From an optimization exercise on the open Yosys and OpenROAD flow, aimed at small area; shortcuts taken in it are not production practice.
The RTL was checked by simulation tests, not by an equivalence proof against the original design.
Not every run is shown, and edits may drop behaviour that the tests do not exercise.

==> design.v <==
module tv80_reg ( 
  DOBH, DOAL, DOCL, DOBL, DOCH, DOAH, 
  AddrC, AddrA, AddrB, DIH, DIL, clk, CEN, WEH, WEL
  );
    input  [2:0] AddrC;
    output [7:0] DOBH;
    input  [2:0] AddrA;
    input  [2:0] AddrB;
    input  [7:0] DIH;
    output [7:0] DOAL;
    output [7:0] DOCL;
    input  [7:0] DIL;
    output [7:0] DOBL;
    output [7:0] DOCH;
    output [7:0] DOAH;
    input  clk, CEN, WEH, WEL;
  reg [7:0] RegsH [0:7];
  reg [7:0] RegsL [0:7];
  always @(posedge clk)
    begin
      if (CEN)
        begin
          if (WEH) RegsH[AddrA] <= DIH;
          if (WEL) RegsL[AddrA] <= DIL;
        end
    end
  assign DOAH = RegsH[AddrA];
  assign DOAL = RegsL[AddrA];
  assign DOBH = RegsH[AddrB];
  assign DOBL = RegsL[AddrB];
  assign DOCH = RegsH[AddrC];
  assign DOCL = RegsL[AddrC];
  wire [7:0] B = RegsH[0];
  wire [7:0] BP = RegsH[4];
  wire [7:0] C = RegsL[0];
  wire [7:0] CP = RegsL[4];
  wire [7:0] D = RegsH[1];
  wire [7:0] DP = RegsH[5];
  wire [7:0] E = RegsL[1];
  wire [7:0] EP = RegsL[5];
  wire [7:0] H = RegsH[2];
  wire [7:0] HP = RegsH[6];
  wire [7:0] L = RegsL[2];
  wire [7:0] LP = RegsL[6];
  wire [15:0] IX = { RegsH[3], RegsL[3] };
  wire [15:0] IY = { RegsH[7], RegsL[7] };
endmodule
module tv80_alu ( 
  Q, F_Out, 
  Arith16, Z16, ALU_Op, IR, ISet, BusA, BusB, F_In
  );
  parameter		Mode   = 0;
  parameter		Flag_C = 0;
  parameter		Flag_N = 1;
  parameter		Flag_P = 2;
  parameter		Flag_X = 3;
  parameter		Flag_H = 4;
  parameter		Flag_Y = 5;
  parameter		Flag_Z = 6;
  parameter		Flag_S = 7;
  input 		Arith16;
  input 		Z16;
  input [3:0]           ALU_Op ;
  input [5:0]           IR;
  input [1:0]           ISet;
  input [7:0]           BusA;
  input [7:0]           BusB;
  input [7:0]           F_In;
  output [7:0]          Q;
  output [7:0]          F_Out;
  reg [7:0]             Q;
  reg [7:0]             F_Out;
  function [4:0] AddSub4;
    input [3:0] A;
    input [3:0] B;
    input Sub;
    input Carry_In;
    begin
      AddSub4 = { 1'b0, A } + { 1'b0, (Sub)?~B:B } + {4'h0,Carry_In};
    end
  endfunction  
  function [3:0] AddSub3;
    input [2:0] A;
    input [2:0] B;
    input Sub;
    input Carry_In;
    begin
      AddSub3 = { 1'b0, A } + { 1'b0, (Sub)?~B:B } + {3'h0,Carry_In};
    end
  endfunction  
  function [1:0] AddSub1;
    input A;
    input B;
    input Sub;
    input Carry_In;
    begin
      AddSub1 = { 1'b0, A } + { 1'b0, (Sub)?~B:B } + {1'h0,Carry_In};
    end
  endfunction  
  reg UseCarry;
  reg Carry7_v;
  reg OverFlow_v;
  reg HalfCarry_v;
  reg Carry_v;
  reg [7:0] Q_v;
  reg [7:0] BitMask;
  reg [1:0] addsub1;
  reg [3:0] addsub3;
  reg [4:0] addsub4;
  always @( ALU_Op or BusA or BusB or F_In or IR)
    begin
      case (IR[5:3])
        3'b000 : BitMask = 8'b00000001;
        3'b001 : BitMask = 8'b00000010;
        3'b010 : BitMask = 8'b00000100; 
        3'b011 : BitMask = 8'b00001000; 
        3'b100 : BitMask = 8'b00010000; 
        3'b101 : BitMask = 8'b00100000; 
        3'b110 : BitMask = 8'b01000000; 
        default: BitMask = 8'b10000000; 
      endcase  
      UseCarry = ~ ALU_Op[2] && ALU_Op[0];
      addsub4 = AddSub4(BusA[3:0], BusB[3:0], ALU_Op[1], ALU_Op[1] ^ (UseCarry && F_In[Flag_C]) );
	  HalfCarry_v = addsub4[4];
	  addsub3 = AddSub3(BusA[6:4], BusB[6:4], ALU_Op[1], HalfCarry_v);
	  Carry7_v = addsub3[3];
	  addsub1 = AddSub1(BusA[7], BusB[7], ALU_Op[1], Carry7_v);
	  Carry_v = addsub1[1];
	  Q_v = { addsub1[0], addsub3[2:0], addsub4[3:0]};
      OverFlow_v = Carry_v ^ Carry7_v;
    end  
  reg [7:0] Q_t;
  reg [8:0] DAA_Q;
  always @ ( ALU_Op or Arith16 or BitMask or BusA or BusB
	    or Carry_v or F_In or HalfCarry_v or IR or ISet
	    or OverFlow_v or Q_v or Z16)
    begin
      Q_t = 8'hxx;
      DAA_Q = {9{1'bx}};
      F_Out = F_In;
      case (ALU_Op)
	4'b0000, 4'b0001,  4'b0010, 4'b0011, 4'b0100, 4'b0101, 4'b0110, 4'b0111 :
          begin
	    F_Out[Flag_N] = 1'b0;
	    F_Out[Flag_C] = 1'b0;
	    case (ALU_Op[2:0])
	      3'b000, 3'b001 :  
                begin
		  Q_t = Q_v;
		  F_Out[Flag_C] = Carry_v;
		  F_Out[Flag_H] = HalfCarry_v;
		  F_Out[Flag_P] = OverFlow_v;
                end
	      3'b010, 3'b011, 3'b111 :  
                begin
		  Q_t = Q_v;
		  F_Out[Flag_N] = 1'b1;
		  F_Out[Flag_C] = ~ Carry_v;
		  F_Out[Flag_H] = ~ HalfCarry_v;
		  F_Out[Flag_P] = OverFlow_v;
                end
	      3'b100 :  
                begin
		  Q_t[7:0] = BusA & BusB;
		  F_Out[Flag_H] = 1'b1;
                end
	      3'b101 :  
                begin
		  Q_t[7:0] = BusA ^ BusB;
		  F_Out[Flag_H] = 1'b0;
                end
	      default :  
                begin
		  Q_t[7:0] = BusA | BusB;
		  F_Out[Flag_H] = 1'b0;
                end
	    endcase  
	    if (ALU_Op[2:0] == 3'b111 ) 
              begin  
		F_Out[Flag_X] = BusB[3];
		F_Out[Flag_Y] = BusB[5];
	      end 
            else 
              begin
		F_Out[Flag_X] = Q_t[3];
		F_Out[Flag_Y] = Q_t[5];
	      end
	    if (Q_t[7:0] == 8'b00000000 ) 
              begin
		F_Out[Flag_Z] = 1'b1;
		if (Z16 == 1'b1 ) 
                  begin
		    F_Out[Flag_Z] = F_In[Flag_Z];	 
		  end
	      end 
            else 
              begin
		F_Out[Flag_Z] = 1'b0;
	      end  
	    F_Out[Flag_S] = Q_t[7];
	    case (ALU_Op[2:0])
	      3'b000, 3'b001, 3'b010, 3'b011, 3'b111 :  
                ;
	      default :
	        F_Out[Flag_P] = ~(^Q_t);                    
	    endcase  
	    if (Arith16 == 1'b1 ) 
              begin
		F_Out[Flag_S] = F_In[Flag_S];
		F_Out[Flag_Z] = F_In[Flag_Z];
		F_Out[Flag_P] = F_In[Flag_P];
	      end
          end  
	4'b1100 :
          begin
	    F_Out[Flag_H] = F_In[Flag_H];
	    F_Out[Flag_C] = F_In[Flag_C];
	    DAA_Q[7:0] = BusA;
	    DAA_Q[8] = 1'b0;
	    if (F_In[Flag_N] == 1'b0 ) 
              begin
		if (DAA_Q[3:0] > 9 || F_In[Flag_H] == 1'b1 ) 
                  begin
		    if ((DAA_Q[3:0] > 9) ) 
                      begin
			F_Out[Flag_H] = 1'b1;
		      end 
                    else 
                      begin
			F_Out[Flag_H] = 1'b0;
		      end
		    DAA_Q = DAA_Q + 6;
		  end  
		if (DAA_Q[8:4] > 9 || F_In[Flag_C] == 1'b1 ) 
                  begin
		    DAA_Q = DAA_Q + 96;  
		  end
	      end 
            else 
              begin
		if (DAA_Q[3:0] > 9 || F_In[Flag_H] == 1'b1 ) 
                  begin
		    if (DAA_Q[3:0] > 5 ) 
                      begin
			F_Out[Flag_H] = 1'b0;
		      end
		    DAA_Q[7:0] = DAA_Q[7:0] - 6;
		  end
		if (BusA > 153 || F_In[Flag_C] == 1'b1 ) 
                  begin
		    DAA_Q = DAA_Q - 352;  
		  end
	      end  
	    F_Out[Flag_X] = DAA_Q[3];
	    F_Out[Flag_Y] = DAA_Q[5];
	    F_Out[Flag_C] = F_In[Flag_C] || DAA_Q[8];
	    Q_t = DAA_Q[7:0];
	    if (DAA_Q[7:0] == 8'b00000000 ) 
              begin
		F_Out[Flag_Z] = 1'b1;
	      end 
            else 
              begin
		F_Out[Flag_Z] = 1'b0;
	      end
	    F_Out[Flag_S] = DAA_Q[7];
	    F_Out[Flag_P] = ~ (^DAA_Q[7:0]);
          end  
	4'b1101, 4'b1110 :
          begin
	    Q_t[7:4] = BusA[7:4];
	    if (ALU_Op[0] == 1'b1 ) 
              begin
		Q_t[3:0] = BusB[7:4];
	      end 
            else 
              begin
		Q_t[3:0] = BusB[3:0];
	      end
	    F_Out[Flag_H] = 1'b0;
	    F_Out[Flag_N] = 1'b0;
	    F_Out[Flag_X] = Q_t[3];
	    F_Out[Flag_Y] = Q_t[5];
	    if (Q_t[7:0] == 8'b00000000 ) 
              begin
		F_Out[Flag_Z] = 1'b1;
	      end 
            else 
              begin
		F_Out[Flag_Z] = 1'b0;
	      end
	    F_Out[Flag_S] = Q_t[7];
            F_Out[Flag_P] = ~(^Q_t);
          end  
	4'b1001 :
          begin
	    Q_t[7:0] = BusB & BitMask;
	    F_Out[Flag_S] = Q_t[7];
	    if (Q_t[7:0] == 8'b00000000 ) 
              begin
		F_Out[Flag_Z] = 1'b1;
		F_Out[Flag_P] = 1'b1;
	      end 
            else 
              begin
		F_Out[Flag_Z] = 1'b0;
		F_Out[Flag_P] = 1'b0;
	      end
	    F_Out[Flag_H] = 1'b1;
	    F_Out[Flag_N] = 1'b0;
	    F_Out[Flag_X] = 1'b0;
	    F_Out[Flag_Y] = 1'b0;
	    if (IR[2:0] != 3'b110 ) 
              begin
		F_Out[Flag_X] = BusB[3];
		F_Out[Flag_Y] = BusB[5];
	      end
          end  
	4'b1010 :
	  Q_t[7:0] = BusB | BitMask;
	4'b1011 :
	  Q_t[7:0] = BusB & ~ BitMask;
	4'b1000 :
          begin
	    case (IR[5:3])
	      3'b000 :  
                begin
		  Q_t[7:1] = BusA[6:0];
		  Q_t[0] = BusA[7];
		  F_Out[Flag_C] = BusA[7];
                end
	      3'b010 :  
                begin
		  Q_t[7:1] = BusA[6:0];
		  Q_t[0] = F_In[Flag_C];
		  F_Out[Flag_C] = BusA[7];
                end
	      3'b001 :  
                begin
		  Q_t[6:0] = BusA[7:1];
		  Q_t[7] = BusA[0];
		  F_Out[Flag_C] = BusA[0];
                end
	      3'b011 :  
                begin                        
		  Q_t[6:0] = BusA[7:1];
		  Q_t[7] = F_In[Flag_C];
		  F_Out[Flag_C] = BusA[0];
                end
	      3'b100 :  
                begin
		  Q_t[7:1] = BusA[6:0];
		  Q_t[0] = 1'b0;
		  F_Out[Flag_C] = BusA[7];
                end
	      3'b110 :  
                begin
		  if (Mode == 3 ) 
                    begin
		      Q_t[7:4] = BusA[3:0];
		      Q_t[3:0] = BusA[7:4];
		      F_Out[Flag_C] = 1'b0;                            
		    end 
                  else 
                    begin
		      Q_t[7:1] = BusA[6:0];
		      Q_t[0] = 1'b1;
		      F_Out[Flag_C] = BusA[7];
		    end  
                end  
	      3'b101 :  
                begin
		  Q_t[6:0] = BusA[7:1];
		  Q_t[7] = BusA[7];
		  F_Out[Flag_C] = BusA[0];
                end
	      default :  
                begin
		  Q_t[6:0] = BusA[7:1];
		  Q_t[7] = 1'b0;
		  F_Out[Flag_C] = BusA[0];
                end
	    endcase  
	    F_Out[Flag_H] = 1'b0;
	    F_Out[Flag_N] = 1'b0;
	    F_Out[Flag_X] = Q_t[3];
	    F_Out[Flag_Y] = Q_t[5];
	    F_Out[Flag_S] = Q_t[7];
	    if (Q_t[7:0] == 8'b00000000 ) 
              begin
		F_Out[Flag_Z] = 1'b1;
	      end 
            else 
              begin
		F_Out[Flag_Z] = 1'b0;
	      end
            F_Out[Flag_P] = ~(^Q_t);
	    if (ISet == 2'b00 ) 
              begin
		F_Out[Flag_P] = F_In[Flag_P];
		F_Out[Flag_S] = F_In[Flag_S];
		F_Out[Flag_Z] = F_In[Flag_Z];
	      end
          end  
	default :
	  ;
      endcase  
      Q = Q_t;
    end  
endmodule  
module tv80_mcode 
  ( 
  MCycles, TStates, Prefix, Inc_PC, Inc_WZ, IncDec_16, Read_To_Reg, 
  Read_To_Acc, Set_BusA_To, Set_BusB_To, ALU_Op, Save_ALU, PreserveC, 
  Arith16, Set_Addr_To, IORQ, Jump, JumpE, JumpXY, Call, RstP, LDZ, 
  LDW, LDSPHL, Special_LD, ExchangeDH, ExchangeRp, ExchangeAF, 
  ExchangeRS, I_DJNZ, I_CPL, I_CCF, I_SCF, I_RETN, I_BT, I_BC, I_BTR, 
  I_RLD, I_RRD, I_INRC, SetDI, SetEI, IMode, Halt, NoRead, Write, 
  IR, ISet, MCycle, F, NMICycle, IntCycle
  );
  parameter             Mode   = 0;
  parameter             Flag_C = 0;
  parameter             Flag_N = 1;
  parameter             Flag_P = 2;
  parameter             Flag_X = 3;
  parameter             Flag_H = 4;
  parameter             Flag_Y = 5;
  parameter             Flag_Z = 6;
  parameter             Flag_S = 7;
  input [7:0]           IR;
  input [1:0]           ISet                    ;
  input [6:0]           MCycle                  ;
  input [7:0]           F                       ;
  input                 NMICycle                ;
  input                 IntCycle                ;
  output [2:0]          MCycles                 ;
  output [2:0]          TStates                 ;
  output [1:0]          Prefix                  ;  
  output                Inc_PC                  ;
  output                Inc_WZ                  ;
  output [3:0]          IncDec_16               ;  
  output                Read_To_Reg             ;
  output                Read_To_Acc             ;
  output [3:0]          Set_BusA_To     ;  
  output [3:0]          Set_BusB_To     ;  
  output [3:0]          ALU_Op                  ;
  output                Save_ALU                ;
  output                PreserveC               ;
  output                Arith16                 ;
  output [2:0]          Set_Addr_To             ;  
  output                IORQ                    ;
  output                Jump                    ;
  output                JumpE                   ;
  output                JumpXY                  ;
  output                Call                    ;
  output                RstP                    ;
  output                LDZ                     ;
  output                LDW                     ;
  output                LDSPHL                  ;
  output [2:0]          Special_LD              ;  
  output                ExchangeDH              ;
  output                ExchangeRp              ;
  output                ExchangeAF              ;
  output                ExchangeRS              ;
  output                I_DJNZ                  ;
  output                I_CPL                   ;
  output                I_CCF                   ;
  output                I_SCF                   ;
  output                I_RETN                  ;
  output                I_BT                    ;
  output                I_BC                    ;
  output                I_BTR                   ;
  output                I_RLD                   ;
  output                I_RRD                   ;
  output                I_INRC                  ;
  output                SetDI                   ;
  output                SetEI                   ;
  output [1:0]          IMode                   ;
  output                Halt                    ;
  output                NoRead                  ;
  output                Write   ;                
  reg [2:0]             MCycles                 ;
  reg [2:0]             TStates                 ;
  reg [1:0]             Prefix                  ;  
  reg                   Inc_PC                  ;
  reg                   Inc_WZ                  ;
  reg [3:0]             IncDec_16               ;  
  reg                   Read_To_Reg             ;
  reg                   Read_To_Acc             ;
  reg [3:0]             Set_BusA_To     ;  
  reg [3:0]             Set_BusB_To     ;  
  reg [3:0]             ALU_Op                  ;
  reg                   Save_ALU                ;
  reg                   PreserveC               ;
  reg                   Arith16                 ;
  reg [2:0]             Set_Addr_To             ;  
  reg                   IORQ                    ;
  reg                   Jump                    ;
  reg                   JumpE                   ;
  reg                   JumpXY                  ;
  reg                   Call                    ;
  reg                   RstP                    ;
  reg                   LDZ                     ;
  reg                   LDW                     ;
  reg                   LDSPHL                  ;
  reg [2:0]             Special_LD              ;  
  reg                   ExchangeDH              ;
  reg                   ExchangeRp              ;
  reg                   ExchangeAF              ;
  reg                   ExchangeRS              ;
  reg                   I_DJNZ                  ;
  reg                   I_CPL                   ;
  reg                   I_CCF                   ;
  reg                   I_SCF                   ;
  reg                   I_RETN                  ;
  reg                   I_BT                    ;
  reg                   I_BC                    ;
  reg                   I_BTR                   ;
  reg                   I_RLD                   ;
  reg                   I_RRD                   ;
  reg                   I_INRC                  ;
  reg                   SetDI                   ;
  reg                   SetEI                   ;
  reg [1:0]             IMode                   ;
  reg                   Halt                    ;
  reg                   NoRead                  ;
  reg                   Write   ;                
  parameter             aNone   = 3'b111;
  parameter             aBC     = 3'b000;
  parameter             aDE     = 3'b001;
  parameter             aXY     = 3'b010;
  parameter             aIOA    = 3'b100;
  parameter             aSP     = 3'b101;
  parameter             aZI     = 3'b110;
  function is_cc_true;
    input [7:0] FF;
    input [2:0] cc;
    begin
      if (Mode == 3 ) 
        begin
          case (cc)
            3'b000  : is_cc_true = FF[7] == 1'b0;  
            3'b001  : is_cc_true = FF[7] == 1'b1;  
            3'b010  : is_cc_true = FF[4] == 1'b0;  
            3'b011  : is_cc_true = FF[4] == 1'b1;  
            3'b100  : is_cc_true = 0;
            3'b101  : is_cc_true = 0;
            3'b110  : is_cc_true = 0;
            3'b111  : is_cc_true = 0;
          endcase
        end 
      else 
        begin
          case (cc)
            3'b000  : is_cc_true = FF[6] == 1'b0;  
            3'b001  : is_cc_true = FF[6] == 1'b1;  
            3'b010  : is_cc_true = FF[0] == 1'b0;  
            3'b011  : is_cc_true = FF[0] == 1'b1;  
            3'b100  : is_cc_true = FF[2] == 1'b0;  
            3'b101  : is_cc_true = FF[2] == 1'b1;  
            3'b110  : is_cc_true = FF[7] == 1'b0;  
            3'b111  : is_cc_true = FF[7] == 1'b1;  
          endcase
        end
    end
  endfunction  
  reg [2:0] DDD;
  reg [2:0] SSS;
  reg [1:0] DPAIR;
  always @ ( F or IR or ISet or IntCycle or MCycle
            or NMICycle)
    begin
      DDD = IR[5:3];
      SSS = IR[2:0];
      DPAIR = IR[5:4];
      MCycles = 3'b001;
      if (MCycle[0] ) 
        begin
          TStates = 3'b100;
        end 
      else 
        begin
          TStates = 3'b011;
        end
      Prefix = 2'b00;
      Inc_PC = 1'b0;
      Inc_WZ = 1'b0;
      IncDec_16 = 4'b0000;
      Read_To_Acc = 1'b0;
      Read_To_Reg = 1'b0;
      Set_BusB_To = 4'b0000;
      Set_BusA_To = 4'b0000;
      ALU_Op = { 1'b0, IR[5:3] };
      Save_ALU = 1'b0;
      PreserveC = 1'b0;
      Arith16 = 1'b0;
      IORQ = 1'b0;
      Set_Addr_To = aNone;
      Jump = 1'b0;
      JumpE = 1'b0;
      JumpXY = 1'b0;
      Call = 1'b0;
      RstP = 1'b0;
      LDZ = 1'b0;
      LDW = 1'b0;
      LDSPHL = 1'b0;
      Special_LD = 3'b000;
      ExchangeDH = 1'b0;
      ExchangeRp = 1'b0;
      ExchangeAF = 1'b0;
      ExchangeRS = 1'b0;
      I_DJNZ = 1'b0;
      I_CPL = 1'b0;
      I_CCF = 1'b0;
      I_SCF = 1'b0;
      I_RETN = 1'b0;
      I_BT = 1'b0;
      I_BC = 1'b0;
      I_BTR = 1'b0;
      I_RLD = 1'b0;
      I_RRD = 1'b0;
      I_INRC = 1'b0;
      SetDI = 1'b0;
      SetEI = 1'b0;
      IMode = 2'b11;
      Halt = 1'b0;
      NoRead = 1'b0;
      Write = 1'b0;
      case (ISet)
        2'b00  :
          begin
            casez (IR)
              8'b01zzzzzz :
                begin
                  if (IR[5:0] == 6'b110110)
                    Halt = 1'b1;
                  else if (IR[2:0] == 3'b110)
                    begin
                      MCycles = 3'b010;
                      if (MCycle[0])
                        Set_Addr_To = aXY;
                      if (MCycle[1])
                        begin
                          Set_BusA_To[2:0] = DDD;
                          Read_To_Reg = 1'b1;
                        end
                    end  
                  else if (IR[5:3] == 3'b110)
                    begin
                      MCycles = 3'b010;
                      if (MCycle[0])
                        begin
                          Set_Addr_To = aXY;
                          Set_BusB_To[2:0] = SSS;
                          Set_BusB_To[3] = 1'b0;
                        end
                      if (MCycle[1])
                        Write = 1'b1;
                    end  
                  else
                    begin
                      Set_BusB_To[2:0] = SSS;
                      ExchangeRp = 1'b1;
                      Set_BusA_To[2:0] = DDD;
                      Read_To_Reg = 1'b1;
                    end  
                end  
              8'b00zzz110 :
                begin
                  if (IR[5:3] == 3'b110)
                    begin
                      MCycles = 3'b011;
                      if (MCycle[1])
                        begin
                          Inc_PC = 1'b1;
                          Set_Addr_To = aXY;
                          Set_BusB_To[2:0] = SSS;
                          Set_BusB_To[3] = 1'b0;
                        end
                      if (MCycle[2])
                        Write = 1'b1;
                    end  
                  else
                    begin
                      MCycles = 3'b010;
                      if (MCycle[1])
                        begin
                          Inc_PC = 1'b1;
                          Set_BusA_To[2:0] = DDD;
                          Read_To_Reg = 1'b1;
                        end
                    end
                end
              8'b00001010  :
                begin
                  MCycles = 3'b010;
                  if (MCycle[0])
                    Set_Addr_To = aBC;
                  if (MCycle[1])
                    Read_To_Acc = 1'b1;
                end  
              8'b00011010  :
                begin
                  MCycles = 3'b010;
                  if (MCycle[0])
                    Set_Addr_To = aDE;
                  if (MCycle[1])
                    Read_To_Acc = 1'b1;
                end  
              8'b00111010  :
                begin
                  if (Mode == 3 ) 
                    begin
                      MCycles = 3'b010;
                      if (MCycle[0])
                        Set_Addr_To = aXY;
                      if (MCycle[1])
                        begin
                          Read_To_Acc = 1'b1;
                          IncDec_16 = 4'b1110;
                        end
                    end 
                  else 
                    begin
                      MCycles = 3'b100;
                      if (MCycle[1])
                        begin
                          Inc_PC = 1'b1;
                          LDZ = 1'b1;
                        end
                      if (MCycle[2])
                        begin
                          Set_Addr_To = aZI;
                          Inc_PC = 1'b1;
                        end
                      if (MCycle[3])
                        begin
                          Read_To_Acc = 1'b1;
                        end
                    end  
                end  
              8'b00000010  :
                begin
                  MCycles = 3'b010;
                  if (MCycle[0])
                    begin
                      Set_Addr_To = aBC;
                      Set_BusB_To = 4'b0111;
                    end
                  if (MCycle[1])
                    begin
                      Write = 1'b1;
                    end
                end  
              8'b00010010  :
                begin
                  MCycles = 3'b010;
                  case (1'b1)  
                    MCycle[0] :
                      begin
                        Set_Addr_To = aDE;
                        Set_BusB_To = 4'b0111;
                      end
                    MCycle[1] :
                      Write = 1'b1;
                    default :;
                  endcase  
                end  
              8'b00110010  :
                begin
                  if (Mode == 3 ) 
                    begin
                      MCycles = 3'b010;
                      case (1'b1)  
                        MCycle[0] :
                          begin
                            Set_Addr_To = aXY;
                            Set_BusB_To = 4'b0111;
                          end
                        MCycle[1] :
                          begin
                            Write = 1'b1;
                            IncDec_16 = 4'b1110;
                          end
                        default :;
                      endcase  
                    end 
                  else 
                    begin
                      MCycles = 3'b100;
                      case (1'b1)  
                        MCycle[1] :
                          begin
                            Inc_PC = 1'b1;
                            LDZ = 1'b1;
                          end
                        MCycle[2] :
                          begin
                            Set_Addr_To = aZI;
                            Inc_PC = 1'b1;
                            Set_BusB_To = 4'b0111;
                          end
                        MCycle[3] :
                          begin
                            Write = 1'b1;
                          end
                        default :;
                      endcase
                    end  
                end  
              8'b00000001,8'b00010001,8'b00100001,8'b00110001  :
                begin
                  MCycles = 3'b011;
                  case (1'b1)  
                    MCycle[1] :
                      begin
                        Inc_PC = 1'b1;
                        Read_To_Reg = 1'b1;
                        if (DPAIR == 2'b11 ) 
                          begin
                            Set_BusA_To[3:0] = 4'b1000;
                          end 
                        else 
                          begin
                            Set_BusA_To[2:1] = DPAIR;
                            Set_BusA_To[0] = 1'b1;
                          end
                      end  
                    MCycle[2] :
                      begin
                        Inc_PC = 1'b1;
                        Read_To_Reg = 1'b1;
                        if (DPAIR == 2'b11 ) 
                          begin
                            Set_BusA_To[3:0] = 4'b1001;
                          end 
                        else 
                          begin
                            Set_BusA_To[2:1] = DPAIR;
                            Set_BusA_To[0] = 1'b0;
                          end
                      end  
                    default :;
                  endcase  
                end  
              8'b00101010  :
                begin
                  if (Mode == 3 ) 
                    begin
                      MCycles = 3'b010;
                      case (1'b1)  
                        MCycle[0] :
                          Set_Addr_To = aXY;
                        MCycle[1] :
                          begin
                            Read_To_Acc = 1'b1;
                            IncDec_16 = 4'b0110;
                          end
                        default :;
                      endcase
                    end 
                  else 
                    begin
                      MCycles = 3'b101;
                      case (1'b1)  
                        MCycle[1] :
                          begin
                            Inc_PC = 1'b1;
                            LDZ = 1'b1;
                          end
                        MCycle[2] :
                          begin
                            Set_Addr_To = aZI;
                            Inc_PC = 1'b1;
                            LDW = 1'b1;
                          end
                        MCycle[3] :
                          begin
                            Set_BusA_To[2:0] = 3'b101;  
                            Read_To_Reg = 1'b1;
                            Inc_WZ = 1'b1;
                            Set_Addr_To = aZI;
                          end
                        MCycle[4] :
                          begin
                            Set_BusA_To[2:0] = 3'b100;  
                            Read_To_Reg = 1'b1;
                          end
                        default :;
                      endcase
                    end  
                end  
              8'b00100010  :
                begin
                  if (Mode == 3 ) 
                    begin
                      MCycles = 3'b010;
                      case (1'b1)  
                        MCycle[0] :
                          begin
                            Set_Addr_To = aXY;
                            Set_BusB_To = 4'b0111;
                          end
                        MCycle[1] :
                          begin
                            Write = 1'b1;
                            IncDec_16 = 4'b0110;
                          end
                        default :;
                      endcase
                    end 
                  else 
                    begin
                      MCycles = 3'b101;
                      case (1'b1)  
                        MCycle[1] :
                          begin
                            Inc_PC = 1'b1;
                            LDZ = 1'b1;
                          end
                        MCycle[2] :
                          begin
                            Set_Addr_To = aZI;
                            Inc_PC = 1'b1;
                            LDW = 1'b1;
                            Set_BusB_To = 4'b0101;  
                          end
                        MCycle[3] :
                          begin
                            Inc_WZ = 1'b1;
                            Set_Addr_To = aZI;
                            Write = 1'b1;
                            Set_BusB_To = 4'b0100;  
                          end
                        MCycle[4] :                          
                          Write = 1'b1;
                        default :;
                      endcase
                    end  
                end  
              8'b11111001  :
                begin
                  TStates = 3'b110;
                  LDSPHL = 1'b1;
                end
              8'b11zz0101 :
                begin
                  MCycles = 3'b011;
                  case (1'b1)  
                    MCycle[0] :
                      begin
                        TStates = 3'b101;
                        IncDec_16 = 4'b1111;
                        Set_Addr_To = aSP;
                        if (DPAIR == 2'b11 ) 
                          begin
                            Set_BusB_To = 4'b0111;
                          end 
                        else
                          begin
                            Set_BusB_To[2:1] = DPAIR;
                            Set_BusB_To[0] = 1'b0;
                            Set_BusB_To[3] = 1'b0;
                          end
                      end  
                    MCycle[1] :
                      begin
                        IncDec_16 = 4'b1111;
                        Set_Addr_To = aSP;
                        if (DPAIR == 2'b11 ) 
                          begin
                            Set_BusB_To = 4'b1011;
                          end 
                        else 
                          begin
                            Set_BusB_To[2:1] = DPAIR;
                            Set_BusB_To[0] = 1'b1;
                            Set_BusB_To[3] = 1'b0;
                          end
                        Write = 1'b1;
                      end  
                    MCycle[2] :
                      Write = 1'b1;
                    default :;
                  endcase  
                end  
              8'b11zz0001 :
                begin
                  MCycles = 3'b011;
                  case (1'b1)  
                    MCycle[0] :
                      Set_Addr_To = aSP;
                    MCycle[1] :
                      begin
                        IncDec_16 = 4'b0111;
                        Set_Addr_To = aSP;
                        Read_To_Reg = 1'b1;
                        if (DPAIR == 2'b11 ) 
                          begin
                            Set_BusA_To[3:0] = 4'b1011;
                          end 
                        else 
                          begin
                            Set_BusA_To[2:1] = DPAIR;
                            Set_BusA_To[0] = 1'b1;
                          end
                      end  
                    MCycle[2] :
                      begin
                        IncDec_16 = 4'b0111;
                        Read_To_Reg = 1'b1;
                        if (DPAIR == 2'b11 ) 
                          begin
                            Set_BusA_To[3:0] = 4'b0111;
                          end 
                        else 
                          begin
                            Set_BusA_To[2:1] = DPAIR;
                            Set_BusA_To[0] = 1'b0;
                          end
                      end  
                    default :;
                  endcase  
                end  
              8'b11101011  :
                begin
                  if (Mode != 3 ) 
                    begin
                      ExchangeDH = 1'b1;
                    end
                end
              8'b00001000  :
                begin
                  if (Mode == 3 ) 
                    begin
                      MCycles = 3'b101;
                      case (1'b1)  
                        MCycle[1] :
                          begin
                            Inc_PC = 1'b1;
                            LDZ = 1'b1;
                          end
                        MCycle[2] :
                          begin
                            Set_Addr_To = aZI;
                            Inc_PC = 1'b1;
                            LDW = 1'b1;
                            Set_BusB_To = 4'b1000;
                          end
                        MCycle[3] :
                          begin
                            Inc_WZ = 1'b1;
                            Set_Addr_To = aZI;
                            Write = 1'b1;
                            Set_BusB_To = 4'b1001;
                          end
                        MCycle[4] :
                          Write = 1'b1;
                        default :;
                      endcase
                    end 
                  else if (Mode < 2 ) 
                    begin
                      ExchangeAF = 1'b1;
                    end
                end  
              8'b11011001  :
                begin
                  if (Mode == 3 ) 
                    begin
                      MCycles = 3'b011;
                      case (1'b1)  
                        MCycle[0] :
                          Set_Addr_To = aSP;
                        MCycle[1] :
                          begin
                            IncDec_16 = 4'b0111;
                            Set_Addr_To = aSP;
                            LDZ = 1'b1;
                          end
                        MCycle[2] :
                          begin
                            Jump = 1'b1;
                            IncDec_16 = 4'b0111;
                            I_RETN = 1'b1;
                            SetEI = 1'b1;
                          end
                        default :;
                      endcase
                    end 
                  else if (Mode < 2 ) 
                    begin
                      ExchangeRS = 1'b1;
                    end
                end  
              8'b11100011  :
                begin
                  if (Mode != 3 ) 
                    begin
                      MCycles = 3'b101;
                      case (1'b1)  
                        MCycle[0] :
                          Set_Addr_To = aSP;
                        MCycle[1] :
                          begin
                            Read_To_Reg = 1'b1;
                            Set_BusA_To = 4'b0101;
                            Set_BusB_To = 4'b0101;
                            Set_Addr_To = aSP;
                          end
                        MCycle[2] :
                          begin
                            IncDec_16 = 4'b0111;
                            Set_Addr_To = aSP;
                            TStates = 3'b100;
                            Write = 1'b1;
                          end
                        MCycle[3] :
                          begin
                            Read_To_Reg = 1'b1;
                            Set_BusA_To = 4'b0100;
                            Set_BusB_To = 4'b0100;
                            Set_Addr_To = aSP;
                          end
                        MCycle[4] :
                          begin
                            IncDec_16 = 4'b1111;
                            TStates = 3'b101;
                            Write = 1'b1;
                          end
                        default :;
                      endcase
                    end  
                end  
              8'b10zzzzzz :
                begin
                  if (IR[2:0] == 3'b110)
                    begin
                      MCycles = 3'b010;
                      case (1'b1)  
                        MCycle[0] :
                          Set_Addr_To = aXY;
                        MCycle[1] :
                          begin
                            Read_To_Reg = 1'b1;
                            Save_ALU = 1'b1;
                            Set_BusB_To[2:0] = SSS;
                            Set_BusA_To[2:0] = 3'b111;
                          end
                        default :;
                      endcase  
                    end  
                  else
                    begin
                      Set_BusB_To[2:0] = SSS;
                      Set_BusA_To[2:0] = 3'b111;
                      Read_To_Reg = 1'b1;
                      Save_ALU = 1'b1;
                    end  
                end  
              8'b11zzz110 :
                begin
                  MCycles = 3'b010;
                  if (MCycle[1] ) 
                    begin
                      Inc_PC = 1'b1;
                      Read_To_Reg = 1'b1;
                      Save_ALU = 1'b1;
                      Set_BusB_To[2:0] = SSS;
                      Set_BusA_To[2:0] = 3'b111;
                    end
                end
              8'b00zzz100 :
                begin
                  if (IR[5:3] == 3'b110)
                    begin
                      MCycles = 3'b011;
                      case (1'b1)  
                        MCycle[0] :
                          Set_Addr_To = aXY;
                        MCycle[1] :
                          begin
                            TStates = 3'b100;
                            Set_Addr_To = aXY;
                            Read_To_Reg = 1'b1;
                            Save_ALU = 1'b1;
                            PreserveC = 1'b1;
                            ALU_Op = 4'b0000;
                            Set_BusB_To = 4'b1010;
                            Set_BusA_To[2:0] = DDD;
                          end  
                        MCycle[2] :
                          Write = 1'b1;
                        default :;
                      endcase  
                    end  
                  else
                    begin
                      Set_BusB_To = 4'b1010;
                      Set_BusA_To[2:0] = DDD;
                      Read_To_Reg = 1'b1;
                      Save_ALU = 1'b1;
                      PreserveC = 1'b1;
                      ALU_Op = 4'b0000;
                    end
                end
              8'b00zzz101 :
                begin               
                  if (IR[5:3] == 3'b110)
                    begin
                      MCycles = 3'b011;
                      case (1'b1)  
                        MCycle[0] :
                          Set_Addr_To = aXY;
                        MCycle[1] :
                          begin
                            TStates = 3'b100;
                            Set_Addr_To = aXY;
                            ALU_Op = 4'b0010;
                            Read_To_Reg = 1'b1;
                            Save_ALU = 1'b1;
                            PreserveC = 1'b1;
                            Set_BusB_To = 4'b1010;
                            Set_BusA_To[2:0] = DDD;
                          end  
                        MCycle[2] :
                          Write = 1'b1;
                        default :;
                      endcase  
                    end
                  else
                    begin
                      Set_BusB_To = 4'b1010;
                      Set_BusA_To[2:0] = DDD;
                      Read_To_Reg = 1'b1;
                      Save_ALU = 1'b1;
                      PreserveC = 1'b1;
                      ALU_Op = 4'b0010;
                    end
                end
              8'b00100111  :
                begin
                  Set_BusA_To[2:0] = 3'b111;
                  Read_To_Reg = 1'b1;
                  ALU_Op = 4'b1100;
                  Save_ALU = 1'b1;
                end
              8'b00101111  :
                I_CPL = 1'b1;
              8'b00111111  :
                I_CCF = 1'b1;
              8'b00110111  :
                I_SCF = 1'b1;
              8'b00000000  :
                begin
                  if (NMICycle == 1'b1 ) 
                    begin
                      MCycles = 3'b011;
                      case (1'b1)  
                        MCycle[0] :
                          begin
                            TStates = 3'b101;
                            IncDec_16 = 4'b1111;
                            Set_Addr_To = aSP;
                            Set_BusB_To = 4'b1101;
                          end
                        MCycle[1] :
                          begin
                            TStates = 3'b100;
                            Write = 1'b1;
                            IncDec_16 = 4'b1111;
                            Set_Addr_To = aSP;
                            Set_BusB_To = 4'b1100;
                          end
                        MCycle[2] :
                          begin
                            TStates = 3'b100;
                            Write = 1'b1;
                          end
                        default :;
                      endcase  
                    end 
                  else if (IntCycle == 1'b1 ) 
                    begin
                      MCycles = 3'b101;
                      case (1'b1)  
                        MCycle[0] :
                          begin
                            LDZ = 1'b1;
                            TStates = 3'b101;
                            IncDec_16 = 4'b1111;
                            Set_Addr_To = aSP;
                            Set_BusB_To = 4'b1101;
                          end
                        MCycle[1] :
                          begin
                            TStates = 3'b100;
                            Write = 1'b1;
                            IncDec_16 = 4'b1111;
                            Set_Addr_To = aSP;
                            Set_BusB_To = 4'b1100;
                          end
                        MCycle[2] :
                          begin
                            TStates = 3'b100;
                            Write = 1'b1;
                          end
                        MCycle[3] :
                          begin
                            Inc_PC = 1'b1;
                            LDZ = 1'b1;
                          end
                        MCycle[4] :
                          Jump = 1'b1;
                        default :;
                      endcase
                    end
                end  
              8'b11110011  :
                SetDI = 1'b1;
              8'b11111011  :
                SetEI = 1'b1;
              8'b00zz1001  :
                begin
                  MCycles = 3'b011;
                  case (1'b1)  
                    MCycle[1] :
                      begin
                        NoRead = 1'b1;
                        ALU_Op = 4'b0000;
                        Read_To_Reg = 1'b1;
                        Save_ALU = 1'b1;
                        Set_BusA_To[2:0] = 3'b101;
                        case (IR[5:4])
                          0,1,2  :
                            begin
                              Set_BusB_To[2:1] = IR[5:4];
                              Set_BusB_To[0] = 1'b1;
                            end
                          default :
                            Set_BusB_To = 4'b1000;
                        endcase  
                        TStates = 3'b100;
                        Arith16 = 1'b1;
                      end  
                    MCycle[2] :
                      begin
                        NoRead = 1'b1;
                        Read_To_Reg = 1'b1;
                        Save_ALU = 1'b1;
                        ALU_Op = 4'b0001;
                        Set_BusA_To[2:0] = 3'b100;
                        case (IR[5:4])
                          0,1,2  :
                            Set_BusB_To[2:1] = IR[5:4];
                          default :
                            Set_BusB_To = 4'b1001;
                        endcase
                        Arith16 = 1'b1;
                      end  
                    default :;
                  endcase  
                end  
              8'b00zz0011 :
                begin
                  TStates = 3'b110;
                  IncDec_16[3:2] = 2'b01;
                  IncDec_16[1:0] = DPAIR;
                end
              8'b00zz1011 :
                begin
                  TStates = 3'b110;
                  IncDec_16[3:2] = 2'b11;
                  IncDec_16[1:0] = DPAIR;
                end
              8'b00000111,
                  8'b00010111,
                  8'b00001111,
                  8'b00011111 :
                    begin
                      Set_BusA_To[2:0] = 3'b111;
                      ALU_Op = 4'b1000;
                      Read_To_Reg = 1'b1;
                      Save_ALU = 1'b1;
                    end  
              8'b11000011  :
                begin
                  MCycles = 3'b011;
                  if (MCycle[1])
                    begin
                      Inc_PC = 1'b1;
                      LDZ = 1'b1;
                    end
                  if (MCycle[2])
                    begin
                      Inc_PC = 1'b1;
                      Jump = 1'b1;
                    end
                end  
              8'b11zzz010  :
                begin
                  if (IR[5] == 1'b1 && Mode == 3 ) 
                    begin
                      case (IR[4:3])
                        2'b00  :
                          begin
                            MCycles = 3'b010;
                            case (1'b1)  
                              MCycle[0] :
                                begin
                                  Set_Addr_To = aBC;
                                  Set_BusB_To   = 4'b0111;
                                end
                              MCycle[1] :
                                begin
                                  Write = 1'b1;
                                  IORQ = 1'b1;
                                end
                              default :;
                            endcase  
                          end  
                        2'b01  :
                          begin
                            MCycles = 3'b100;
                            case (1'b1)  
                              MCycle[1] :
                                begin
                                  Inc_PC = 1'b1;
                                  LDZ = 1'b1;
                                end
                              MCycle[2] :
                                begin
                                  Set_Addr_To = aZI;
                                  Inc_PC = 1'b1;
                                  Set_BusB_To = 4'b0111;
                                end
                              MCycle[3] :
                                Write = 1'b1;
                              default :;
                            endcase  
                          end  
                        2'b10  :
                          begin
                            MCycles = 3'b010;
                            case (1'b1)  
                              MCycle[0] :
                                Set_Addr_To = aBC;
                              MCycle[1] :
                                begin
                                  Read_To_Acc = 1'b1;
                                  IORQ = 1'b1;
                                end
                              default :;
                            endcase  
                          end  
                        2'b11  :
                          begin
                            MCycles = 3'b100;
                            case (1'b1)  
                              MCycle[1] :
                                begin
                                  Inc_PC = 1'b1;
                                  LDZ = 1'b1;
                                end
                              MCycle[2] :
                                begin
                                  Set_Addr_To = aZI;
                                  Inc_PC = 1'b1;
                                end
                              MCycle[3] :
                                Read_To_Acc = 1'b1;
                              default :;
                            endcase  
                          end
                      endcase
                    end 
                  else 
                    begin
                      MCycles = 3'b011;
                      case (1'b1)  
                        MCycle[1] :
                          begin
                            Inc_PC = 1'b1;
                            LDZ = 1'b1;
                          end
                        MCycle[2] :
                          begin
                            Inc_PC = 1'b1;
                            if (is_cc_true(F, IR[5:3]) ) 
                              begin
                                Jump = 1'b1;
                              end
                          end
                        default :;
                      endcase
                    end  
                end  
              8'b00011000  :
                begin
                  if (Mode != 2 ) 
                    begin
                      MCycles = 3'b011;
                      case (1'b1)  
                        MCycle[1] :
                          Inc_PC = 1'b1;
                        MCycle[2] :
                          begin
                            NoRead = 1'b1;
                            JumpE = 1'b1;
                            TStates = 3'b101;
                          end
                        default :;
                      endcase
                    end  
                end  
              8'b001zz000  :
                begin
                  if (Mode != 2 ) 
                    begin
                      MCycles = 3'd3;
                      case (1'b1)  
                        MCycle[1] :
                          begin
                            Inc_PC = 1'b1;
                            case (IR[4:3])
                              0 : MCycles = (F[Flag_Z]) ? 3'd2 : 3'd3;
                              1 : MCycles = (!F[Flag_Z]) ? 3'd2 : 3'd3;
                              2 : MCycles = (F[Flag_C]) ? 3'd2 : 3'd3;
                              3 : MCycles = (!F[Flag_C]) ? 3'd2 : 3'd3;
                            endcase
                          end
                        MCycle[2] :
                          begin
                            NoRead = 1'b1;
                            JumpE = 1'b1;
                            TStates = 3'd5;
                          end
                        default :;
                      endcase
                    end  
                end  
              8'b11101001  :
                JumpXY = 1'b1;
              8'b00010000  :
                begin
                  if (Mode == 3 ) 
                    begin
                      I_DJNZ = 1'b1;
                    end 
                  else if (Mode < 2 ) 
                    begin
                      MCycles = 3'b011;
                      case (1'b1)  
                        MCycle[0] :
                          begin
                            TStates = 3'b101;
                            I_DJNZ = 1'b1;
                            Set_BusB_To = 4'b1010;
                            Set_BusA_To[2:0] = 3'b000;
                            Read_To_Reg = 1'b1;
                            Save_ALU = 1'b1;
                            ALU_Op = 4'b0010;
                          end
                        MCycle[1] :
                          begin
                            I_DJNZ = 1'b1;
                            Inc_PC = 1'b1;
                          end
                        MCycle[2] :
                          begin
                            NoRead = 1'b1;
                            JumpE = 1'b1;
                            TStates = 3'b101;
                          end
                        default :;
                      endcase
                    end  
                end  
              8'b11001101  :
                begin
                  MCycles = 3'b101;
                  case (1'b1)  
                    MCycle[1] :
                      begin
                        Inc_PC = 1'b1;
                        LDZ = 1'b1;
                      end
                    MCycle[2] :
                      begin
                        IncDec_16 = 4'b1111;
                        Inc_PC = 1'b1;
                        TStates = 3'b100;
                        Set_Addr_To = aSP;
                        LDW = 1'b1;
                        Set_BusB_To = 4'b1101;
                      end
                    MCycle[3] :
                      begin
                        Write = 1'b1;
                        IncDec_16 = 4'b1111;
                        Set_Addr_To = aSP;
                        Set_BusB_To = 4'b1100;
                      end
                    MCycle[4] :
                      begin
                        Write = 1'b1;
                        Call = 1'b1;
                      end
                    default :;
                  endcase  
                end  
              8'b11zzz100  :
                begin
                  if (IR[5] == 1'b0 || Mode != 3 ) 
                    begin
                      MCycles = 3'b101;
                      case (1'b1)  
                        MCycle[1] :
                          begin
                            Inc_PC = 1'b1;
                            LDZ = 1'b1;
                          end
                        MCycle[2] :
                          begin
                            Inc_PC = 1'b1;
                            LDW = 1'b1;
                            if (is_cc_true(F, IR[5:3]) ) 
                              begin
                                IncDec_16 = 4'b1111;
                                Set_Addr_To = aSP;
                                TStates = 3'b100;
                                Set_BusB_To = 4'b1101;
                              end 
                            else 
                              begin
                                MCycles = 3'b011;
                              end  
                          end  
                        MCycle[3] :
                          begin
                            Write = 1'b1;
                            IncDec_16 = 4'b1111;
                            Set_Addr_To = aSP;
                            Set_BusB_To = 4'b1100;
                          end
                        MCycle[4] :
                          begin
                            Write = 1'b1;
                            Call = 1'b1;
                          end
                        default :;
                      endcase
                    end  
                end  
              8'b11001001  :
                begin
                  MCycles = 3'b011;
                  case (1'b1)  
                    MCycle[0] :
                      begin
                        Set_Addr_To = aSP;
                      end
                    MCycle[1] :
                      begin
                        IncDec_16 = 4'b0111;
                        Set_Addr_To = aSP;
                        LDZ = 1'b1;
                      end
                    MCycle[2] :
                      begin
                        Jump = 1'b1;
                        IncDec_16 = 4'b0111;
                      end
                    default :;
                  endcase  
                end  
              8'b11000000,8'b11001000,8'b11010000,8'b11011000,8'b11100000,8'b11101000,8'b11110000,8'b11111000  :
                begin                  
                  if (IR[5] == 1'b1 && Mode == 3 ) 
                    begin
                      case (IR[4:3])
                        2'b00  :
                          begin
                            MCycles = 3'b011;
                            case (1'b1)  
                              MCycle[1] :
                                begin
                                  Inc_PC = 1'b1;
                                  Set_Addr_To = aIOA;
                                  Set_BusB_To   = 4'b0111;
                                end
                              MCycle[2] :
                                Write = 1'b1;
                              default :;
                            endcase  
                          end  
                        2'b01  :
                          begin
                            MCycles = 3'b011;
                            case (1'b1)  
                              MCycle[1] :
                                begin
                                  ALU_Op = 4'b0000;
                                  Inc_PC = 1'b1;
                                  Read_To_Reg = 1'b1;
                                  Save_ALU = 1'b1;
                                  Set_BusA_To = 4'b1000;
                                  Set_BusB_To = 4'b0110;
                                end
                              MCycle[2] :
                                begin
                                  NoRead = 1'b1;
                                  Read_To_Reg = 1'b1;
                                  Save_ALU = 1'b1;
                                  ALU_Op = 4'b0001;
                                  Set_BusA_To = 4'b1001;
                                  Set_BusB_To = 4'b1110;         
                                end
                              default :;
                            endcase  
                          end  
                        2'b10  :
                          begin
                            MCycles = 3'b011;
                            case (1'b1)  
                              MCycle[1] :
                                begin
                                  Inc_PC = 1'b1;
                                  Set_Addr_To = aIOA;
                                end
                              MCycle[2] :
                                Read_To_Acc = 1'b1;
                              default :;
                            endcase  
                          end  
                        2'b11  :
                          begin
                            MCycles = 3'b101;
                            case (1'b1)  
                              MCycle[1] :
                                begin
                                  Inc_PC = 1'b1;
                                  LDZ = 1'b1;
                                end
                              MCycle[2] :
                                begin
                                  Set_Addr_To = aZI;
                                  Inc_PC = 1'b1;
                                  LDW = 1'b1;
                                end
                              MCycle[3] :
                                begin
                                  Set_BusA_To[2:0] = 3'b101;  
                                  Read_To_Reg = 1'b1;
                                  Inc_WZ = 1'b1;
                                  Set_Addr_To = aZI;
                                end
                              MCycle[4] :
                                begin
                                  Set_BusA_To[2:0] = 3'b100;  
                                  Read_To_Reg = 1'b1;
                                end
                              default :;
                            endcase  
                          end  
                      endcase  
                    end 
                  else 
                    begin
                      MCycles = 3'b011;
                      case (1'b1)  
                        MCycle[0] :
                          begin
                            if (is_cc_true(F, IR[5:3]) )                              
                              begin
                                Set_Addr_To = aSP;
                              end 
                            else 
                              begin
                                MCycles = 3'b001;
                              end
                            TStates = 3'b101;
                          end  
                        MCycle[1] :
                          begin
                            IncDec_16 = 4'b0111;
                            Set_Addr_To = aSP;
                            LDZ = 1'b1;
                          end
                        MCycle[2] :
                          begin
                            Jump = 1'b1;
                            IncDec_16 = 4'b0111;
                          end
                        default :;
                      endcase
                    end  
                end  
              8'b11000111,8'b11001111,8'b11010111,8'b11011111,8'b11100111,8'b11101111,8'b11110111,8'b11111111  :
                begin
                  MCycles = 3'b011;
                  case (1'b1)  
                    MCycle[0] :
                      begin
                        TStates = 3'b101;
                        IncDec_16 = 4'b1111;
                        Set_Addr_To = aSP;
                        Set_BusB_To = 4'b1101;
                      end
                    MCycle[1] :
                      begin
                        Write = 1'b1;
                        IncDec_16 = 4'b1111;
                        Set_Addr_To = aSP;
                        Set_BusB_To = 4'b1100;
                      end
                    MCycle[2] :
                      begin
                        Write = 1'b1;
                        RstP = 1'b1;
                      end
                    default :;
                  endcase  
                end  
              8'b11011011  :
                begin
                  if (Mode != 3 ) 
                    begin
                      MCycles = 3'b011;
                      case (1'b1)  
                        MCycle[1] :
                          begin
                            Inc_PC = 1'b1;
                            Set_Addr_To = aIOA;
                          end
                        MCycle[2] :
                          begin
                            Read_To_Acc = 1'b1;
                            IORQ = 1'b1;
                          end
                        default :;
                      endcase
                    end  
                end  
              8'b11010011  :
                begin
                  if (Mode != 3 ) 
                    begin
                      MCycles = 3'b011;
                      case (1'b1)  
                        MCycle[1] :
                          begin
                            Inc_PC = 1'b1;
                            Set_Addr_To = aIOA;
                            Set_BusB_To = 4'b0111;
                          end
                        MCycle[2] :
                          begin
                            Write = 1'b1;
                            IORQ = 1'b1;
                          end
                        default :;
                      endcase
                    end  
                end  
              8'b11001011  :
                begin
                  if (Mode != 2 ) 
                    begin
                      Prefix = 2'b01;
                    end
                end              
              8'b11101101  :
                begin
                  if (Mode < 2 ) 
                    begin
                      Prefix = 2'b10;
                    end
                end
              8'b11011101,8'b11111101  :
                begin
                  if (Mode < 2 ) 
                    begin
                      Prefix = 2'b11;
                    end
                end
            endcase  
          end  
        2'b01  :
          begin
            Set_BusA_To[2:0] = IR[2:0];
            Set_BusB_To[2:0] = IR[2:0];
            casez (IR)
              8'b00000000,8'b00000001,8'b00000010,8'b00000011,8'b00000100,8'b00000101,8'b00000111,
              8'b00010000,8'b00010001,8'b00010010,8'b00010011,8'b00010100,8'b00010101,8'b00010111,
              8'b00001000,8'b00001001,8'b00001010,8'b00001011,8'b00001100,8'b00001101,8'b00001111,
              8'b00011000,8'b00011001,8'b00011010,8'b00011011,8'b00011100,8'b00011101,8'b00011111,
              8'b00100000,8'b00100001,8'b00100010,8'b00100011,8'b00100100,8'b00100101,8'b00100111,
              8'b00101000,8'b00101001,8'b00101010,8'b00101011,8'b00101100,8'b00101101,8'b00101111,
              8'b00110000,8'b00110001,8'b00110010,8'b00110011,8'b00110100,8'b00110101,8'b00110111,
              8'b00111000,8'b00111001,8'b00111010,8'b00111011,8'b00111100,8'b00111101,8'b00111111 :
                begin
                  if (MCycle[0] ) begin
                    ALU_Op = 4'b1000;
                    Read_To_Reg = 1'b1;
                    Save_ALU = 1'b1;
                  end
                end  
              8'b00zzz110  :
                begin
                  MCycles = 3'b011;
                  case (1'b1)  
                    MCycle[0], MCycle[6] :
                      Set_Addr_To = aXY;
                    MCycle[1] :
                      begin
                        ALU_Op = 4'b1000;
                        Read_To_Reg = 1'b1;
                        Save_ALU = 1'b1;
                        Set_Addr_To = aXY;
                        TStates = 3'b100;
                      end
                    MCycle[2] :
                      Write = 1'b1;
                    default :;
                  endcase  
                end  
              8'b01000000,8'b01000001,8'b01000010,8'b01000011,8'b01000100,8'b01000101,8'b01000111,
                  8'b01001000,8'b01001001,8'b01001010,8'b01001011,8'b01001100,8'b01001101,8'b01001111,
                  8'b01010000,8'b01010001,8'b01010010,8'b01010011,8'b01010100,8'b01010101,8'b01010111,
                  8'b01011000,8'b01011001,8'b01011010,8'b01011011,8'b01011100,8'b01011101,8'b01011111,
                  8'b01100000,8'b01100001,8'b01100010,8'b01100011,8'b01100100,8'b01100101,8'b01100111,
                  8'b01101000,8'b01101001,8'b01101010,8'b01101011,8'b01101100,8'b01101101,8'b01101111,
                  8'b01110000,8'b01110001,8'b01110010,8'b01110011,8'b01110100,8'b01110101,8'b01110111,
                  8'b01111000,8'b01111001,8'b01111010,8'b01111011,8'b01111100,8'b01111101,8'b01111111 :
                    begin
                      if (MCycle[0] )
                        begin
                          Set_BusB_To[2:0] = IR[2:0];
                          ALU_Op = 4'b1001;
                        end
                    end  
              8'b01000110,8'b01001110,8'b01010110,8'b01011110,8'b01100110,8'b01101110,8'b01110110,8'b01111110  :
                begin
                  MCycles = 3'b010;
                  case (1'b1)  
                    MCycle[0], MCycle[6] :
                      Set_Addr_To = aXY;
                    MCycle[1] :
                      begin
                        ALU_Op = 4'b1001;
                        TStates = 3'b100;
                      end
                    default :;
                  endcase  
                end  
              8'b11000000,8'b11000001,8'b11000010,8'b11000011,8'b11000100,8'b11000101,8'b11000111,
                  8'b11001000,8'b11001001,8'b11001010,8'b11001011,8'b11001100,8'b11001101,8'b11001111,
                  8'b11010000,8'b11010001,8'b11010010,8'b11010011,8'b11010100,8'b11010101,8'b11010111,
                  8'b11011000,8'b11011001,8'b11011010,8'b11011011,8'b11011100,8'b11011101,8'b11011111,
                  8'b11100000,8'b11100001,8'b11100010,8'b11100011,8'b11100100,8'b11100101,8'b11100111,
                  8'b11101000,8'b11101001,8'b11101010,8'b11101011,8'b11101100,8'b11101101,8'b11101111,
                  8'b11110000,8'b11110001,8'b11110010,8'b11110011,8'b11110100,8'b11110101,8'b11110111,
                  8'b11111000,8'b11111001,8'b11111010,8'b11111011,8'b11111100,8'b11111101,8'b11111111 :
                    begin
                      if (MCycle[0] ) 
                        begin
                          ALU_Op = 4'b1010;
                          Read_To_Reg = 1'b1;
                          Save_ALU = 1'b1;
                        end
                    end  
              8'b11000110,8'b11001110,8'b11010110,8'b11011110,8'b11100110,8'b11101110,8'b11110110,8'b11111110  :
                begin
                  MCycles = 3'b011;
                  case (1'b1)  
                    MCycle[0], MCycle[6] :
                      Set_Addr_To = aXY;
                    MCycle[1] :
                      begin
                        ALU_Op = 4'b1010;
                        Read_To_Reg = 1'b1;
                        Save_ALU = 1'b1;
                        Set_Addr_To = aXY;
                        TStates = 3'b100;
                      end
                    MCycle[2] :
                      Write = 1'b1;
                    default :;
                  endcase  
                end  
              8'b10000000,8'b10000001,8'b10000010,8'b10000011,8'b10000100,8'b10000101,8'b10000111,
                  8'b10001000,8'b10001001,8'b10001010,8'b10001011,8'b10001100,8'b10001101,8'b10001111,
                  8'b10010000,8'b10010001,8'b10010010,8'b10010011,8'b10010100,8'b10010101,8'b10010111,
                  8'b10011000,8'b10011001,8'b10011010,8'b10011011,8'b10011100,8'b10011101,8'b10011111,
                  8'b10100000,8'b10100001,8'b10100010,8'b10100011,8'b10100100,8'b10100101,8'b10100111,
                  8'b10101000,8'b10101001,8'b10101010,8'b10101011,8'b10101100,8'b10101101,8'b10101111,
                  8'b10110000,8'b10110001,8'b10110010,8'b10110011,8'b10110100,8'b10110101,8'b10110111,
                  8'b10111000,8'b10111001,8'b10111010,8'b10111011,8'b10111100,8'b10111101,8'b10111111 :
                    begin
                      if (MCycle[0] ) 
                        begin
                          ALU_Op = 4'b1011;
                          Read_To_Reg = 1'b1;
                          Save_ALU = 1'b1;
                        end
                    end  
              8'b10000110,8'b10001110,8'b10010110,8'b10011110,8'b10100110,8'b10101110,8'b10110110,8'b10111110  :
                begin
                  MCycles = 3'b011;
                  case (1'b1)  
                    MCycle[0], MCycle[6] :
                      Set_Addr_To = aXY;
                    MCycle[1] :
                      begin
                        ALU_Op = 4'b1011;
                        Read_To_Reg = 1'b1;
                        Save_ALU = 1'b1;
                        Set_Addr_To = aXY;
                        TStates = 3'b100;
                      end
                    MCycle[2] :
                      Write = 1'b1;
                    default :;
                  endcase  
                end  
            endcase  
          end  
        default :
          begin : default_ed_block
            casez (IR)
              8'b01010111  :
                begin
                  Special_LD = 3'b100;
                  TStates = 3'b101;
                end
              8'b01011111  :
                begin
                  Special_LD = 3'b101;
                  TStates = 3'b101;
                end
              8'b01000111  :
                begin
                  Special_LD = 3'b110;
                  TStates = 3'b101;
                end
              8'b01001111  :
                begin
                  Special_LD = 3'b111;
                  TStates = 3'b101;
                end
              8'b01001011,8'b01011011,8'b01101011,8'b01111011  :
                begin
                  MCycles = 3'b101;
                  case (1'b1)  
                    MCycle[1] :
                      begin
                        Inc_PC = 1'b1;
                        LDZ = 1'b1;
                      end
                    MCycle[2] :
                      begin
                        Set_Addr_To = aZI;
                        Inc_PC = 1'b1;
                        LDW = 1'b1;
                      end
                    MCycle[3] :
                      begin
                        Read_To_Reg = 1'b1;
                        if (IR[5:4] == 2'b11 ) 
                          begin
                            Set_BusA_To = 4'b1000;
                          end 
                        else 
                          begin
                            Set_BusA_To[2:1] = IR[5:4];
                            Set_BusA_To[0] = 1'b1;
                          end
                        Inc_WZ = 1'b1;
                        Set_Addr_To = aZI;
                      end  
                    MCycle[4] :
                      begin
                        Read_To_Reg = 1'b1;
                        if (IR[5:4] == 2'b11 ) 
                          begin
                            Set_BusA_To = 4'b1001;
                          end 
                        else 
                          begin
                            Set_BusA_To[2:1] = IR[5:4];
                            Set_BusA_To[0] = 1'b0;
                          end
                      end  
                    default :;
                  endcase  
                end  
              8'b01000011,8'b01010011,8'b01100011,8'b01110011  :
                begin
                  MCycles = 3'b101;
                  case (1'b1)  
                    MCycle[1] :
                      begin
                        Inc_PC = 1'b1;
                        LDZ = 1'b1;
                      end
                    MCycle[2] :
                      begin
                        Set_Addr_To = aZI;
                        Inc_PC = 1'b1;
                        LDW = 1'b1;
                        if (IR[5:4] == 2'b11 ) 
                          begin
                            Set_BusB_To = 4'b1000;
                          end 
                        else 
                          begin
                            Set_BusB_To[2:1] = IR[5:4];
                            Set_BusB_To[0] = 1'b1;
                            Set_BusB_To[3] = 1'b0;
                          end
                      end  
                    MCycle[3] :
                      begin
                        Inc_WZ = 1'b1;
                        Set_Addr_To = aZI;
                        Write = 1'b1;
                        if (IR[5:4] == 2'b11 ) 
                          begin
                            Set_BusB_To = 4'b1001;
                          end 
                        else 
                          begin
                            Set_BusB_To[2:1] = IR[5:4];
                            Set_BusB_To[0] = 1'b0;
                            Set_BusB_To[3] = 1'b0;
                          end
                      end  
                    MCycle[4] :
                      begin
                        Write = 1'b1;
                      end
                    default :;
                  endcase  
                end  
              8'b10100000 , 8'b10101000 , 8'b10110000 , 8'b10111000  :
                begin
                  MCycles = 3'b100;
                  case (1'b1)  
                    MCycle[0] :
                      begin
                        Set_Addr_To = aXY;
                        IncDec_16 = 4'b1100;  
                      end
                    MCycle[1] :
                      begin
                        Set_BusB_To = 4'b0110;
                        Set_BusA_To[2:0] = 3'b111;
                        ALU_Op = 4'b0000;
                        Set_Addr_To = aDE;
                        if (IR[3] == 1'b0 ) 
                          begin
                            IncDec_16 = 4'b0110;  
                          end 
                        else 
                          begin
                            IncDec_16 = 4'b1110;
                          end
                      end  
                    MCycle[2] :
                      begin
                        I_BT = 1'b1;
                        TStates = 3'b101;
                        Write = 1'b1;
                        if (IR[3] == 1'b0 ) 
                          begin
                            IncDec_16 = 4'b0101;  
                          end 
                        else 
                          begin
                            IncDec_16 = 4'b1101;
                          end
                      end  
                    MCycle[3] :
                      begin
                        NoRead = 1'b1;
                        TStates = 3'b101;
                      end
                    default :;
                  endcase  
                end  
              8'b10100001 , 8'b10101001 , 8'b10110001 , 8'b10111001  :
                begin
                  MCycles = 3'b100;
                  case (1'b1)  
                    MCycle[0] :
                      begin
                        Set_Addr_To = aXY;
                        IncDec_16 = 4'b1100;  
                      end
                    MCycle[1] :
                      begin
                        Set_BusB_To = 4'b0110;
                        Set_BusA_To[2:0] = 3'b111;
                        ALU_Op = 4'b0111;
                        Save_ALU = 1'b1;
                        PreserveC = 1'b1;
                        if (IR[3] == 1'b0 ) 
                          begin
                            IncDec_16 = 4'b0110;
                          end 
                        else 
                          begin
                            IncDec_16 = 4'b1110;
                          end
                      end  
                    MCycle[2] :
                      begin
                        NoRead = 1'b1;
                        I_BC = 1'b1;
                        TStates = 3'b101;
                      end
                    MCycle[3] :
                      begin
                        NoRead = 1'b1;
                        TStates = 3'b101;
                      end
                    default :;
                  endcase  
                end  
              8'b01000100,8'b01001100,8'b01010100,8'b01011100,8'b01100100,8'b01101100,8'b01110100,8'b01111100  :
                begin
                  ALU_Op = 4'b0010;
                  Set_BusB_To = 4'b0111;
                  Set_BusA_To = 4'b1010;
                  Read_To_Acc = 1'b1;
                  Save_ALU = 1'b1;
                end
              8'b01000110,8'b01001110,8'b01100110,8'b01101110  :
                begin
                  IMode = 2'b00;
                end
              8'b01010110,8'b01110110  :
                IMode = 2'b01;
              8'b01011110,8'b01110111  :
                IMode = 2'b10;
              8'b01001010,8'b01011010,8'b01101010,8'b01111010  :
                begin
                  MCycles = 3'b011;
                  case (1'b1)  
                    MCycle[1] :
                      begin
                        NoRead = 1'b1;
                        ALU_Op = 4'b0001;
                        Read_To_Reg = 1'b1;
                        Save_ALU = 1'b1;
                        Set_BusA_To[2:0] = 3'b101;
                        case (IR[5:4])
                          0,1,2  :
                            begin
                              Set_BusB_To[2:1] = IR[5:4];
                              Set_BusB_To[0] = 1'b1;
                            end
                          default :
                            Set_BusB_To = 4'b1000;
                        endcase
                        TStates = 3'b100;
                      end  
                    MCycle[2] :
                      begin
                        NoRead = 1'b1;
                        Read_To_Reg = 1'b1;
                        Save_ALU = 1'b1;
                        ALU_Op = 4'b0001;
                        Set_BusA_To[2:0] = 3'b100;
                        case (IR[5:4])
                          0,1,2  :
                            begin
                              Set_BusB_To[2:1] = IR[5:4];
                              Set_BusB_To[0] = 1'b0;
                            end
                          default :
                            Set_BusB_To = 4'b1001;
                        endcase  
                      end  
                    default :;
                  endcase  
                end  
              8'b01000010,8'b01010010,8'b01100010,8'b01110010  :
                begin
                  MCycles = 3'b011;
                  case (1'b1)  
                    MCycle[1] :
                      begin
                        NoRead = 1'b1;
                        ALU_Op = 4'b0011;
                        Read_To_Reg = 1'b1;
                        Save_ALU = 1'b1;
                        Set_BusA_To[2:0] = 3'b101;
                        case (IR[5:4])
                          0,1,2  :
                            begin
                              Set_BusB_To[2:1] = IR[5:4];
                              Set_BusB_To[0] = 1'b1;
                            end
                          default :
                            Set_BusB_To = 4'b1000;
                        endcase
                        TStates = 3'b100;
                      end  
                    MCycle[2] :
                      begin
                        NoRead = 1'b1;
                        ALU_Op = 4'b0011;
                        Read_To_Reg = 1'b1;
                        Save_ALU = 1'b1;
                        Set_BusA_To[2:0] = 3'b100;
                        case (IR[5:4])
                          0,1,2  :
                            Set_BusB_To[2:1] = IR[5:4];
                          default :
                            Set_BusB_To = 4'b1001;
                        endcase
                      end  
                    default :;
                  endcase  
                end  
              8'b01101111  :
                begin
                  MCycles = 3'b100;
                  case (1'b1)  
                    MCycle[1] :
                      begin
                        NoRead = 1'b1;
                        Set_Addr_To = aXY;
                      end
                    MCycle[2] :
                      begin
                        Read_To_Reg = 1'b1;
                        Set_BusB_To[2:0] = 3'b110;
                        Set_BusA_To[2:0] = 3'b111;
                        ALU_Op = 4'b1101;
                        TStates = 3'b100;
                        Set_Addr_To = aXY;
                        Save_ALU = 1'b1;
                      end
                    MCycle[3] :
                      begin
                        I_RLD = 1'b1;
                        Write = 1'b1;
                      end
                    default :;
                  endcase  
                end  
              8'b01100111  :
                begin
                  MCycles = 3'b100;
                  case (1'b1)  
                    MCycle[1] :
                      Set_Addr_To = aXY;
                    MCycle[2] :
                      begin
                        Read_To_Reg = 1'b1;
                        Set_BusB_To[2:0] = 3'b110;
                        Set_BusA_To[2:0] = 3'b111;
                        ALU_Op = 4'b1110;
                        TStates = 3'b100;
                        Set_Addr_To = aXY;
                        Save_ALU = 1'b1;
                      end
                    MCycle[3] :
                      begin
                        I_RRD = 1'b1;
                        Write = 1'b1;
                      end
                    default :;
                  endcase  
                end  
              8'b01000101,8'b01001101,8'b01010101,8'b01011101,8'b01100101,8'b01101101,8'b01110101,8'b01111101  :
                begin
                  MCycles = 3'b011;
                  case (1'b1)  
                    MCycle[0] :
                      Set_Addr_To = aSP;
                    MCycle[1] :
                      begin
                        IncDec_16 = 4'b0111;
                        Set_Addr_To = aSP;
                        LDZ = 1'b1;
                      end
                    MCycle[2] :
                      begin
                        Jump = 1'b1;
                        IncDec_16 = 4'b0111;
                        I_RETN = 1'b1;
                      end
                    default :;
                  endcase  
                end  
              8'b01000000,8'b01001000,8'b01010000,8'b01011000,8'b01100000,8'b01101000,8'b01110000,8'b01111000  :
                begin
                  MCycles = 3'b010;
                  case (1'b1)  
                    MCycle[0] :
                      Set_Addr_To = aBC;
                    MCycle[1] :
                      begin
                        IORQ = 1'b1;
                        if (IR[5:3] != 3'b110 ) 
                          begin
                            Read_To_Reg = 1'b1;
                            Set_BusA_To[2:0] = IR[5:3];
                          end
                        I_INRC = 1'b1;
                      end
                    default :;
                  endcase  
                end  
              8'b01000001,8'b01001001,8'b01010001,8'b01011001,8'b01100001,8'b01101001,8'b01110001,8'b01111001  :
                begin
                  MCycles = 3'b010;
                  case (1'b1)  
                    MCycle[0] :
                      begin
                        Set_Addr_To = aBC;
                        Set_BusB_To[2:0]        = IR[5:3];
                        if (IR[5:3] == 3'b110 ) 
                          begin
                            Set_BusB_To[3] = 1'b1;
                          end
                      end
                    MCycle[1] :
                      begin
                        Write = 1'b1;
                        IORQ = 1'b1;
                      end
                    default :;
                  endcase  
                end  
              8'b10100010 , 8'b10101010 , 8'b10110010 , 8'b10111010  :
                begin
                  MCycles = 3'b100;
                  case (1'b1)  
                    MCycle[0] :
                      begin
                        Set_Addr_To = aBC;
                        Set_BusB_To = 4'b1010;
                        Set_BusA_To = 4'b0000;
                        Read_To_Reg = 1'b1;
                        Save_ALU = 1'b1;
                        ALU_Op = 4'b0010;
                      end
                    MCycle[1] :
                      begin
                        IORQ = 1'b1;
                        Set_BusB_To = 4'b0110;
                        Set_Addr_To = aXY;
                      end
                    MCycle[2] :
                      begin
                        if (IR[3] == 1'b0 ) 
                          begin
			    IncDec_16 = 4'b0110;
                          end 
                        else 
                          begin
			    IncDec_16 = 4'b1110;
                          end
                        TStates = 3'b100;
                        Write = 1'b1;
                        I_BTR = 1'b1;
                      end  
                    MCycle[3] :
                      begin
                        NoRead = 1'b1;
                        TStates = 3'b101;
                      end
                    default :;
                  endcase  
                end  
              8'b10100011 , 8'b10101011 , 8'b10110011 , 8'b10111011  :
                begin
                  MCycles = 3'b100;
                  case (1'b1)  
                    MCycle[0] :
                      begin
                        TStates = 3'b101;
                        Set_Addr_To = aXY;
                        Set_BusB_To = 4'b1010;
                        Set_BusA_To = 4'b0000;
                        Read_To_Reg = 1'b1;
                        Save_ALU = 1'b1;
                        ALU_Op = 4'b0010;
                      end
                    MCycle[1] :
                      begin
                        Set_BusB_To = 4'b0110;
                        Set_Addr_To = aBC;
                        if (IR[3] == 1'b0 ) 
                          begin
                            IncDec_16 = 4'b0110;
                          end 
                        else 
                          begin
                            IncDec_16 = 4'b1110;
                          end
                      end
                    MCycle[2] :
                      begin
                        if (IR[3] == 1'b0 ) 
                          begin
                            IncDec_16 = 4'b0010;
                          end 
                        else 
                          begin
                            IncDec_16 = 4'b1010;
                          end
                        IORQ = 1'b1;
                        Write = 1'b1;
                        I_BTR = 1'b1;
                      end  
                    MCycle[3] :
                      begin
                        NoRead = 1'b1;
                        TStates = 3'b101;
                      end
                    default :;
                  endcase  
                end  
              default : ;
            endcase  
          end  
      endcase  
      if (Mode == 1 ) 
        begin
          if (MCycle[0] ) 
            begin
            end 
          else 
            begin
              TStates = 3'b011;
            end
        end
      if (Mode == 3 ) 
        begin
          if (MCycle[0] ) 
            begin
            end 
          else 
            begin
              TStates = 3'b100;
            end
        end
      if (Mode < 2 ) 
        begin
          if (MCycle[5] ) 
            begin
              Inc_PC = 1'b1;
              if (Mode == 1 ) 
                begin
                  Set_Addr_To = aXY;
                  TStates = 3'b100;
                  Set_BusB_To[2:0] = SSS;
                  Set_BusB_To[3] = 1'b0;
                end
              if (IR == 8'b00110110 || IR == 8'b11001011 ) 
                begin
                  Set_Addr_To = aNone;
                end
            end
          if (MCycle[6] ) 
            begin
              if (Mode == 0 ) 
                begin
                  TStates = 3'b101;
                end
              if (ISet != 2'b01 ) 
                begin
                  Set_Addr_To = aXY;
                end
              Set_BusB_To[2:0] = SSS;
              Set_BusB_To[3] = 1'b0;
              if (IR == 8'b00110110 || ISet == 2'b01 ) 
                begin
                  Inc_PC = 1'b1;
                end 
              else 
                begin
                  NoRead = 1'b1;
                end
            end
        end  
    end  
endmodule  
module tv80_core ( 
  m1_n, iorq, no_read, write, rfsh_n, halt_n, busak_n, A, dout, mc,
  ts, intcycle_n, IntE, stop,
  reset_n, clk, cen, wait_n, int_n, nmi_n, busrq_n, dinst, di
  );
  parameter Mode = 1;    
  parameter IOWait = 1;  
  parameter Flag_C = 0;
  parameter Flag_N = 1;
  parameter Flag_P = 2;
  parameter Flag_X = 3;
  parameter Flag_H = 4;
  parameter Flag_Y = 5;
  parameter Flag_Z = 6;
  parameter Flag_S = 7;
  input     reset_n;            
  input     clk;                
  input     cen;                
  input     wait_n;             
  input     int_n;              
  input     nmi_n;              
  input     busrq_n;            
  output    m1_n;               
  output    iorq;               
  output    no_read;            
  output    write;              
  output    rfsh_n;             
  output    halt_n;             
  output    busak_n;            
  output [15:0] A; 
  input [7:0]   dinst;  
  input [7:0]   di;     
  output [7:0]  dout;     
  output [6:0]  mc;     
  output [6:0]  ts;     
  output        intcycle_n;     
  output        IntE;           
  output        stop;           
  reg    m1_n;          
  reg    iorq; 
  reg    halt_n;                
  reg    busak_n;               
  reg [15:0] A; 
  reg [7:0]  dout;        
  reg [6:0]  mc;        
  reg [6:0]  ts;        
  reg   intcycle_n;     
  reg   IntE;           
  reg   stop;           
  parameter     aNone    = 3'b111;
  parameter     aBC      = 3'b000;
  parameter     aDE      = 3'b001;
  parameter     aXY      = 3'b010;
  parameter     aIOA     = 3'b100;
  parameter     aSP      = 3'b101;
  parameter     aZI      = 3'b110;
  reg [7:0]     ACC, F;
  reg [7:0]     Ap, Fp;
  reg [7:0]     I;
  reg [15:0]    SP, PC;
  reg [7:0]     RegDIH;
  reg [7:0]     RegDIL;
  wire [15:0]   RegBusA;
  wire [15:0]   RegBusB;
  wire [15:0]   RegBusC;
  reg [2:0]     RegAddrA_r;
  reg [2:0]     RegAddrA;
  reg [2:0]     RegAddrB_r;
  reg [2:0]     RegAddrB;
  reg [2:0]     RegAddrC;
  reg           RegWEH;
  reg           RegWEL;
  reg           Alternate;
  reg [15:0]    TmpAddr;         
  reg [7:0]     IR;              
  reg [1:0]     ISet;            
  reg [15:0]    RegBusA_r;
  reg [15:0]    ID16;
  reg [7:0]     Save_Mux;
  reg [6:0]     tstate;
  reg [6:0]     mcycle;
  reg           last_mcycle, last_tstate;
  reg           IntE_FF1;
  reg           IntE_FF2;
  reg           Halt_FF;
  reg           BusReq_s;
  reg           BusAck;
  reg           ClkEn;
  reg           NMI_s;
  reg           INT_s;
  reg [1:0]     IStatus;
  reg [7:0]     DI_Reg;
  reg           T_Res;
  reg [1:0]     XY_State;
  reg [2:0]     Pre_XY_F_M;
  reg           NextIs_XY_Fetch;
  reg           XY_Ind;
  reg           No_BTR;
  reg           BTR_r;
  reg           Auto_Wait;
  reg           Auto_Wait_t1;
  reg           Auto_Wait_t2;
  reg           IncDecZ;
  reg [7:0]     BusB;
  reg [7:0]     BusA;
  wire [7:0]    ALU_Q;
  wire [7:0]    F_Out;
  wire [7:0]    cpi_xy_n = ALU_Q - {7'b0, F_Out[Flag_H]};
  reg [4:0]     Read_To_Reg_r;
  reg           Arith16_r;
  reg           Z16_r;
  reg [3:0]     ALU_Op_r;
  reg           Save_ALU_r;
  reg           PreserveC_r;
  reg [2:0]     mcycles;
  wire [2:0]    mcycles_d;
  wire [2:0]    tstates;
  reg           IntCycle;
  reg           NMICycle;
  wire          Inc_PC;
  wire          Inc_WZ;
  wire [3:0]    IncDec_16;
  wire [1:0]    Prefix;
  wire          Read_To_Acc;
  wire          Read_To_Reg;
  wire [3:0]     Set_BusB_To;
  wire [3:0]     Set_BusA_To;
  wire [3:0]     ALU_Op;
  wire           Save_ALU;
  wire           PreserveC;
  wire           Arith16;
  wire [2:0]     Set_Addr_To;
  wire           Jump;
  wire           JumpE;
  wire           JumpXY;
  wire           Call;
  wire           RstP;
  wire           LDZ;
  wire           LDW;
  wire           LDSPHL;
  wire           iorq_i;
  wire [2:0]     Special_LD;
  wire           ExchangeDH;
  wire           ExchangeRp;
  wire           ExchangeAF;
  wire           ExchangeRS;
  wire           I_DJNZ;
  wire           I_CPL;
  wire           I_CCF;
  wire           I_SCF;
  wire           I_RETN;
  wire           I_BT;
  wire           I_BC;
  wire           I_BTR;
  wire           I_RLD;
  wire           I_RRD;
  wire           I_INRC;
  wire           SetDI;
  wire           SetEI;
  wire [1:0]     IMode;
  wire           Halt;
  reg [15:0]     PC16;
  reg [15:0]     PC16_B;
  reg [15:0]     SP16, SP16_A, SP16_B;
  reg [15:0]     ID16_B;
  reg            Oldnmi_n;
  tv80_mcode #(Mode, Flag_C, Flag_N, Flag_P, Flag_X, Flag_H, Flag_Y, Flag_Z, Flag_S) i_mcode
    (
     .IR                   (IR),
     .ISet                 (ISet),
     .MCycle               (mcycle),
     .F                    (F),
     .NMICycle             (NMICycle),
     .IntCycle             (IntCycle),
     .MCycles              (mcycles_d),
     .TStates              (tstates),
     .Prefix               (Prefix),
     .Inc_PC               (Inc_PC),
     .Inc_WZ               (Inc_WZ),
     .IncDec_16            (IncDec_16),
     .Read_To_Acc          (Read_To_Acc),
     .Read_To_Reg          (Read_To_Reg),
     .Set_BusB_To          (Set_BusB_To),
     .Set_BusA_To          (Set_BusA_To),
     .ALU_Op               (ALU_Op),
     .Save_ALU             (Save_ALU),
     .PreserveC            (PreserveC),
     .Arith16              (Arith16),
     .Set_Addr_To          (Set_Addr_To),
     .IORQ                 (iorq_i),
     .Jump                 (Jump),
     .JumpE                (JumpE),
     .JumpXY               (JumpXY),
     .Call                 (Call),
     .RstP                 (RstP),
     .LDZ                  (LDZ),
     .LDW                  (LDW),
     .LDSPHL               (LDSPHL),
     .Special_LD           (Special_LD),
     .ExchangeDH           (ExchangeDH),
     .ExchangeRp           (ExchangeRp),
     .ExchangeAF           (ExchangeAF),
     .ExchangeRS           (ExchangeRS),
     .I_DJNZ               (I_DJNZ),
     .I_CPL                (I_CPL),
     .I_CCF                (I_CCF),
     .I_SCF                (I_SCF),
     .I_RETN               (I_RETN),
     .I_BT                 (I_BT),
     .I_BC                 (I_BC),
     .I_BTR                (I_BTR),
     .I_RLD                (I_RLD),
     .I_RRD                (I_RRD),
     .I_INRC               (I_INRC),
     .SetDI                (SetDI),
     .SetEI                (SetEI),
     .IMode                (IMode),
     .Halt                 (Halt),
     .NoRead               (no_read),
     .Write                (write)
     );
  tv80_alu #(Mode, Flag_C, Flag_N, Flag_P, Flag_X, Flag_H, Flag_Y, Flag_Z, Flag_S) i_alu
    (
     .Arith16              (Arith16_r),
     .Z16                  (Z16_r),
     .ALU_Op               (ALU_Op_r),
     .IR                   (IR[5:0]),
     .ISet                 (ISet),
     .BusA                 (BusA),
     .BusB                 (BusB),
     .F_In                 (F),
     .Q                    (ALU_Q),
     .F_Out                (F_Out)
     );
  function [6:0] number_to_bitvec;
    input [2:0] num;
    begin
      case (num)
        1 : number_to_bitvec = 7'b0000001;
        2 : number_to_bitvec = 7'b0000010;
        3 : number_to_bitvec = 7'b0000100;
        4 : number_to_bitvec = 7'b0001000;
        5 : number_to_bitvec = 7'b0010000;
        6 : number_to_bitvec = 7'b0100000;
        7 : number_to_bitvec = 7'b1000000;
        default : number_to_bitvec = 7'bx;
      endcase  
    end
  endfunction  
  function [2:0] mcyc_to_number;
    input [6:0] mcyc;
    begin
      casez (mcyc)
        7'b1zzzzzz : mcyc_to_number = 3'h7;
        7'b01zzzzz : mcyc_to_number = 3'h6;
        7'b001zzzz : mcyc_to_number = 3'h5;
        7'b0001zzz : mcyc_to_number = 3'h4;
        7'b00001zz : mcyc_to_number = 3'h3;
        7'b000001z : mcyc_to_number = 3'h2;
        7'b0000001 : mcyc_to_number = 3'h1;
        default : mcyc_to_number = 3'h1;
      endcase
    end
  endfunction
  always @( mcycle or mcycles or tstate or tstates)
    begin
      case (mcycles)
        1 : last_mcycle = mcycle[0];
        2 : last_mcycle = mcycle[1];
        3 : last_mcycle = mcycle[2];
        4 : last_mcycle = mcycle[3];
        5 : last_mcycle = mcycle[4];
        6 : last_mcycle = mcycle[5];
        7 : last_mcycle = mcycle[6];
        default : last_mcycle = 1'bx;
      endcase  
      case (tstates)
        0 : last_tstate = tstate[0];
        1 : last_tstate = tstate[1];
        2 : last_tstate = tstate[2];
        3 : last_tstate = tstate[3];
        4 : last_tstate = tstate[4];
        5 : last_tstate = tstate[5];
        6 : last_tstate = tstate[6];
        default : last_tstate = 1'bx;
      endcase
    end  
  always @( ALU_Q or BusAck or BusB or DI_Reg
	   or ExchangeRp or IR or Save_ALU_r or Set_Addr_To or XY_Ind
	   or XY_State or cen or last_tstate or mcycle)
    begin
      ClkEn = cen && ~ BusAck;
      if (last_tstate)
        T_Res = 1'b1;
      else T_Res = 1'b0;
      if (XY_State != 2'b00 && XY_Ind == 1'b0 &&
          ((Set_Addr_To == aXY) ||
           (mcycle[0] && IR == 8'b11001011) ||
           (mcycle[0] && IR == 8'b00110110)))
        NextIs_XY_Fetch = 1'b1;
      else 
        NextIs_XY_Fetch = 1'b0;
      if (ExchangeRp)
        Save_Mux = BusB;
      else if (!Save_ALU_r)
        Save_Mux = DI_Reg;
      else
        Save_Mux = ALU_Q;
    end  
  always @ (posedge clk or negedge reset_n)
    begin
      if (reset_n == 1'b0 ) 
        begin
          PC <=  0;   
          A <=  0;
          TmpAddr <=  0;
          IR <=  8'b00000000;
          ISet <=  2'b00;
          XY_State <=  2'b00;
          IStatus <=  2'b00;
          mcycles <=  3'b000;
          dout <=  8'b00000000;
          ACC <=  8'hFF;
          F <=  8'hFF;
          Ap <=  8'hFF;
          Fp <=  8'hFF;
          I <=  0;
          SP <=  16'hFFFF;
          Alternate <=  1'b0;
          Read_To_Reg_r <=  5'b00000;
          Arith16_r <=  1'b0;
          BTR_r <=  1'b0;
          Z16_r <=  1'b0;
          ALU_Op_r <=  4'b0000;
          Save_ALU_r <=  1'b0;
          PreserveC_r <=  1'b0;
          XY_Ind <=  1'b0;
        end 
      else 
        begin
          if (ClkEn == 1'b1 ) 
            begin
              ALU_Op_r <=  4'b0000;
              Save_ALU_r <=  1'b0;
              Read_To_Reg_r <=  5'b00000;
              mcycles <=  mcycles_d;
              if (IMode != 2'b11 ) 
                begin
                  IStatus <=  IMode;
                end
              Arith16_r <=  Arith16;
              PreserveC_r <=  PreserveC;
              if (ISet == 2'b10 && ALU_Op[2] == 1'b0 && ALU_Op[0] == 1'b1 && mcycle[2] ) 
                begin
                  Z16_r <=  1'b1;
                end 
              else 
                begin
                  Z16_r <=  1'b0;
                end
              if (mcycle[0] && (tstate[1] | tstate[2] | tstate[3] )) 
                begin
                  if (tstate[2] && wait_n == 1'b1 ) 
                    begin
                      if (Jump == 1'b0 && Call == 1'b0 && NMICycle == 1'b0 && IntCycle == 1'b0 && ~ (Halt_FF == 1'b1 || Halt == 1'b1) ) 
                        begin
                          PC <=  PC16;
                        end
                      if (IntCycle == 1'b1 && IStatus == 2'b01 ) 
                        begin
                          IR <=  8'b11111111;
                        end 
                      else if (Halt_FF == 1'b1 || (IntCycle == 1'b1 && IStatus == 2'b10) || NMICycle == 1'b1 ) 
                        begin
                          IR <=  8'b00000000;
			  TmpAddr[7:0] <=  dinst;  
                        end 
                      else 
                        begin
                          IR <=  dinst;
                        end
                      ISet <=  2'b00;
                      if (Prefix != 2'b00 ) 
                        begin
                          if (Prefix == 2'b11 ) 
                            begin
                              if (IR[5] == 1'b1 ) 
                                begin
                                  XY_State <=  2'b10;
                                end 
                              else 
                                begin
                                  XY_State <=  2'b01;
                                end
                            end 
                          else 
                            begin
                              if (Prefix == 2'b10 ) 
                                begin
                                  XY_State <=  2'b00;
                                  XY_Ind <=  1'b0;
                                end
                              ISet <=  Prefix;
                            end
                        end 
                      else 
                        begin
                          XY_State <=  2'b00;
                          XY_Ind <=  1'b0;
                        end
                    end  
                end 
              else 
                begin
                  if (mcycle[5] ) 
                    begin
                      XY_Ind <=  1'b1;
                      if (Prefix == 2'b01 ) 
                        begin
                          ISet <=  2'b01;
                        end
                    end
                  if (T_Res == 1'b1 ) 
                    begin
                      BTR_r <=  (I_BT || I_BC || I_BTR) && ~ No_BTR;
                      if (Jump == 1'b1 ) 
                        begin
                          A[15:8] <=  DI_Reg;
                          A[7:0] <=  TmpAddr[7:0];
                          PC[15:8] <=  DI_Reg;
                          PC[7:0] <=  TmpAddr[7:0];
                        end 
                      else if (JumpXY == 1'b1 ) 
                        begin
                          A <=  RegBusC;
                          PC <=  RegBusC;
                        end else if (Call == 1'b1 || RstP == 1'b1 ) 
                          begin
                            A <=  TmpAddr;
                            PC <=  TmpAddr;
                          end 
                        else if (last_mcycle && NMICycle == 1'b1 ) 
                          begin
                            A <=  16'b0000000001100110;
                            PC <=  16'b0000000001100110;
                          end 
                        else if (mcycle[2] && IntCycle == 1'b1 && IStatus == 2'b10 ) 
                          begin
                            A[15:8] <=  I;
                            A[7:0] <=  TmpAddr[7:0];
                            PC[15:8] <=  I;
                            PC[7:0] <=  TmpAddr[7:0];
                          end 
                        else 
                          begin
                            case (Set_Addr_To)
                              aXY :
                                begin
                                  if (XY_State == 2'b00 ) 
                                    begin
                                      A <=  RegBusC;
                                    end 
                                  else 
                                    begin
                                      if (NextIs_XY_Fetch == 1'b1 )
                                        begin
                                          A <=  PC;
                                        end 
                                      else 
                                        begin
                                          A <=  TmpAddr;
                                        end
                                    end  
                                end  
                              aIOA :
                                begin
                                  if (Mode == 3 ) 
                                    begin
                                      A[15:8] <=  8'hFF;
                                    end 
                                  else if (Mode == 2 ) 
                                    begin
                                      A[15:8] <=  DI_Reg;
                                    end 
                                  else 
                                    begin
                                      A[15:8] <=  ACC;
                                    end
                                  A[7:0] <=  DI_Reg;
                                end  
                              aSP :
                                begin
                                  A <=  SP;
                                end
                              aBC :
                                begin
                                  if (Mode == 3 && iorq_i == 1'b1 ) 
                                    begin
                                      A[15:8] <=  8'hFF;
                                      A[7:0] <=  RegBusC[7:0];
                                    end 
                                  else 
                                    begin
                                      A <=  RegBusC;
                                    end
                                end  
                              aDE :
                                begin
                                  A <=  RegBusC;
                                end
                              aZI :
                                begin                                  
                                  if (Inc_WZ == 1'b1 ) 
                                    begin
                                      A <=  TmpAddr + 1;
                                    end 
                                  else 
                                    begin
                                      A[15:8] <=  DI_Reg;
                                      A[7:0] <=  TmpAddr[7:0];
                                    end
                                end  
                              default   :
                                begin                                    
                                  A <=  PC;
                                end
                            endcase  
                          end  
                      Save_ALU_r <=  Save_ALU;
                      ALU_Op_r <=  ALU_Op;
                      if (I_CPL == 1'b1 ) 
                        begin
                          ACC <=  ~ ACC;
                          F[Flag_Y] <=  ~ ACC[5];
                          F[Flag_H] <=  1'b1;
                          F[Flag_X] <=  ~ ACC[3];
                          F[Flag_N] <=  1'b1;
                        end
                      if (I_CCF == 1'b1 ) 
                        begin
                          F[Flag_C] <=  ~ F[Flag_C];
                          F[Flag_Y] <=  ACC[5];
                          F[Flag_H] <=  F[Flag_C];
                          F[Flag_X] <=  ACC[3];
                          F[Flag_N] <=  1'b0;
                        end
                      if (I_SCF == 1'b1 ) 
                        begin
                          F[Flag_C] <=  1'b1;
                          F[Flag_Y] <=  ACC[5];
                          F[Flag_H] <=  1'b0;
                          F[Flag_X] <=  ACC[3];
                          F[Flag_N] <=  1'b0;
                        end
                    end  
                  if (tstate[2] && wait_n == 1'b1 ) 
                    begin
                      if (ISet == 2'b01 && mcycle[6] ) 
                        begin
                          IR <=  dinst;
                        end
                      if (JumpE == 1'b1 ) 
                        begin
                          PC <=  PC16;
                        end 
                      else if (Inc_PC == 1'b1 ) 
                        begin
                          PC <=  PC16;
                        end
                      if (BTR_r == 1'b1 ) 
                        begin
                          PC <=  PC16;
                        end
                      if (RstP == 1'b1 ) 
                        begin
                          TmpAddr <=  { 10'h0, IR[5:3], 3'h0 };
                        end
                    end
                  if (tstate[3] && mcycle[5] ) 
                    begin
                      TmpAddr <=  SP16;
                    end
                  if ((tstate[2] && wait_n == 1'b1) || (tstate[4] && mcycle[0]) ) 
                    begin
                      if (IncDec_16[2:0] == 3'b111 ) 
                        begin
                          SP <=  SP16;
                        end
                    end
                  if (LDSPHL == 1'b1 ) 
                    begin
                      SP <=  RegBusC;
                    end
                  if (ExchangeAF == 1'b1 ) 
                    begin
                      Ap <=  ACC;
                      ACC <=  Ap;
                      Fp <=  F;
                      F <=  Fp;
                    end
                  if (ExchangeRS == 1'b1 ) 
                    begin
                      Alternate <=  ~ Alternate;
                    end
                end  
              if (tstate[3] ) 
                begin
                  if (LDZ == 1'b1 ) 
                    begin
                      TmpAddr[7:0] <=  DI_Reg;
                    end
                  if (LDW == 1'b1 ) 
                    begin
                      TmpAddr[15:8] <=  DI_Reg;
                    end
                  if (Special_LD[2] == 1'b1 ) 
                    begin
                      case (Special_LD[1:0])
                        2'b00 :
                          begin
                            ACC <=  I;
                            F[Flag_P] <=  IntE_FF2;
			    F[Flag_Z] <= (I == 0);
			    F[Flag_S] <= I[7];
			    F[Flag_H] <= 0;
			    F[Flag_N] <= 0; 
                          end
                        2'b01 :
                          begin
                            ACC <=  0;
                            F[Flag_P] <=  IntE_FF2;
			    F[Flag_Z] <= (I == 0);
			    F[Flag_S] <= I[7];
			    F[Flag_H] <= 0;
			    F[Flag_N] <= 0; 
                          end
                        2'b10 :
                          I <=  ACC;
                        default : ;
                      endcase
                    end
                end  
              if ((I_DJNZ == 1'b0 && Save_ALU_r == 1'b1) || ALU_Op_r == 4'b1001 ) 
                begin
                  if (Mode == 3 ) 
                    begin
                      F[6] <=  F_Out[6];
                      F[5] <=  F_Out[5];
                      F[7] <=  F_Out[7];
                      if (PreserveC_r == 1'b0 ) 
                        begin
                          F[4] <=  F_Out[4];
                        end
                    end 
                  else 
                    begin
                      F[7:1] <=  F_Out[7:1];
                      if (PreserveC_r == 1'b0 ) 
                        begin
                          F[Flag_C] <=  F_Out[0];
                        end
                    end
                end  
              if (T_Res == 1'b1 && I_INRC == 1'b1 ) 
                begin
                  F[Flag_H] <=  1'b0;
                  F[Flag_N] <=  1'b0;
                  if (DI_Reg[7:0] == 8'b00000000 ) 
                    begin
                      F[Flag_Z] <=  1'b1;
                    end 
                  else 
                    begin
                      F[Flag_Z] <=  1'b0;
                    end
                  F[Flag_S] <=  DI_Reg[7];
                  F[Flag_P] <=  ~ (^DI_Reg[7:0]);
                end  
              if (tstate[1] && Auto_Wait_t1 == 1'b0 ) 
                begin
                  dout <=  BusB;
                  if (I_RLD == 1'b1 ) 
                    begin
                      dout[3:0] <=  BusA[3:0];
                      dout[7:4] <=  BusB[3:0];
                    end
                  if (I_RRD == 1'b1 ) 
                    begin
                      dout[3:0] <=  BusB[7:4];
                      dout[7:4] <=  BusA[3:0];
                    end
                end
              if (T_Res == 1'b1 ) 
                begin
                  Read_To_Reg_r[3:0] <=  Set_BusA_To;
                  Read_To_Reg_r[4] <=  Read_To_Reg;
                  if (Read_To_Acc == 1'b1 ) 
                    begin
                      Read_To_Reg_r[3:0] <=  4'b0111;
                      Read_To_Reg_r[4] <=  1'b1;
                    end
                end
              if (tstate[1] && I_BT == 1'b1 )
                begin
                  F[Flag_X] <=  ALU_Q[3];
                  F[Flag_Y] <=  ALU_Q[1];
                  F[Flag_H] <=  1'b0;
                  F[Flag_N] <=  1'b0;
                end
              if (tstate[1] && I_BC == 1'b1 )
                begin
                  F[Flag_X] <=  cpi_xy_n[3];
                  F[Flag_Y] <=  cpi_xy_n[1];
                end
              if (I_BC == 1'b1 || I_BT == 1'b1 )
                begin
                  F[Flag_P] <=  IncDecZ;
                end
              if ((tstate[1] && Save_ALU_r == 1'b0 && Auto_Wait_t1 == 1'b0) ||
                  (Save_ALU_r == 1'b1 && ALU_Op_r != 4'b0111) ) 
                begin
                  case (Read_To_Reg_r)
                    5'b10111 :
                      ACC <=  Save_Mux;
                    5'b10110 :
                      dout <=  Save_Mux;
                    5'b11000 :
                      SP[7:0] <=  Save_Mux;
                    5'b11001 :
                      SP[15:8] <=  Save_Mux;
                    5'b11011 :
                      F <=  Save_Mux;
                    default : ;
                  endcase
                end  
            end  
        end  
    end
  always @ (posedge clk)
    begin
      if (ClkEn == 1'b1 ) 
        begin
          RegAddrA_r <=   { Alternate, Set_BusA_To[2:1] };
          if (XY_Ind == 1'b0 && XY_State != 2'b00 && Set_BusA_To[2:1] == 2'b10 ) 
            begin
              RegAddrA_r <=  { XY_State[1],  2'b11 };
            end
          RegAddrB_r <=  { Alternate, Set_BusB_To[2:1] };
          if (XY_Ind == 1'b0 && XY_State != 2'b00 && Set_BusB_To[2:1] == 2'b10 ) 
            begin
              RegAddrB_r <=  { XY_State[1],  2'b11 };
            end
          RegAddrC <=  { Alternate,  Set_Addr_To[1:0] };
          if ((JumpXY == 1'b1 || LDSPHL == 1'b1) ) 
            begin
              RegAddrC <=  { Alternate, 2'b10 };
            end
          if (((JumpXY == 1'b1 || LDSPHL == 1'b1) && XY_State != 2'b00) || (mcycle[5]) ) 
            begin
              RegAddrC <=  { XY_State[1],  2'b11 };
            end
          if (I_DJNZ == 1'b1 && Save_ALU_r == 1'b1 && Mode < 2 ) 
            begin
              IncDecZ <=  F_Out[Flag_Z];
            end
          if ((tstate[2] || (tstate[3] && mcycle[0])) && IncDec_16[2:0] == 3'b100 ) 
            begin
              if (ID16 == 0 ) 
                begin
                  IncDecZ <=  1'b0;
                end 
              else 
                begin
                  IncDecZ <=  1'b1;
                end
            end
          RegBusA_r <=  RegBusA;
        end
    end  
  always @( Alternate or ExchangeDH or IncDec_16
	   or RegAddrA_r or RegAddrB_r or XY_State or mcycle or tstate)
    begin
      if ((tstate[2] || (tstate[3] && mcycle[0] && IncDec_16[2] == 1'b1)) && XY_State == 2'b00)
        RegAddrA = { Alternate, IncDec_16[1:0] };
      else if ((tstate[2] || (tstate[3] && mcycle[0] && IncDec_16[2] == 1'b1)) && IncDec_16[1:0] == 2'b10)
        RegAddrA = { XY_State[1], 2'b11 };
      else if (ExchangeDH == 1'b1 && tstate[3])
        RegAddrA = { Alternate, 2'b10 };
      else if (ExchangeDH == 1'b1 && tstate[4])
        RegAddrA = { Alternate, 2'b01 };
      else
        RegAddrA = RegAddrA_r;
      if (ExchangeDH == 1'b1 && tstate[3])
        RegAddrB = { Alternate, 2'b01 };
      else
        RegAddrB = RegAddrB_r;
    end  
  always @( ALU_Op_r or Auto_Wait_t1 or ExchangeDH
	   or IncDec_16 or Read_To_Reg_r or Save_ALU_r or mcycle
	   or tstate or wait_n)
    begin
      RegWEH = 1'b0;
      RegWEL = 1'b0;
      if ((tstate[1] && ~Save_ALU_r && ~Auto_Wait_t1) ||
          (Save_ALU_r && (ALU_Op_r != 4'b0111)) ) 
        begin
          case (Read_To_Reg_r)
            5'b10000 , 5'b10001 , 5'b10010 , 5'b10011 , 5'b10100 , 5'b10101 :
              begin
                RegWEH = ~ Read_To_Reg_r[0];
                RegWEL = Read_To_Reg_r[0];
              end  
            default : ;
          endcase  
        end  
      if (ExchangeDH && (tstate[3] || tstate[4]) ) 
        begin
          RegWEH = 1'b1;
          RegWEL = 1'b1;
        end
      if (IncDec_16[2] && ((tstate[2] && wait_n && ~mcycle[0]) || (tstate[3] && mcycle[0])) ) 
        begin
          case (IncDec_16[1:0])
            2'b00 , 2'b01 , 2'b10 :
              begin
                RegWEH = 1'b1;
                RegWEL = 1'b1;
              end  
            default : ;
          endcase
        end
    end  
  always @( ExchangeDH or ID16 or IncDec_16 or RegBusA_r
	   or RegBusB or Save_Mux or mcycle or tstate)
    begin
      RegDIH = Save_Mux;
      RegDIL = Save_Mux;
      if (ExchangeDH == 1'b1 && tstate[3] ) 
        begin
          RegDIH = RegBusB[15:8];
          RegDIL = RegBusB[7:0];
        end
      else if (ExchangeDH == 1'b1 && tstate[4] ) 
        begin
          RegDIH = RegBusA_r[15:8];
          RegDIL = RegBusA_r[7:0];
        end
      else if (IncDec_16[2] == 1'b1 && ((tstate[2] && ~mcycle[0]) || (tstate[3] && mcycle[0])) ) 
        begin
          RegDIH = ID16[15:8];
          RegDIL = ID16[7:0];
        end
    end
  tv80_reg i_reg
    (
     .clk                  (clk),
     .CEN                  (ClkEn),
     .WEH                  (RegWEH),
     .WEL                  (RegWEL),
     .AddrA                (RegAddrA),
     .AddrB                (RegAddrB),
     .AddrC                (RegAddrC),
     .DIH                  (RegDIH),
     .DIL                  (RegDIL),
     .DOAH                 (RegBusA[15:8]),
     .DOAL                 (RegBusA[7:0]),
     .DOBH                 (RegBusB[15:8]),
     .DOBL                 (RegBusB[7:0]),
     .DOCH                 (RegBusC[15:8]),
     .DOCL                 (RegBusC[7:0])
     );
  always @ (posedge clk)
    begin
      if (ClkEn == 1'b1 ) 
        begin
          case (Set_BusB_To)
            4'b0111 :
              BusB <=  ACC;
            4'b0000 , 4'b0001 , 4'b0010 , 4'b0011 , 4'b0100 , 4'b0101 :
              begin
                if (Set_BusB_To[0] == 1'b1 ) 
                  begin
                    BusB <=  RegBusB[7:0];
                  end 
                else 
                  begin
                    BusB <=  RegBusB[15:8];
                  end
              end
            4'b0110 :
              BusB <=  DI_Reg;
            4'b1000 :
              BusB <=  SP[7:0];
            4'b1001 :
              BusB <=  SP[15:8];
            4'b1010 :
              BusB <=  8'b00000001;
            4'b1011 :
              BusB <=  F;
            4'b1100 :
              BusB <=  PC[7:0];
            4'b1101 :
              BusB <=  PC[15:8];
            4'b1110 :
              BusB <=  8'b00000000;
            default :
              BusB <=  8'h0;
          endcase
          case (Set_BusA_To)
            4'b0111 :
              BusA <=  ACC;
            4'b0000 , 4'b0001 , 4'b0010 , 4'b0011 , 4'b0100 , 4'b0101 :
              begin
                if (Set_BusA_To[0] == 1'b1 )
                  begin
                    BusA <=  RegBusA[7:0];
                  end 
                else 
                  begin
                    BusA <=  RegBusA[15:8];
                  end
              end
            4'b0110 :
              BusA <=  DI_Reg;
            4'b1000 :
              BusA <=  SP[7:0];
            4'b1001 :
              BusA <=  SP[15:8];
            4'b1010 :
              BusA <=  8'b00000000;
            default :
              BusA <=   8'h0;
          endcase
        end
    end
  assign rfsh_n = 1'b1;
  always @( BusAck or Halt_FF or I_DJNZ or IntCycle
	   or IntE_FF1 or di or iorq_i or mcycle or tstate)
    begin
      mc = mcycle;
      ts = tstate;
      DI_Reg = di;
      halt_n = ~ Halt_FF;
      busak_n = ~ BusAck;
      intcycle_n = ~ IntCycle;
      IntE = IntE_FF1;
      iorq = iorq_i;
      stop = I_DJNZ;
    end
  always @ (posedge clk or negedge reset_n)
    begin : sync_inputs
      if (~reset_n) 
        begin
          BusReq_s <=  1'b0;
          INT_s <=  1'b0;
          NMI_s <=  1'b0;
          Oldnmi_n <=  1'b0;
        end 
      else
        begin
          if (cen == 1'b1 ) 
            begin
              BusReq_s <=  ~ busrq_n;
              INT_s <=  ~ int_n;
              if (NMICycle == 1'b1 ) 
                begin
                  NMI_s <=  1'b0;
                end 
              else if (nmi_n == 1'b0 && Oldnmi_n == 1'b1 ) 
                begin
                  NMI_s <=  1'b1;
                end
              Oldnmi_n <=  nmi_n;
            end
        end
    end
  always @ (posedge clk or negedge reset_n)
    begin
      if (reset_n == 1'b0 ) 
        begin
          mcycle <=  7'b0000001;
          tstate <=  7'b0000001;
          Pre_XY_F_M <=  3'b000;
          Halt_FF <=  1'b0;
          BusAck <=  1'b0;
          NMICycle <=  1'b0;
          IntCycle <=  1'b0;
          IntE_FF1 <=  1'b0;
          IntE_FF2 <=  1'b0;
          No_BTR <=  1'b0;
          Auto_Wait_t1 <=  1'b0;
          Auto_Wait_t2 <=  1'b0;
          m1_n <=  1'b1;
        end 
      else
        begin
          if (cen == 1'b1 ) 
            begin
              if (T_Res == 1'b1 ) 
                begin
                  Auto_Wait_t1 <=  1'b0;
                end 
              else 
                begin
		  Auto_Wait_t1 <=  Auto_Wait || (iorq_i & ~Auto_Wait_t2);
                end
              Auto_Wait_t2 <=  Auto_Wait_t1 & !T_Res;
              No_BTR <=  (I_BT && (~ IR[4] || ~ F[Flag_P])) ||
                        (I_BC && (~ IR[4] || F[Flag_Z] || ~ F[Flag_P])) ||
                        (I_BTR && (~ IR[4] || F[Flag_Z]));
              if (tstate[2] ) 
                begin
                  if (SetEI == 1'b1 ) 
                    begin
                      if (!NMICycle)
                        IntE_FF1 <=  1'b1;
                      IntE_FF2 <=  1'b1;
                    end
                  if (I_RETN == 1'b1 ) 
                    begin
                      IntE_FF1 <=  IntE_FF2;
                    end
                end
              if (tstate[3] ) 
                begin
                  if (SetDI == 1'b1 ) 
                    begin
                      IntE_FF1 <=  1'b0;
                      IntE_FF2 <=  1'b0;
                    end
                end
              if (IntCycle == 1'b1 || NMICycle == 1'b1 ) 
                begin
                  Halt_FF <=  1'b0;
                end
              if (mcycle[0] && tstate[2] && wait_n == 1'b1 ) 
                begin
                  m1_n <=  1'b1;
                end
              if (BusReq_s == 1'b1 && BusAck == 1'b1 ) 
                begin
                end 
              else 
                begin
                  BusAck <=  1'b0;
                  if (tstate[2] && wait_n == 1'b0 ) 
                    begin
                    end 
                  else if (T_Res == 1'b1 ) 
                    begin
                      if (Halt == 1'b1 ) 
                        begin
                          Halt_FF <=  1'b1;
                        end
                      if (BusReq_s == 1'b1 ) 
                        begin
                          BusAck <=  1'b1;
                        end 
                      else 
                        begin
                          tstate <=  7'b0000010;
                          if (NextIs_XY_Fetch == 1'b1 ) 
                            begin
                              mcycle <=  7'b0100000;
                              Pre_XY_F_M <=  mcyc_to_number(mcycle);
                              if (IR == 8'b00110110 && Mode == 0 ) 
                                begin
                                  Pre_XY_F_M <=  3'b010;
                                end
                            end 
                          else if ((mcycle[6]) || (mcycle[5] && Mode == 1 && ISet != 2'b01) ) 
                            begin
                              mcycle <=  number_to_bitvec(Pre_XY_F_M + 1);
                            end 
                          else if ((last_mcycle) ||
                                   No_BTR == 1'b1 ||
                                   (mcycle[1] && I_DJNZ == 1'b1 && IncDecZ == 1'b1) ) 
                            begin
                              m1_n <=  1'b0;
                              mcycle <=  7'b0000001;
                              IntCycle <=  1'b0;
                              NMICycle <=  1'b0;
                              if (NMI_s == 1'b1 && Prefix == 2'b00 ) 
                                begin
                                  NMICycle <=  1'b1;
                                  IntE_FF1 <=  1'b0;
                                end 
                              else if ((IntE_FF1 == 1'b1 && INT_s == 1'b1) && Prefix == 2'b00 && SetEI == 1'b0 ) 
                                begin
                                  IntCycle <=  1'b1;
                                  IntE_FF1 <=  1'b0;
                                  IntE_FF2 <=  1'b0;
                                end
                            end 
                          else 
                            begin
                              mcycle <=  { mcycle[5:0], mcycle[6] };
                            end
                        end
                    end 
                  else 
                    begin    
                      if ( ~(Auto_Wait == 1'b1 && Auto_Wait_t2 == 1'b0) &&
                           ~(IOWait == 1 && iorq_i == 1'b1 && Auto_Wait_t1 == 1'b0) ) 
                        begin
                          tstate <=  { tstate[5:0], tstate[6] };
                        end
                    end
                end
              if (tstate[0]) 
                begin
                  m1_n <=  1'b0;
                end
            end
        end
    end
  always @( BTR_r or DI_Reg or IncDec_16 or JumpE or PC
	   or RegBusA or RegBusC or SP or tstate)
    begin
      if (JumpE == 1'b1 ) 
        begin
          PC16_B = { {8{DI_Reg[7]}}, DI_Reg };
        end 
      else if (BTR_r == 1'b1 ) 
        begin
          PC16_B = -2;
        end
      else
        begin
          PC16_B = 1;
        end
      if (tstate[3])
        begin
          SP16_A = RegBusC;
          SP16_B = { {8{DI_Reg[7]}}, DI_Reg };
        end
      else
        begin
          SP16_A = SP;
          if (IncDec_16[3] == 1'b1)
            SP16_B = -1;
          else
            SP16_B = 1;
        end
      if (IncDec_16[3])  
        ID16_B = -1;
      else
        ID16_B = 1;
      ID16 = RegBusA + ID16_B;
      PC16 = PC + PC16_B;
      SP16 = SP16_A + SP16_B;
    end  
  always @( IntCycle or NMICycle or mcycle)
    begin
      Auto_Wait = 1'b0;
      if (IntCycle == 1'b1 || NMICycle == 1'b1 ) 
        begin
          if (mcycle[0] ) 
            begin
              Auto_Wait = 1'b1;
            end
        end
    end  
endmodule  
module tv80s ( 
  m1_n, mreq_n, iorq_n, rd_n, wr_n, rfsh_n, halt_n, busak_n, A, dout, 
  reset_n, clk, wait_n, int_n, nmi_n, busrq_n, di
  );
  parameter Mode = 0;     
  parameter T2Write = 1;  
  parameter IOWait  = 1;  
  input         reset_n; 
  input         clk; 
  input         wait_n; 
  input         int_n; 
  input         nmi_n; 
  input         busrq_n; 
  output        m1_n; 
  output        mreq_n; 
  output        iorq_n; 
  output        rd_n; 
  output        wr_n; 
  output        rfsh_n; 
  output        halt_n; 
  output        busak_n; 
  output [15:0] A;
  input [7:0]   di;
  output [7:0]  dout;
  reg           mreq_n; 
  reg           iorq_n; 
  reg           rd_n; 
  reg           wr_n; 
  wire          cen;
  wire          intcycle_n;
  wire          no_read;
  wire          write;
  wire          iorq;
  reg [7:0]     di_reg;
  wire [6:0]    mcycle;
  wire [6:0]    tstate;
  assign    cen = 1;
  tv80_core #(Mode, IOWait) i_tv80_core
    (
     .cen (cen),
     .m1_n (m1_n),
     .iorq (iorq),
     .no_read (no_read),
     .write (write),
     .rfsh_n (rfsh_n),
     .halt_n (halt_n),
     .wait_n (wait_n),
     .int_n (int_n),
     .nmi_n (nmi_n),
     .reset_n (reset_n),
     .busrq_n (busrq_n),
     .busak_n (busak_n),
     .clk (clk),
     .IntE (),
     .stop (),
     .A (A),
     .dinst (di),
     .di (di_reg),
     .dout (dout),
     .mc (mcycle),
     .ts (tstate),
     .intcycle_n (intcycle_n)
     );  
  always @(posedge clk or negedge reset_n)
    begin
      if (!reset_n)
        begin
          rd_n   <=  1'b1;
          wr_n   <=  1'b1;
          iorq_n <=  1'b1;
          mreq_n <=  1'b1;
          di_reg <=  0;
        end
      else
        begin
          rd_n <=  1'b1;
          wr_n <=  1'b1;
          iorq_n <=  1'b1;
          mreq_n <=  1'b1;
          if (mcycle[0])
            begin
              if (tstate[1] || (tstate[2] && wait_n == 1'b0))
                begin
                  rd_n <=  ~ intcycle_n;
                  mreq_n <=  ~ intcycle_n;
                  iorq_n <=  intcycle_n;
                end
            end  
          else
            begin
              if ((tstate[1] || (tstate[2] && wait_n == 1'b0)) && no_read == 1'b0 && write == 1'b0)
                begin
                  rd_n <=  1'b0;
                  iorq_n <=  ~ iorq;
                  mreq_n <=  iorq;
                end
              if (T2Write == 0)
                begin                          
                  if (tstate[2] && write == 1'b1)
                    begin
                      wr_n <=  1'b0;
                      iorq_n <=  ~ iorq;
                      mreq_n <=  iorq;
                    end
                end
              else
                begin
                  if ((tstate[1] || (tstate[2] && wait_n == 1'b0)) && write == 1'b1)
                    begin
                      wr_n <=  1'b0;
                      iorq_n <=  ~ iorq;
                      mreq_n <=  iorq;
                  end
                end  
            end  
          if (tstate[2] && wait_n == 1'b1 && !write && !no_read)
            di_reg <=  di;
        end  
    end  
endmodule  
==> run.sh <==
#!/bin/bash
# synth_recipe.tcl (not shown) runs the flow's synth.tcl, then flattens the netlist and writes it again
# the make line also repeats each setting of config.mk as NAME=value (left out here)
make -C /OpenROAD-flow-scripts/flow DESIGN_CONFIG=/design/flow/config.mk WORK_HOME=/design/flow/orfs CLKGATE_MAP_FILE= SYNTH_SCRIPT=/design/flow/synth_recipe.tcl finish
==> config.mk <==
export PLATFORM = sky130hd
export DESIGN_NAME = tv80s
export DESIGN_NICKNAME = tv80s
export VERILOG_FILES = /design/flow/design.v
export SDC_FILE = /design/flow/constraint.sdc
export NUM_CORES = 4
export LEC_CHECK = 0
export CAP_MARGIN = 20
export CORE_MARGIN = 2
export CORE_UTILIZATION = 40
export SLEW_MARGIN = 20
==> constraint.sdc <==
create_clock -name core_clock -period 12.0 [get_ports {clk}]
set_input_delay 2.4000 -clock core_clock [delete_from_list [all_inputs] [get_ports {clk}]]
set_output_delay 2.4000 -clock core_clock [all_outputs]
set_load 0.01 [all_outputs]
Figure 1. Drive-strength map (run 1).
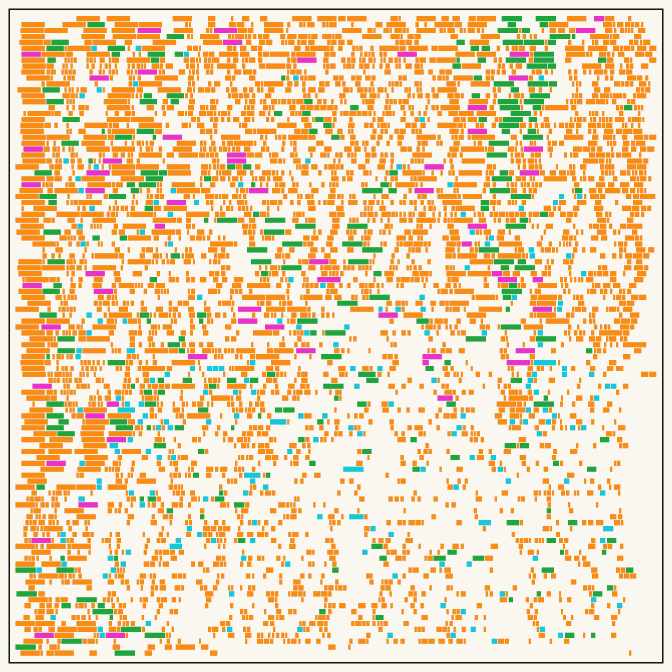
legend:
  green:
    size: x2
    cells: 260
    share: 5.9%
    most_used: mux2_2
  magenta:
    size: x6 and larger
    cells: 61
    share: 1.4%
    most_used: clkbuf_16
  orange:
    size: x1 and smaller
    cells: 3891
    share: 88%
    most_used: nand2_1
  cyan:
    size: x3 and x4
    cells: 198
    share: 4.5%
    most_used: buf_4

Figure 2. Sequential cells grouped by signal name (run 1).
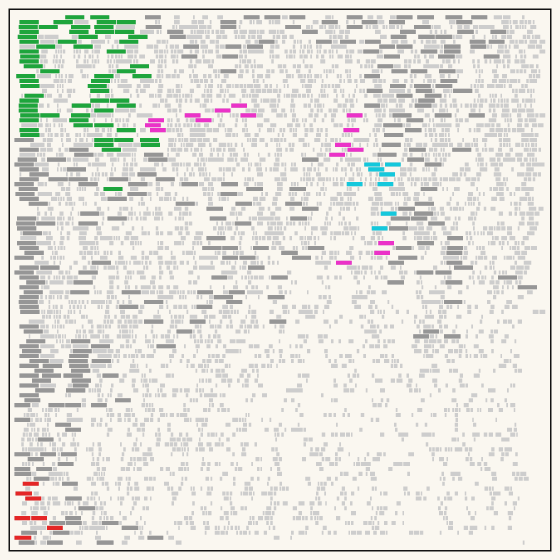
legend:
  red:
    name_in_the_netlist: i_tv80_core.tstate
    placed_flops: 7
    where: south-west
  green:
    name_in_the_netlist: i_tv80_core.i_reg.RegsH
    placed_flops: 64
    where: north-west
  magenta:
    name_in_the_netlist: i_tv80_core.TmpAddr
    placed_flops: 16
    where: north
  cyan:
    name_in_the_netlist: di_reg
    placed_flops: 8
not coloured: 263

==> reports/metrics.cfg, run 1 <==
[outcome]
status=finished clean

[finish]
syn2layout_area_growth_pct=10.2
fillers=8817
n_clock_buffer=61
nets=4501
largest_class=multi-input gates
flops_and_latches=358
sh_seq_area_pct=25.8
multi_input_comb_cells=3608
inverters=135
clk_share_pct=4.01
seqCellArea_sq_um=9890
reg_top3=i_tv80_core.i_reg.RegsH: 64 flops, i_tv80_core.i_reg.RegsL: 64 flops
multi_input_area_sq_um=23100
diodes=10
final_cell_area_sq_um=38400
buf_share_pct=4.78
drive_above_1_share_pct=11.8
multi_input_area_share_pct=60.3
signal_buffers=228

[logic_synthesis]
yosys.area_share.adder_pct=4.20
synth-edff-count=170
synth-compound-area-share_pct=28.6
synth.area.top_cells=edfxtp_1 (15%), dfrtp_1 (9.6%), nand2_1 (6.2%)
synth_top_family_by_area=compound AO/OA/AOI/OAI gates
yosys.area.top_type=edfxtp_1
synth.avg_cell_area_sq_um=7.82
yosysUniqueCellTypes=114
yosysTopAreaCellShare_pct=14.7
ys_seq_area_share_pct=28.4
async_flop_share_pct=52.5
synth_xor_area_share_pct=2.43
synth_area_sq_um=34800
synthMuxAreaShare_pct=8.13
syn-instance-count=4456
ys_warn_count=5
synth_fp_nets=4582
synth_seq_cells=358
synth-simple-area-share_pct=22.5
yosys_most_used_dff=edfxtp_1

[cts]
cts-buffers-inserted=44
ctsHoldBuffers=0
cts_tree=yes
clk_pin_slew_ns=0.06
htree_num_levels=2
clock_latency_ns=0.62
clockRootBuffer=clkbuf_16
cts.sinks=358
cts.path.max_buffers=3
postCtsSetupBuffers=0
postCtsResizedCells=0

[die]
die_h_um=299
pin_count=46
die_area_sq_um=89500
start_util_pct=40.3
rows=108
die_w_um=299
nWellTaps=1155
coreArea_sq_um=86500

[placement]
routabilityCongestion=1.09
dpl_cell_area_sq_um=36800
port_buffers=44
hpwlAfterDp_mm=159
dp_slack_ns=2.44

[worst_setup_path]
path_delay_family=simple AND/OR/NAND/NOR gates
max_stage_delay_ns=0.98
crit_cells=33
r2r_slack_ns=2.02
cp-startpoint=i_tv80_core.IR[6]
critPathRequiredTime_ns=12.32
r2r-start=i_tv80_core.IR[6]
end_kind=flip-flop
startpoint_type=flip-flop
crit_arrival_ns=10.30
rr_endpoint=i_tv80_core.IncDecZ
endpoint=i_tv80_core.IncDecZ
crit_path_top_delay_cell=nor4bb_2
crit_buf_inv=4
critPathMaxFanout=25
path_class=reg -> reg
reg2reg_depth=33

[global_route]
grt_max_degree=80
antenna_found_initial=15
grt_pass1_wl_mm=288
grt_overflow_total=0
grt_use_total_pct=44.9
grt_pass1_vias=36600

[timing]
finalClockSkew_ns=0.0374
fin_crit_sh_pct=83.2
relSlewSlack_pct=11.9
finalWorstSetupSlack_ns=2.02
fin_tns_setup_ns=0
setup_viol=0
rsz0062_at_grt=no
fmax_mhz=100
worstMarginPinSlew_ns=1.29
hold_viol=0
period_needed_ns=9.98
slew_violations=0

[routing]
routed_via_density=7.13
drt_iter0_drc=6453
ant_nets=0
num_vias=39700
drc=0
firstDrtPassIters=7
finalWirelength_mm=207

[hold_path]
hold_class=reg -> reg

[flow_run]
max-cap-violations=0

Figure 3. Routing congestion (run 1).
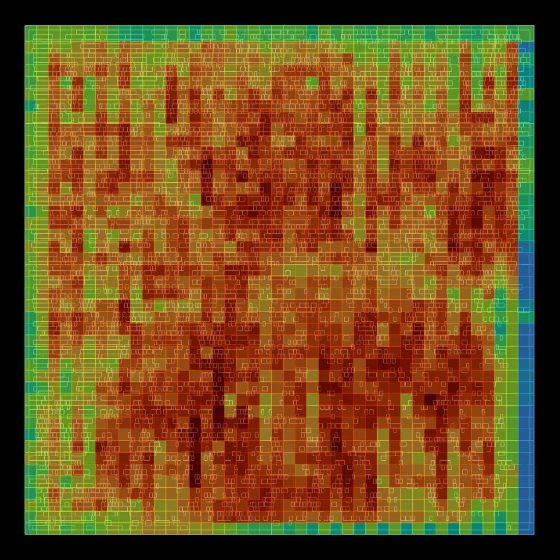
GR peak layer: met2
drt wl/cell: 37.2 um
post-layout util: 44.4%

run 1: cells in the final DEF, fill, tap and decap left out, drive strengths merged, types with 104 or more instances in the layout:
| master | count |
|---|---|
| dfrtp | 133 |
| o21ai | 367 |
| nand2 | 579 |
| nor2 | 446 |
| edfxtp | 170 |
| inv | 133 |
| mux2i | 136 |
| nand3 | 146 |
| a21oi | 350 |
| ha | 104 |
| buf | 184 |
run 1: synthesized netlist by cell type, drive strengths merged, types with 48 or more instances:
cell type,count
buf,92
clkbuf,263
nor3,97
dfstp,55
nor2,446
a211oi,58
nand2,579
o211ai,62
nand3,146
mux2i,136
o21ai,367
mux2,60
xnor2,58
a22oi,59
a21oi,350
edfxtp,170
dfrtp,133
a221oi,48
inv,132
o22ai,81
a31oi,81
ha,104
run 1: per-stage QoR:
| step | cells | hold slack, ns | util (%) |
|---|---|---|---|
| 3_3_place_gp | 5481 | 0.463 | 42.5 |
| 6_report | 5575 | 0.478 | 44.4 |
| 5_1_grt | 5566 | 0.513 | 44.4 |
| 2_1_floorplan | 4456 | 0.452 | - |
| 3_5_place_dp | 5482 | 0.471 | 42.6 |
| 4_1_cts | 5563 | 0.483 | 44.3 |
run 1: per-layer routing:
layer | track usage, % | vias up | wire length (um)
met5 | 0 | - | 74
met4 | 24.5 | 12 | 14000
met3 | 13.6 | 691 | 26200
met2 | 63.5 | 2990 | 83900
met1 | 60.9 | 19400 | 83000
li1 | - | 16600 | -
run 1: worst min-delay path by stage:
stage	depth (start not counted)	start	endpoint	slack, ns
global placement	2	i_tv80_core.A[5]	i_tv80_core.A[5]	0.46
finish	2	i_tv80_core.A[9]	i_tv80_core.A[9]	0.48
CTS	2	i_tv80_core.A[2]	i_tv80_core.A[2]	0.48
detailed placement	2	i_tv80_core.A[2]	i_tv80_core.A[2]	0.47
global route	2	i_tv80_core.A[3]	i_tv80_core.A[3]	0.51
floorplan	2	i_tv80_core.Z16_r	i_tv80_core.Z16_r	0.45
--- run 2 (diff from run 1) ---
--- a/config.mk
+++ b/config.mk
@@ -9,3 +9,4 @@
 export CORE_MARGIN = 2
-export CORE_UTILIZATION = 40
+export CORE_UTILIZATION = 70
+export CTS_BUF_LIST = sky130_fd_sc_hd__clkbuf_4 sky130_fd_sc_hd__clkbuf_8
 export SLEW_MARGIN = 20
==> reports/metrics.cfg, run 2 <==
[logic_synthesis]
synth.area.top_cells=edfxtp_1 (15%), dfrtp_1 (9.6%), nand2_1 (6.2%)
yosysTopAreaCellShare_pct=14.7  ; unchanged
async_flop_share_pct=52.5  ; unchanged
yosys_most_used_dff=edfxtp_1
yosys.area.top_type=edfxtp_1
synth_area_sq_um=34800  ; unchanged
synth-edff-count=170  ; unchanged
synth_fp_nets=4582  ; unchanged
ys_warn_count=5  ; unchanged
synth.avg_cell_area_sq_um=7.82  ; unchanged
yosys-top-cells-count=nand2_1 (579), nor2_1 (444), a21oi_1 (350)
yosysUniqueCellTypes=114  ; unchanged
synth_seq_cells=358  ; unchanged
synth.most_common_cell=nand2_1
syn-instance-count=4456  ; unchanged
ys_seq_area_share_pct=28.4  ; unchanged

[cts]
clockRootBuffer=clkbuf_8
postCtsSetupBuffers=0  ; unchanged
cts-buffers-inserted=56  ; +27%
ctsHoldBuffers=0  ; unchanged
htree_num_levels=2  ; unchanged
cts.path.max_buffers=3  ; unchanged
postCtsResizedCells=0  ; unchanged
cts.sinks=358  ; unchanged

[die]
die_w_um=227  ; -24%
pin_count=46  ; unchanged
rows=81  ; -25%
start_util_pct=71.0  ; +31 points
die_h_um=227  ; -24%

[placement]
hpwlAfterDp_mm=121  ; -24%
dpl_cell_area_sq_um=35700  ; -3.1%
port_buffers=44  ; unchanged
routabilityCongestion=1.40  ; +28%

[global_route]
grt_max_degree=81

[outcome]
lastStage=global routing
status=stopped before the end
error=[ERROR GRT-0116] Global routing finished with congestion. Check the congestion regions in the DRC Viewer.

[run 2: worst max-delay path by stage]
stage | start | endpoint | cells past startpoint
floorplan | i_tv80_core.IR[7] | i_tv80_core.IncDecZ | 33
global placement | i_tv80_core.IR[2] | i_tv80_core.IncDecZ | 29
detailed placement | i_tv80_core.IR[2] | i_tv80_core.IncDecZ | 29
CTS | i_tv80_core.IR[2] | i_tv80_core.IncDecZ | 29
[run 2: cells by family after synthesis]
kind of cell,share of synthesized area [%]
simple gates,22.5
other cells,0.0108
fa+ha+maj,4.20
mux,8.13
flops,28.4
buf+inv,5.75
xor+xnor,2.43
compound gates,28.6
[run 2: per-stage QoR]
stage | hold WS, ns | utilization (%) | instances | setup slack [ns]
2_1_floorplan | 0.452 | - | 4456 | 4.70
3_3_place_gp | 0.462 | 72.7 | 4930 | 2.81
3_5_place_dp | 0.469 | 72.7 | 4931 | 2.71
4_1_cts | 0.483 | 75.3 | 5037 | 2.51
## Run 3: large edit since run 2, in outline
design.v: 3878 -> 9274 lines; modules unchanged: 0
  tv80s: edited, 120 -> 9274 lines
  removed: tv80_reg, tv80_alu, tv80_mcode, tv80_core
--- a/config.mk
+++ b/config.mk
@@ -8,5 +8,5 @@
 export CAP_MARGIN = 20
 export CORE_MARGIN = 2
-export CORE_UTILIZATION = 70
+export CORE_UTILIZATION = 55
 export CTS_BUF_LIST = sky130_fd_sc_hd__clkbuf_4 sky130_fd_sc_hd__clkbuf_8
 export SLEW_MARGIN = 20
Figure 4. Cells coloured by class (run 3).
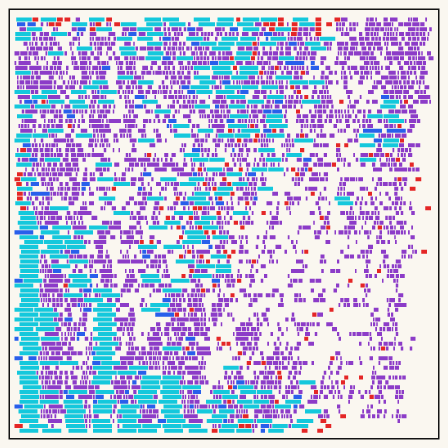
legend:
  purple:
    class: remaining logic cells
    cells: 3064
    share_of_their_area: 62%
  cyan:
    class: registers
    cells: 350
    share_of_their_area: 30%
  red:
    class: remaining buffers and delay cells
    cells: 160
    share_of_their_area: 4.1%
  blue:
    class: clock drivers and dummy loads
    cells: 111
    share_of_their_area: 4.3%

Figure 5. Drive-strength map (run 3).
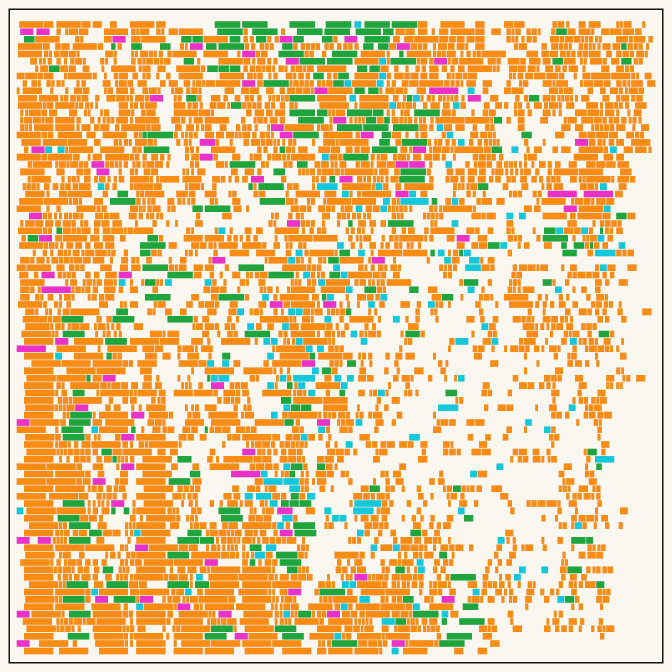
legend:
  orange:
    size: x1 and smaller
    cells: 3214
    share: 87%
    most_used: nand2_1
  green:
    size: x2
    cells: 230
    share: 6.2%
    most_used: mux2_2
  magenta:
    size: x6 and larger
    cells: 78
    share: 2.1%
    most_used: clkbuf_8
  cyan:
    size: x3 and x4
    cells: 163
    share: 4.4%
    most_used: buf_4

==> reports/metrics.cfg, run 3 <==
[global_route]
grt_overflow_total=0
grt_use_total_pct=52.9
grt_pass1_vias=32400
grt_pass1_wl_mm=223
grt_max_degree=76
antenna_found_initial=9

[cts]
cts.sinks=350  ; -2.2%
postCtsSetupBuffers=0  ; unchanged
ctsHoldBuffers=0  ; unchanged
clk_pin_slew_ns=0.06
clock_latency_ns=0.75
cts_tree=yes
postCtsResizedCells=0  ; unchanged
cts.path.max_buffers=3  ; unchanged
htree_num_levels=2  ; unchanged
clockRootBuffer=clkbuf_8
cts-buffers-inserted=60  ; +7.1%

[logic_synthesis]
synth_xor_area_share_pct=1.59  ; -0.84 points
ys_warn_count=1  ; -4
synth_fp_nets=3849  ; -16%
synthMuxAreaShare_pct=7.83  ; -0.30 points
yosysUniqueCellTypes=132  ; +16%
yosysTopAreaCellShare_pct=16.6  ; +1.9 points
syn-instance-count=3726  ; -16%
synth.most_common_cell=nand2_1
yosys.area.top_type=edfxtp_1
synth.avg_cell_area_sq_um=8.26  ; +5.7%
synth.area.top_cells=edfxtp_1 (17%), dfrtp_1 (10%), nand2_1 (6.3%)
synth-simple-area-share_pct=21.0  ; -1.5 points
synth_area_sq_um=30800  ; -12%
yosys.area_share.adder_pct=5.49  ; +1.3 points
yosys_most_used_dff=edfxtp_1
async_flop_share_pct=51.4  ; -1.1 points
synth_top_family_by_area=compound AO/OA/AOI/OAI gates
yosys-top-cells-count=nand2_1 (520), nor2_1 (327), a21oi_1 (283)
synth-edff-count=170  ; unchanged
synth-compound-area-share_pct=26.8  ; -1.8 points
ys_seq_area_share_pct=31.4  ; +3.1 points
synth_seq_cells=350  ; -2.2%

[die]
start_util_pct=55.8  ; -15 points
rows=86  ; +6.2%
die_h_um=241  ; +6.0%
die_area_sq_um=57900
pin_count=46  ; unchanged
coreArea_sq_um=55200
die_w_um=241  ; +6.0%

[outcome]
status=finished clean

[placement]
port_buffers=44  ; unchanged
hpwlAfterDp_mm=111  ; -8.6%
dp_cells=4322  ; -12%
dpl_cell_area_sq_um=31700  ; -11%
routabilityCongestion=1.10  ; -21%
dp_slack_ns=2.08  ; -0.629 ns

[hold_path]
hold_class=reg -> reg

[timing]
hold_viol=0
hold_ws_ns=0.479
finalClockSkew_ns=0.0415
relSlewSlack_pct=17.5
finalWorstSetupSlack_ns=1.77
fin_tns_setup_ns=0
fmax_mhz=97.8
setup_viol=0
slew_violations=0
rsz0062_at_grt=no
worstMarginPinSlew_ns=1.20

[worst_setup_path]
path_class=reg -> reg
crit_path_top_delay_cell=dfstp_2
max_stage_delay_ns=0.91
critPathRequiredTime_ns=12.42
startpoint_type=flip-flop
crit_arrival_ns=10.65
critPathMaxFanout=27
end_kind=flip-flop
crit_top_cell=inv_1

[routing]
num_vias=34500
finalWirelength_mm=154
firstDrtPassIters=13
wl_per_cell_um=34.8

[finish]
nets=3759
final_cells=4438
final_cell_area_sq_um=33200
mostFrequentLayoutCells=nand2_1 (519), nor2_1 (323), a21oi_1 (283)
fillers=4777
final_util_pct=60.1
layout_commonest_cell=nand2_1
syn2layout_area_growth_pct=7.70
drive_above_1_share_pct=12.8

[flow_run]
max-cap-violations=0

run 3: cell types whose count changed after synthesis, moves of 21 or more:
cell,change
nor2_1,-117
o21ai_0,-98
a21oi_1,-67
nand2_1,-59
clkbuf_1,-42
ha_1,-33
a31oi_1,-31
fa_1,+30
mux2i_1,-28
inv_1,-27
and3_1,+22
nor4_1,-21
run 3: per-layer routing:
metal  global-route usage [%]  share of wire, %  wire (um)
met1                     64.8                34      51900
met2                     75.1                40      61800
met3                     18.6                16      23900
met4                     42.7                11      16600
met5                     1.09             0.058         90
run 3: cells by family (layout without fill, tap and decap cells):
family                     count (synthesis)  in the layout
xor gates and xnor gates                  56             56
and+or+nand+nor                         1370           1370
buffers and inverters                    420            379
muxes                                    194            194
other                                      1              6
DFF                                      350            350
adders and majority gates                113            113
AOI/OAI and AO/OA                       1222           1222
run 3: path summary, 6_finish.rpt:
path	startpoint	to	slack, ns	cells after the start
worst max-delay path	r_i_tv80_core_i_mcode_MNum[0]	r_i_tv80_core_i_reg_RegsH_5[7]	1.77	35
worst min-delay path	dout[2]	dout[2]	0.48	2
worst max register to register	r_i_tv80_core_i_mcode_MNum[0]	r_i_tv80_core_i_reg_RegsH_5[7]	1.77	35
worst min register to register	dout[2]	dout[2]	0.48	2
max in group asynchronous	reset_n	r_i_tv80_core_TmpAddr[12]	8.25	3
min in group asynchronous	reset_n	A[2]	1.68	1
run 3: critical path: cells and delay by family (launching register included):
family	cells	cell delay, ns
AND/OR/NAND/NOR	4	1.70
AO/OA/AOI/OAI	12	3.17
XOR/XNOR	2	0.33
buffers and inverters	7	0.81
adder cells (fa/ha/maj)	10	2.97
flip-flops	1	0.91
run 3: area by class of cell:
class                      count  area, sq um  area share (%)
multi-input combinational   2956        19400            58.6
sequential                   350         9690            29.2
timing repair buffer         160         1320            3.96
clock buffer                  84         1060            3.18
tap                          748          936            2.82
inverter                     108          407            1.23
clock inverter                27          333            1.00
antenna                        5         12.5          0.0377
--- run 4 (diff from run 3) ---
--- a/config.mk
+++ b/config.mk
@@ -10,3 +10,2 @@
 export CORE_UTILIZATION = 55
-export CTS_BUF_LIST = sky130_fd_sc_hd__clkbuf_4 sky130_fd_sc_hd__clkbuf_8
 export SLEW_MARGIN = 20
Figure 6. Drive-strength map (run 4).
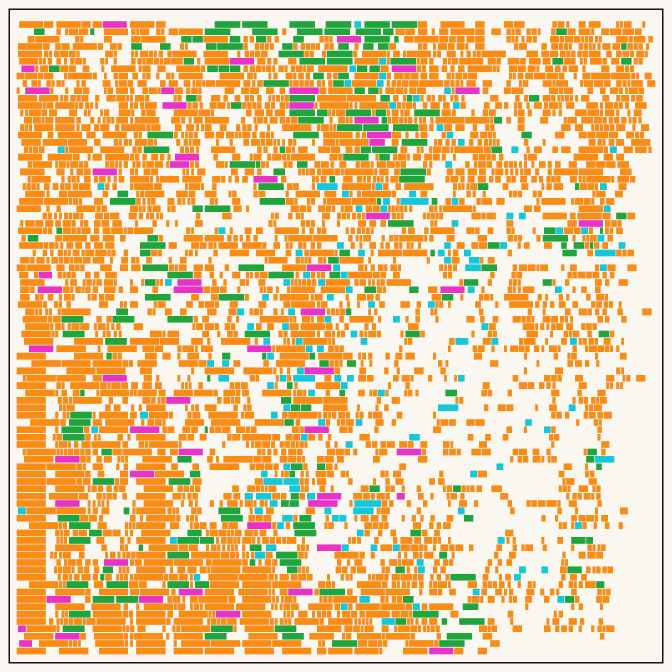
legend:
  green:
    size: x2
    cells: 228
    share: 6.2%
    most_used: mux2_2
  magenta:
    size: x6 and larger
    cells: 54
    share: 1.5%
    most_used: clkbuf_16
  orange:
    size: x1 and smaller
    cells: 3221
    share: 88%
    most_used: nand2_1
  cyan:
    size: x3 and x4
    cells: 148
    share: 4.1%
    most_used: buf_4

Figure 7. Signal wires on met2 (run 4).
Bar = 50 um. Cells faint in the background.
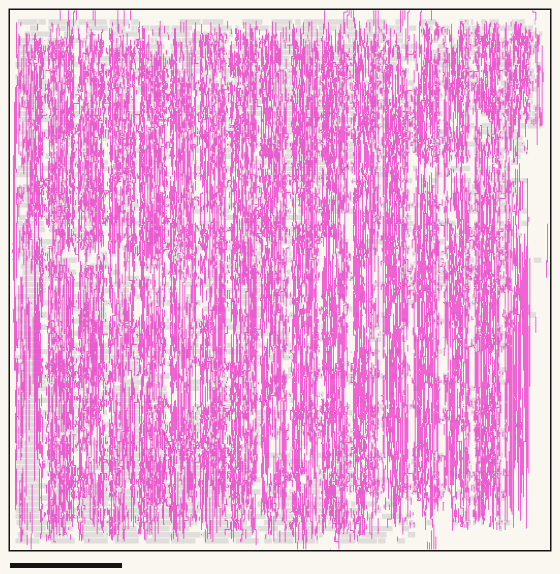
wire length on this layer: 62.3 mm
longest straight run: 129 um
share of all routed wire: 40%
main direction: vertical
nets with wire on the layer: 3149

==> reports/metrics.cfg, run 4 <==
[finish]
layout_commonest_cell=nand2_1
final_util_pct=60.1  ; about the same
drive_above_1_share_pct=11.8  ; -1.0 points
fillers=4753  ; -0.50%
syn2layout_area_growth_pct=7.74  ; about the same
final_cells=4402  ; -0.81%
final_cell_area_sq_um=33200  ; about the same
mostFrequentLayoutCells=nand2_1 (519), nor2_1 (323), a21oi_1 (282)
nets=3741  ; -0.48%

[placement]
routabilityCongestion=1.10  ; unchanged
dp_cells=4322  ; unchanged
dpl_cell_area_sq_um=31700  ; unchanged
port_buffers=44  ; unchanged
dp_slack_ns=2.08  ; unchanged
hpwlAfterDp_mm=111  ; unchanged

[timing]
fin_tns_setup_ns=0  ; unchanged
relSlewSlack_pct=15.0  ; -2.5 points
slew_violations=0  ; unchanged
setup_viol=0  ; unchanged
finalClockSkew_ns=0.0328  ; -0.00869 ns
finalWorstSetupSlack_ns=1.74  ; -0.0362 ns
period_needed_ns=10.26
rsz0062_at_grt=no
hold_ws_ns=0.479  ; +0.000870 ns
worstMarginPinSlew_ns=1.27  ; +0.0713 ns
fin_crit_sh_pct=85.5
fmax_mhz=97.5  ; -0.35%
hold_viol=0  ; unchanged

[logic_synthesis]
yosys.area.top_type=edfxtp_1
synth.avg_cell_area_sq_um=8.26  ; unchanged
yosysUniqueCellTypes=132  ; unchanged
ys_seq_area_share_pct=31.4  ; unchanged
async_flop_share_pct=51.4  ; unchanged
synth.most_common_cell=nand2_1
synth_area_sq_um=30800  ; unchanged
yosysTopAreaCellShare_pct=16.6  ; unchanged
yosys-top-cells-count=nand2_1 (520), nor2_1 (327), a21oi_1 (283)
synth-edff-count=170  ; unchanged
ys_warn_count=1  ; unchanged
synth_fp_nets=3849  ; unchanged
synth_seq_cells=350  ; unchanged
synth.area.top_cells=edfxtp_1 (17%), dfrtp_1 (10%), nand2_1 (6.3%)
yosys_most_used_dff=edfxtp_1
syn-instance-count=3726  ; unchanged

[cts]
htree_num_levels=2  ; unchanged
postCtsResizedCells=0  ; unchanged
clockRootBuffer=clkbuf_16
clock_latency_ns=0.61  ; -0.14 ns
cts.path.max_buffers=3  ; unchanged
clk_pin_slew_ns=0.06  ; about the same
postCtsSetupBuffers=0  ; unchanged
cts-buffers-inserted=41  ; -32%
ctsHoldBuffers=0  ; unchanged
cts_tree=yes
cts.sinks=350  ; unchanged

[worst_setup_path]
r2r-start=r_i_tv80_core_i_mcode_MNum[0]
cp-startpoint=r_i_tv80_core_i_mcode_MNum[0]
end_kind=flip-flop
path_delay_family=compound AO/OA/AOI/OAI gates
crit_buf_inv=7  ; unchanged
crit_arrival_ns=10.55  ; -0.10 ns
max_stage_delay_ns=0.89  ; -0.02 ns
critPathMaxFanout=27  ; unchanged
crit_top_cell=inv_1
critPathRequiredTime_ns=12.28  ; -0.14 ns
crit_path_top_delay_cell=dfstp_2
startpoint_type=flip-flop
path_class=reg -> reg

[die]
pin_count=46  ; unchanged
rows=86  ; unchanged
start_util_pct=55.8  ; unchanged
coreArea_sq_um=55200  ; unchanged
die_w_um=241  ; unchanged
die_area_sq_um=57900  ; unchanged
die_h_um=241  ; unchanged

[global_route]
antenna_found_initial=10  ; +1
grt_pass1_vias=32300  ; -0.43%
grt_use_total_pct=53.2  ; +0.35 points
grt_max_degree=76  ; unchanged
grt_pass1_wl_mm=225  ; +0.73%
grt_overflow_total=0  ; unchanged

[routing]
drt_iter0_drc=7375
wl_per_cell_um=35.2  ; +1.3%
drc=0
finalWirelength_mm=155  ; +0.46%
ant_nets=0
routed_via_density=7.83
firstDrtPassIters=13  ; unchanged
num_vias=34500  ; -0.0029%

[flow_run]
max-cap-violations=0  ; unchanged

[hold_path]
holdCritStartpoint=dout[2]
hold_class=reg -> reg

[outcome]
status=finished clean

[run 4: cell types whose count changed in the layout (fill, tap and decap cells not counted), sizes merged]
cell,before,now
clkinvlp,6,3
clkbuf,85,52
inv,109,110
bufinv,6,4
clkinv,14,17
diode,5,3
[run 4: final cells by class]
type	instances	area (sq um)	area share, %
clock inverter	26	305	0.920
tap	748	936	2.82
clock buffer	50	1090	3.28
multi-input combinational	2956	19400	58.5
antenna	3	7.51	0.0226
sequential	350	9690	29.2
timing repair buffer	161	1320	3.99
inverter	108	407	1.23
[run 4: metal layers]
| metal | vias up | GRT usage, % | part of all wire, % |
|---|---|---|---|
| met4 | 14 | 42.7 | 11 |
| met2 | 3505 | 75.4 | 40 |
| met1 | 16100 | 65.7 | 34 |
| met5 | - | 0.337 | 0.095 |
| li1 | 13700 | - | - |
| met3 | 1112 | 18.5 | 15 |
[run 4: final timing paths]
kind / depth (start not counted) / end / slack, ns
max: 35 / r_i_tv80_core_i_reg_RegsH_0[7] / 1.74
min: 2 / dout[2] / 0.48
max reg2reg: 35 / r_i_tv80_core_i_reg_RegsH_0[7] / 1.74
min reg2reg: 2 / dout[2] / 0.48
max in group asynchronous: 3 / r_i_tv80_core_TmpAddr[2] / 8.14
min in group asynchronous: 1 / r_i_tv80_core_mcycles[1] / 1.83
[run 4: cell families (layout without fill, tap and decap cells)]
| group | count (synthesis) | in the layout | share of synthesized area, % |
|---|---|---|---|
| AND/OR/NAND/NOR | 1370 | 1370 | 21.0 |
| AO/OA/AOI/OAI | 1222 | 1222 | 26.8 |
| buffers and inverters | 420 | 345 | 5.90 |
| flip-flops | 350 | 350 | 31.4 |
| multiplexers | 194 | 194 | 7.83 |
| adder cells (fa/ha/maj) | 113 | 113 | 5.49 |
| XOR/XNOR | 56 | 56 | 1.59 |
| other | 1 | 4 | 0.0122 |
[run 4: worst register-to-register path, delay by kind of cell, from the launching register on]
family	cells	cell delay [ns]
compound gates	12	3.15
xor+xnor	2	0.36
fa+ha+maj	10	2.98
buf+inv	7	0.82
flops	1	0.89
simple gates	4	1.75

==> what the ideal ports hide <==
Ports are ideal in the flow. The routed layouts listed here were re-timed in OpenROAD.
Step 1 (the two cells are an assumption about what drives the block):
set clk [get_ports {clk}]
set_driving_cell -lib_cell sky130_fd_sc_hd__clkbuf_16 $clk
set_driving_cell -lib_cell sky130_fd_sc_hd__buf_2 [delete_from_list [all_inputs] $clk]
Step 2 moves the port delays by t, midway between the first and last clock arrival at a register: inputs arrive t later, outputs are due t later. That takes back most of the time a late clock gives input paths.
a / b / c = ideal ports / drivers / drivers and shift; a / b = the first two.
run | t, ns | setup WS [ns] | worst register clock-pin slew, ns
run 1 | 0.678 | 2.016 / 2.016 / 2.016 | 0.07 / 0.07
run 3 | 0.794 | 1.775 / 1.775 / 1.775 | 0.08 / 0.08
run 4 | 0.661 | 1.738 / 1.738 / 1.738 | 0.08 / 0.08
After both steps setup and hold are still met in every run listed.
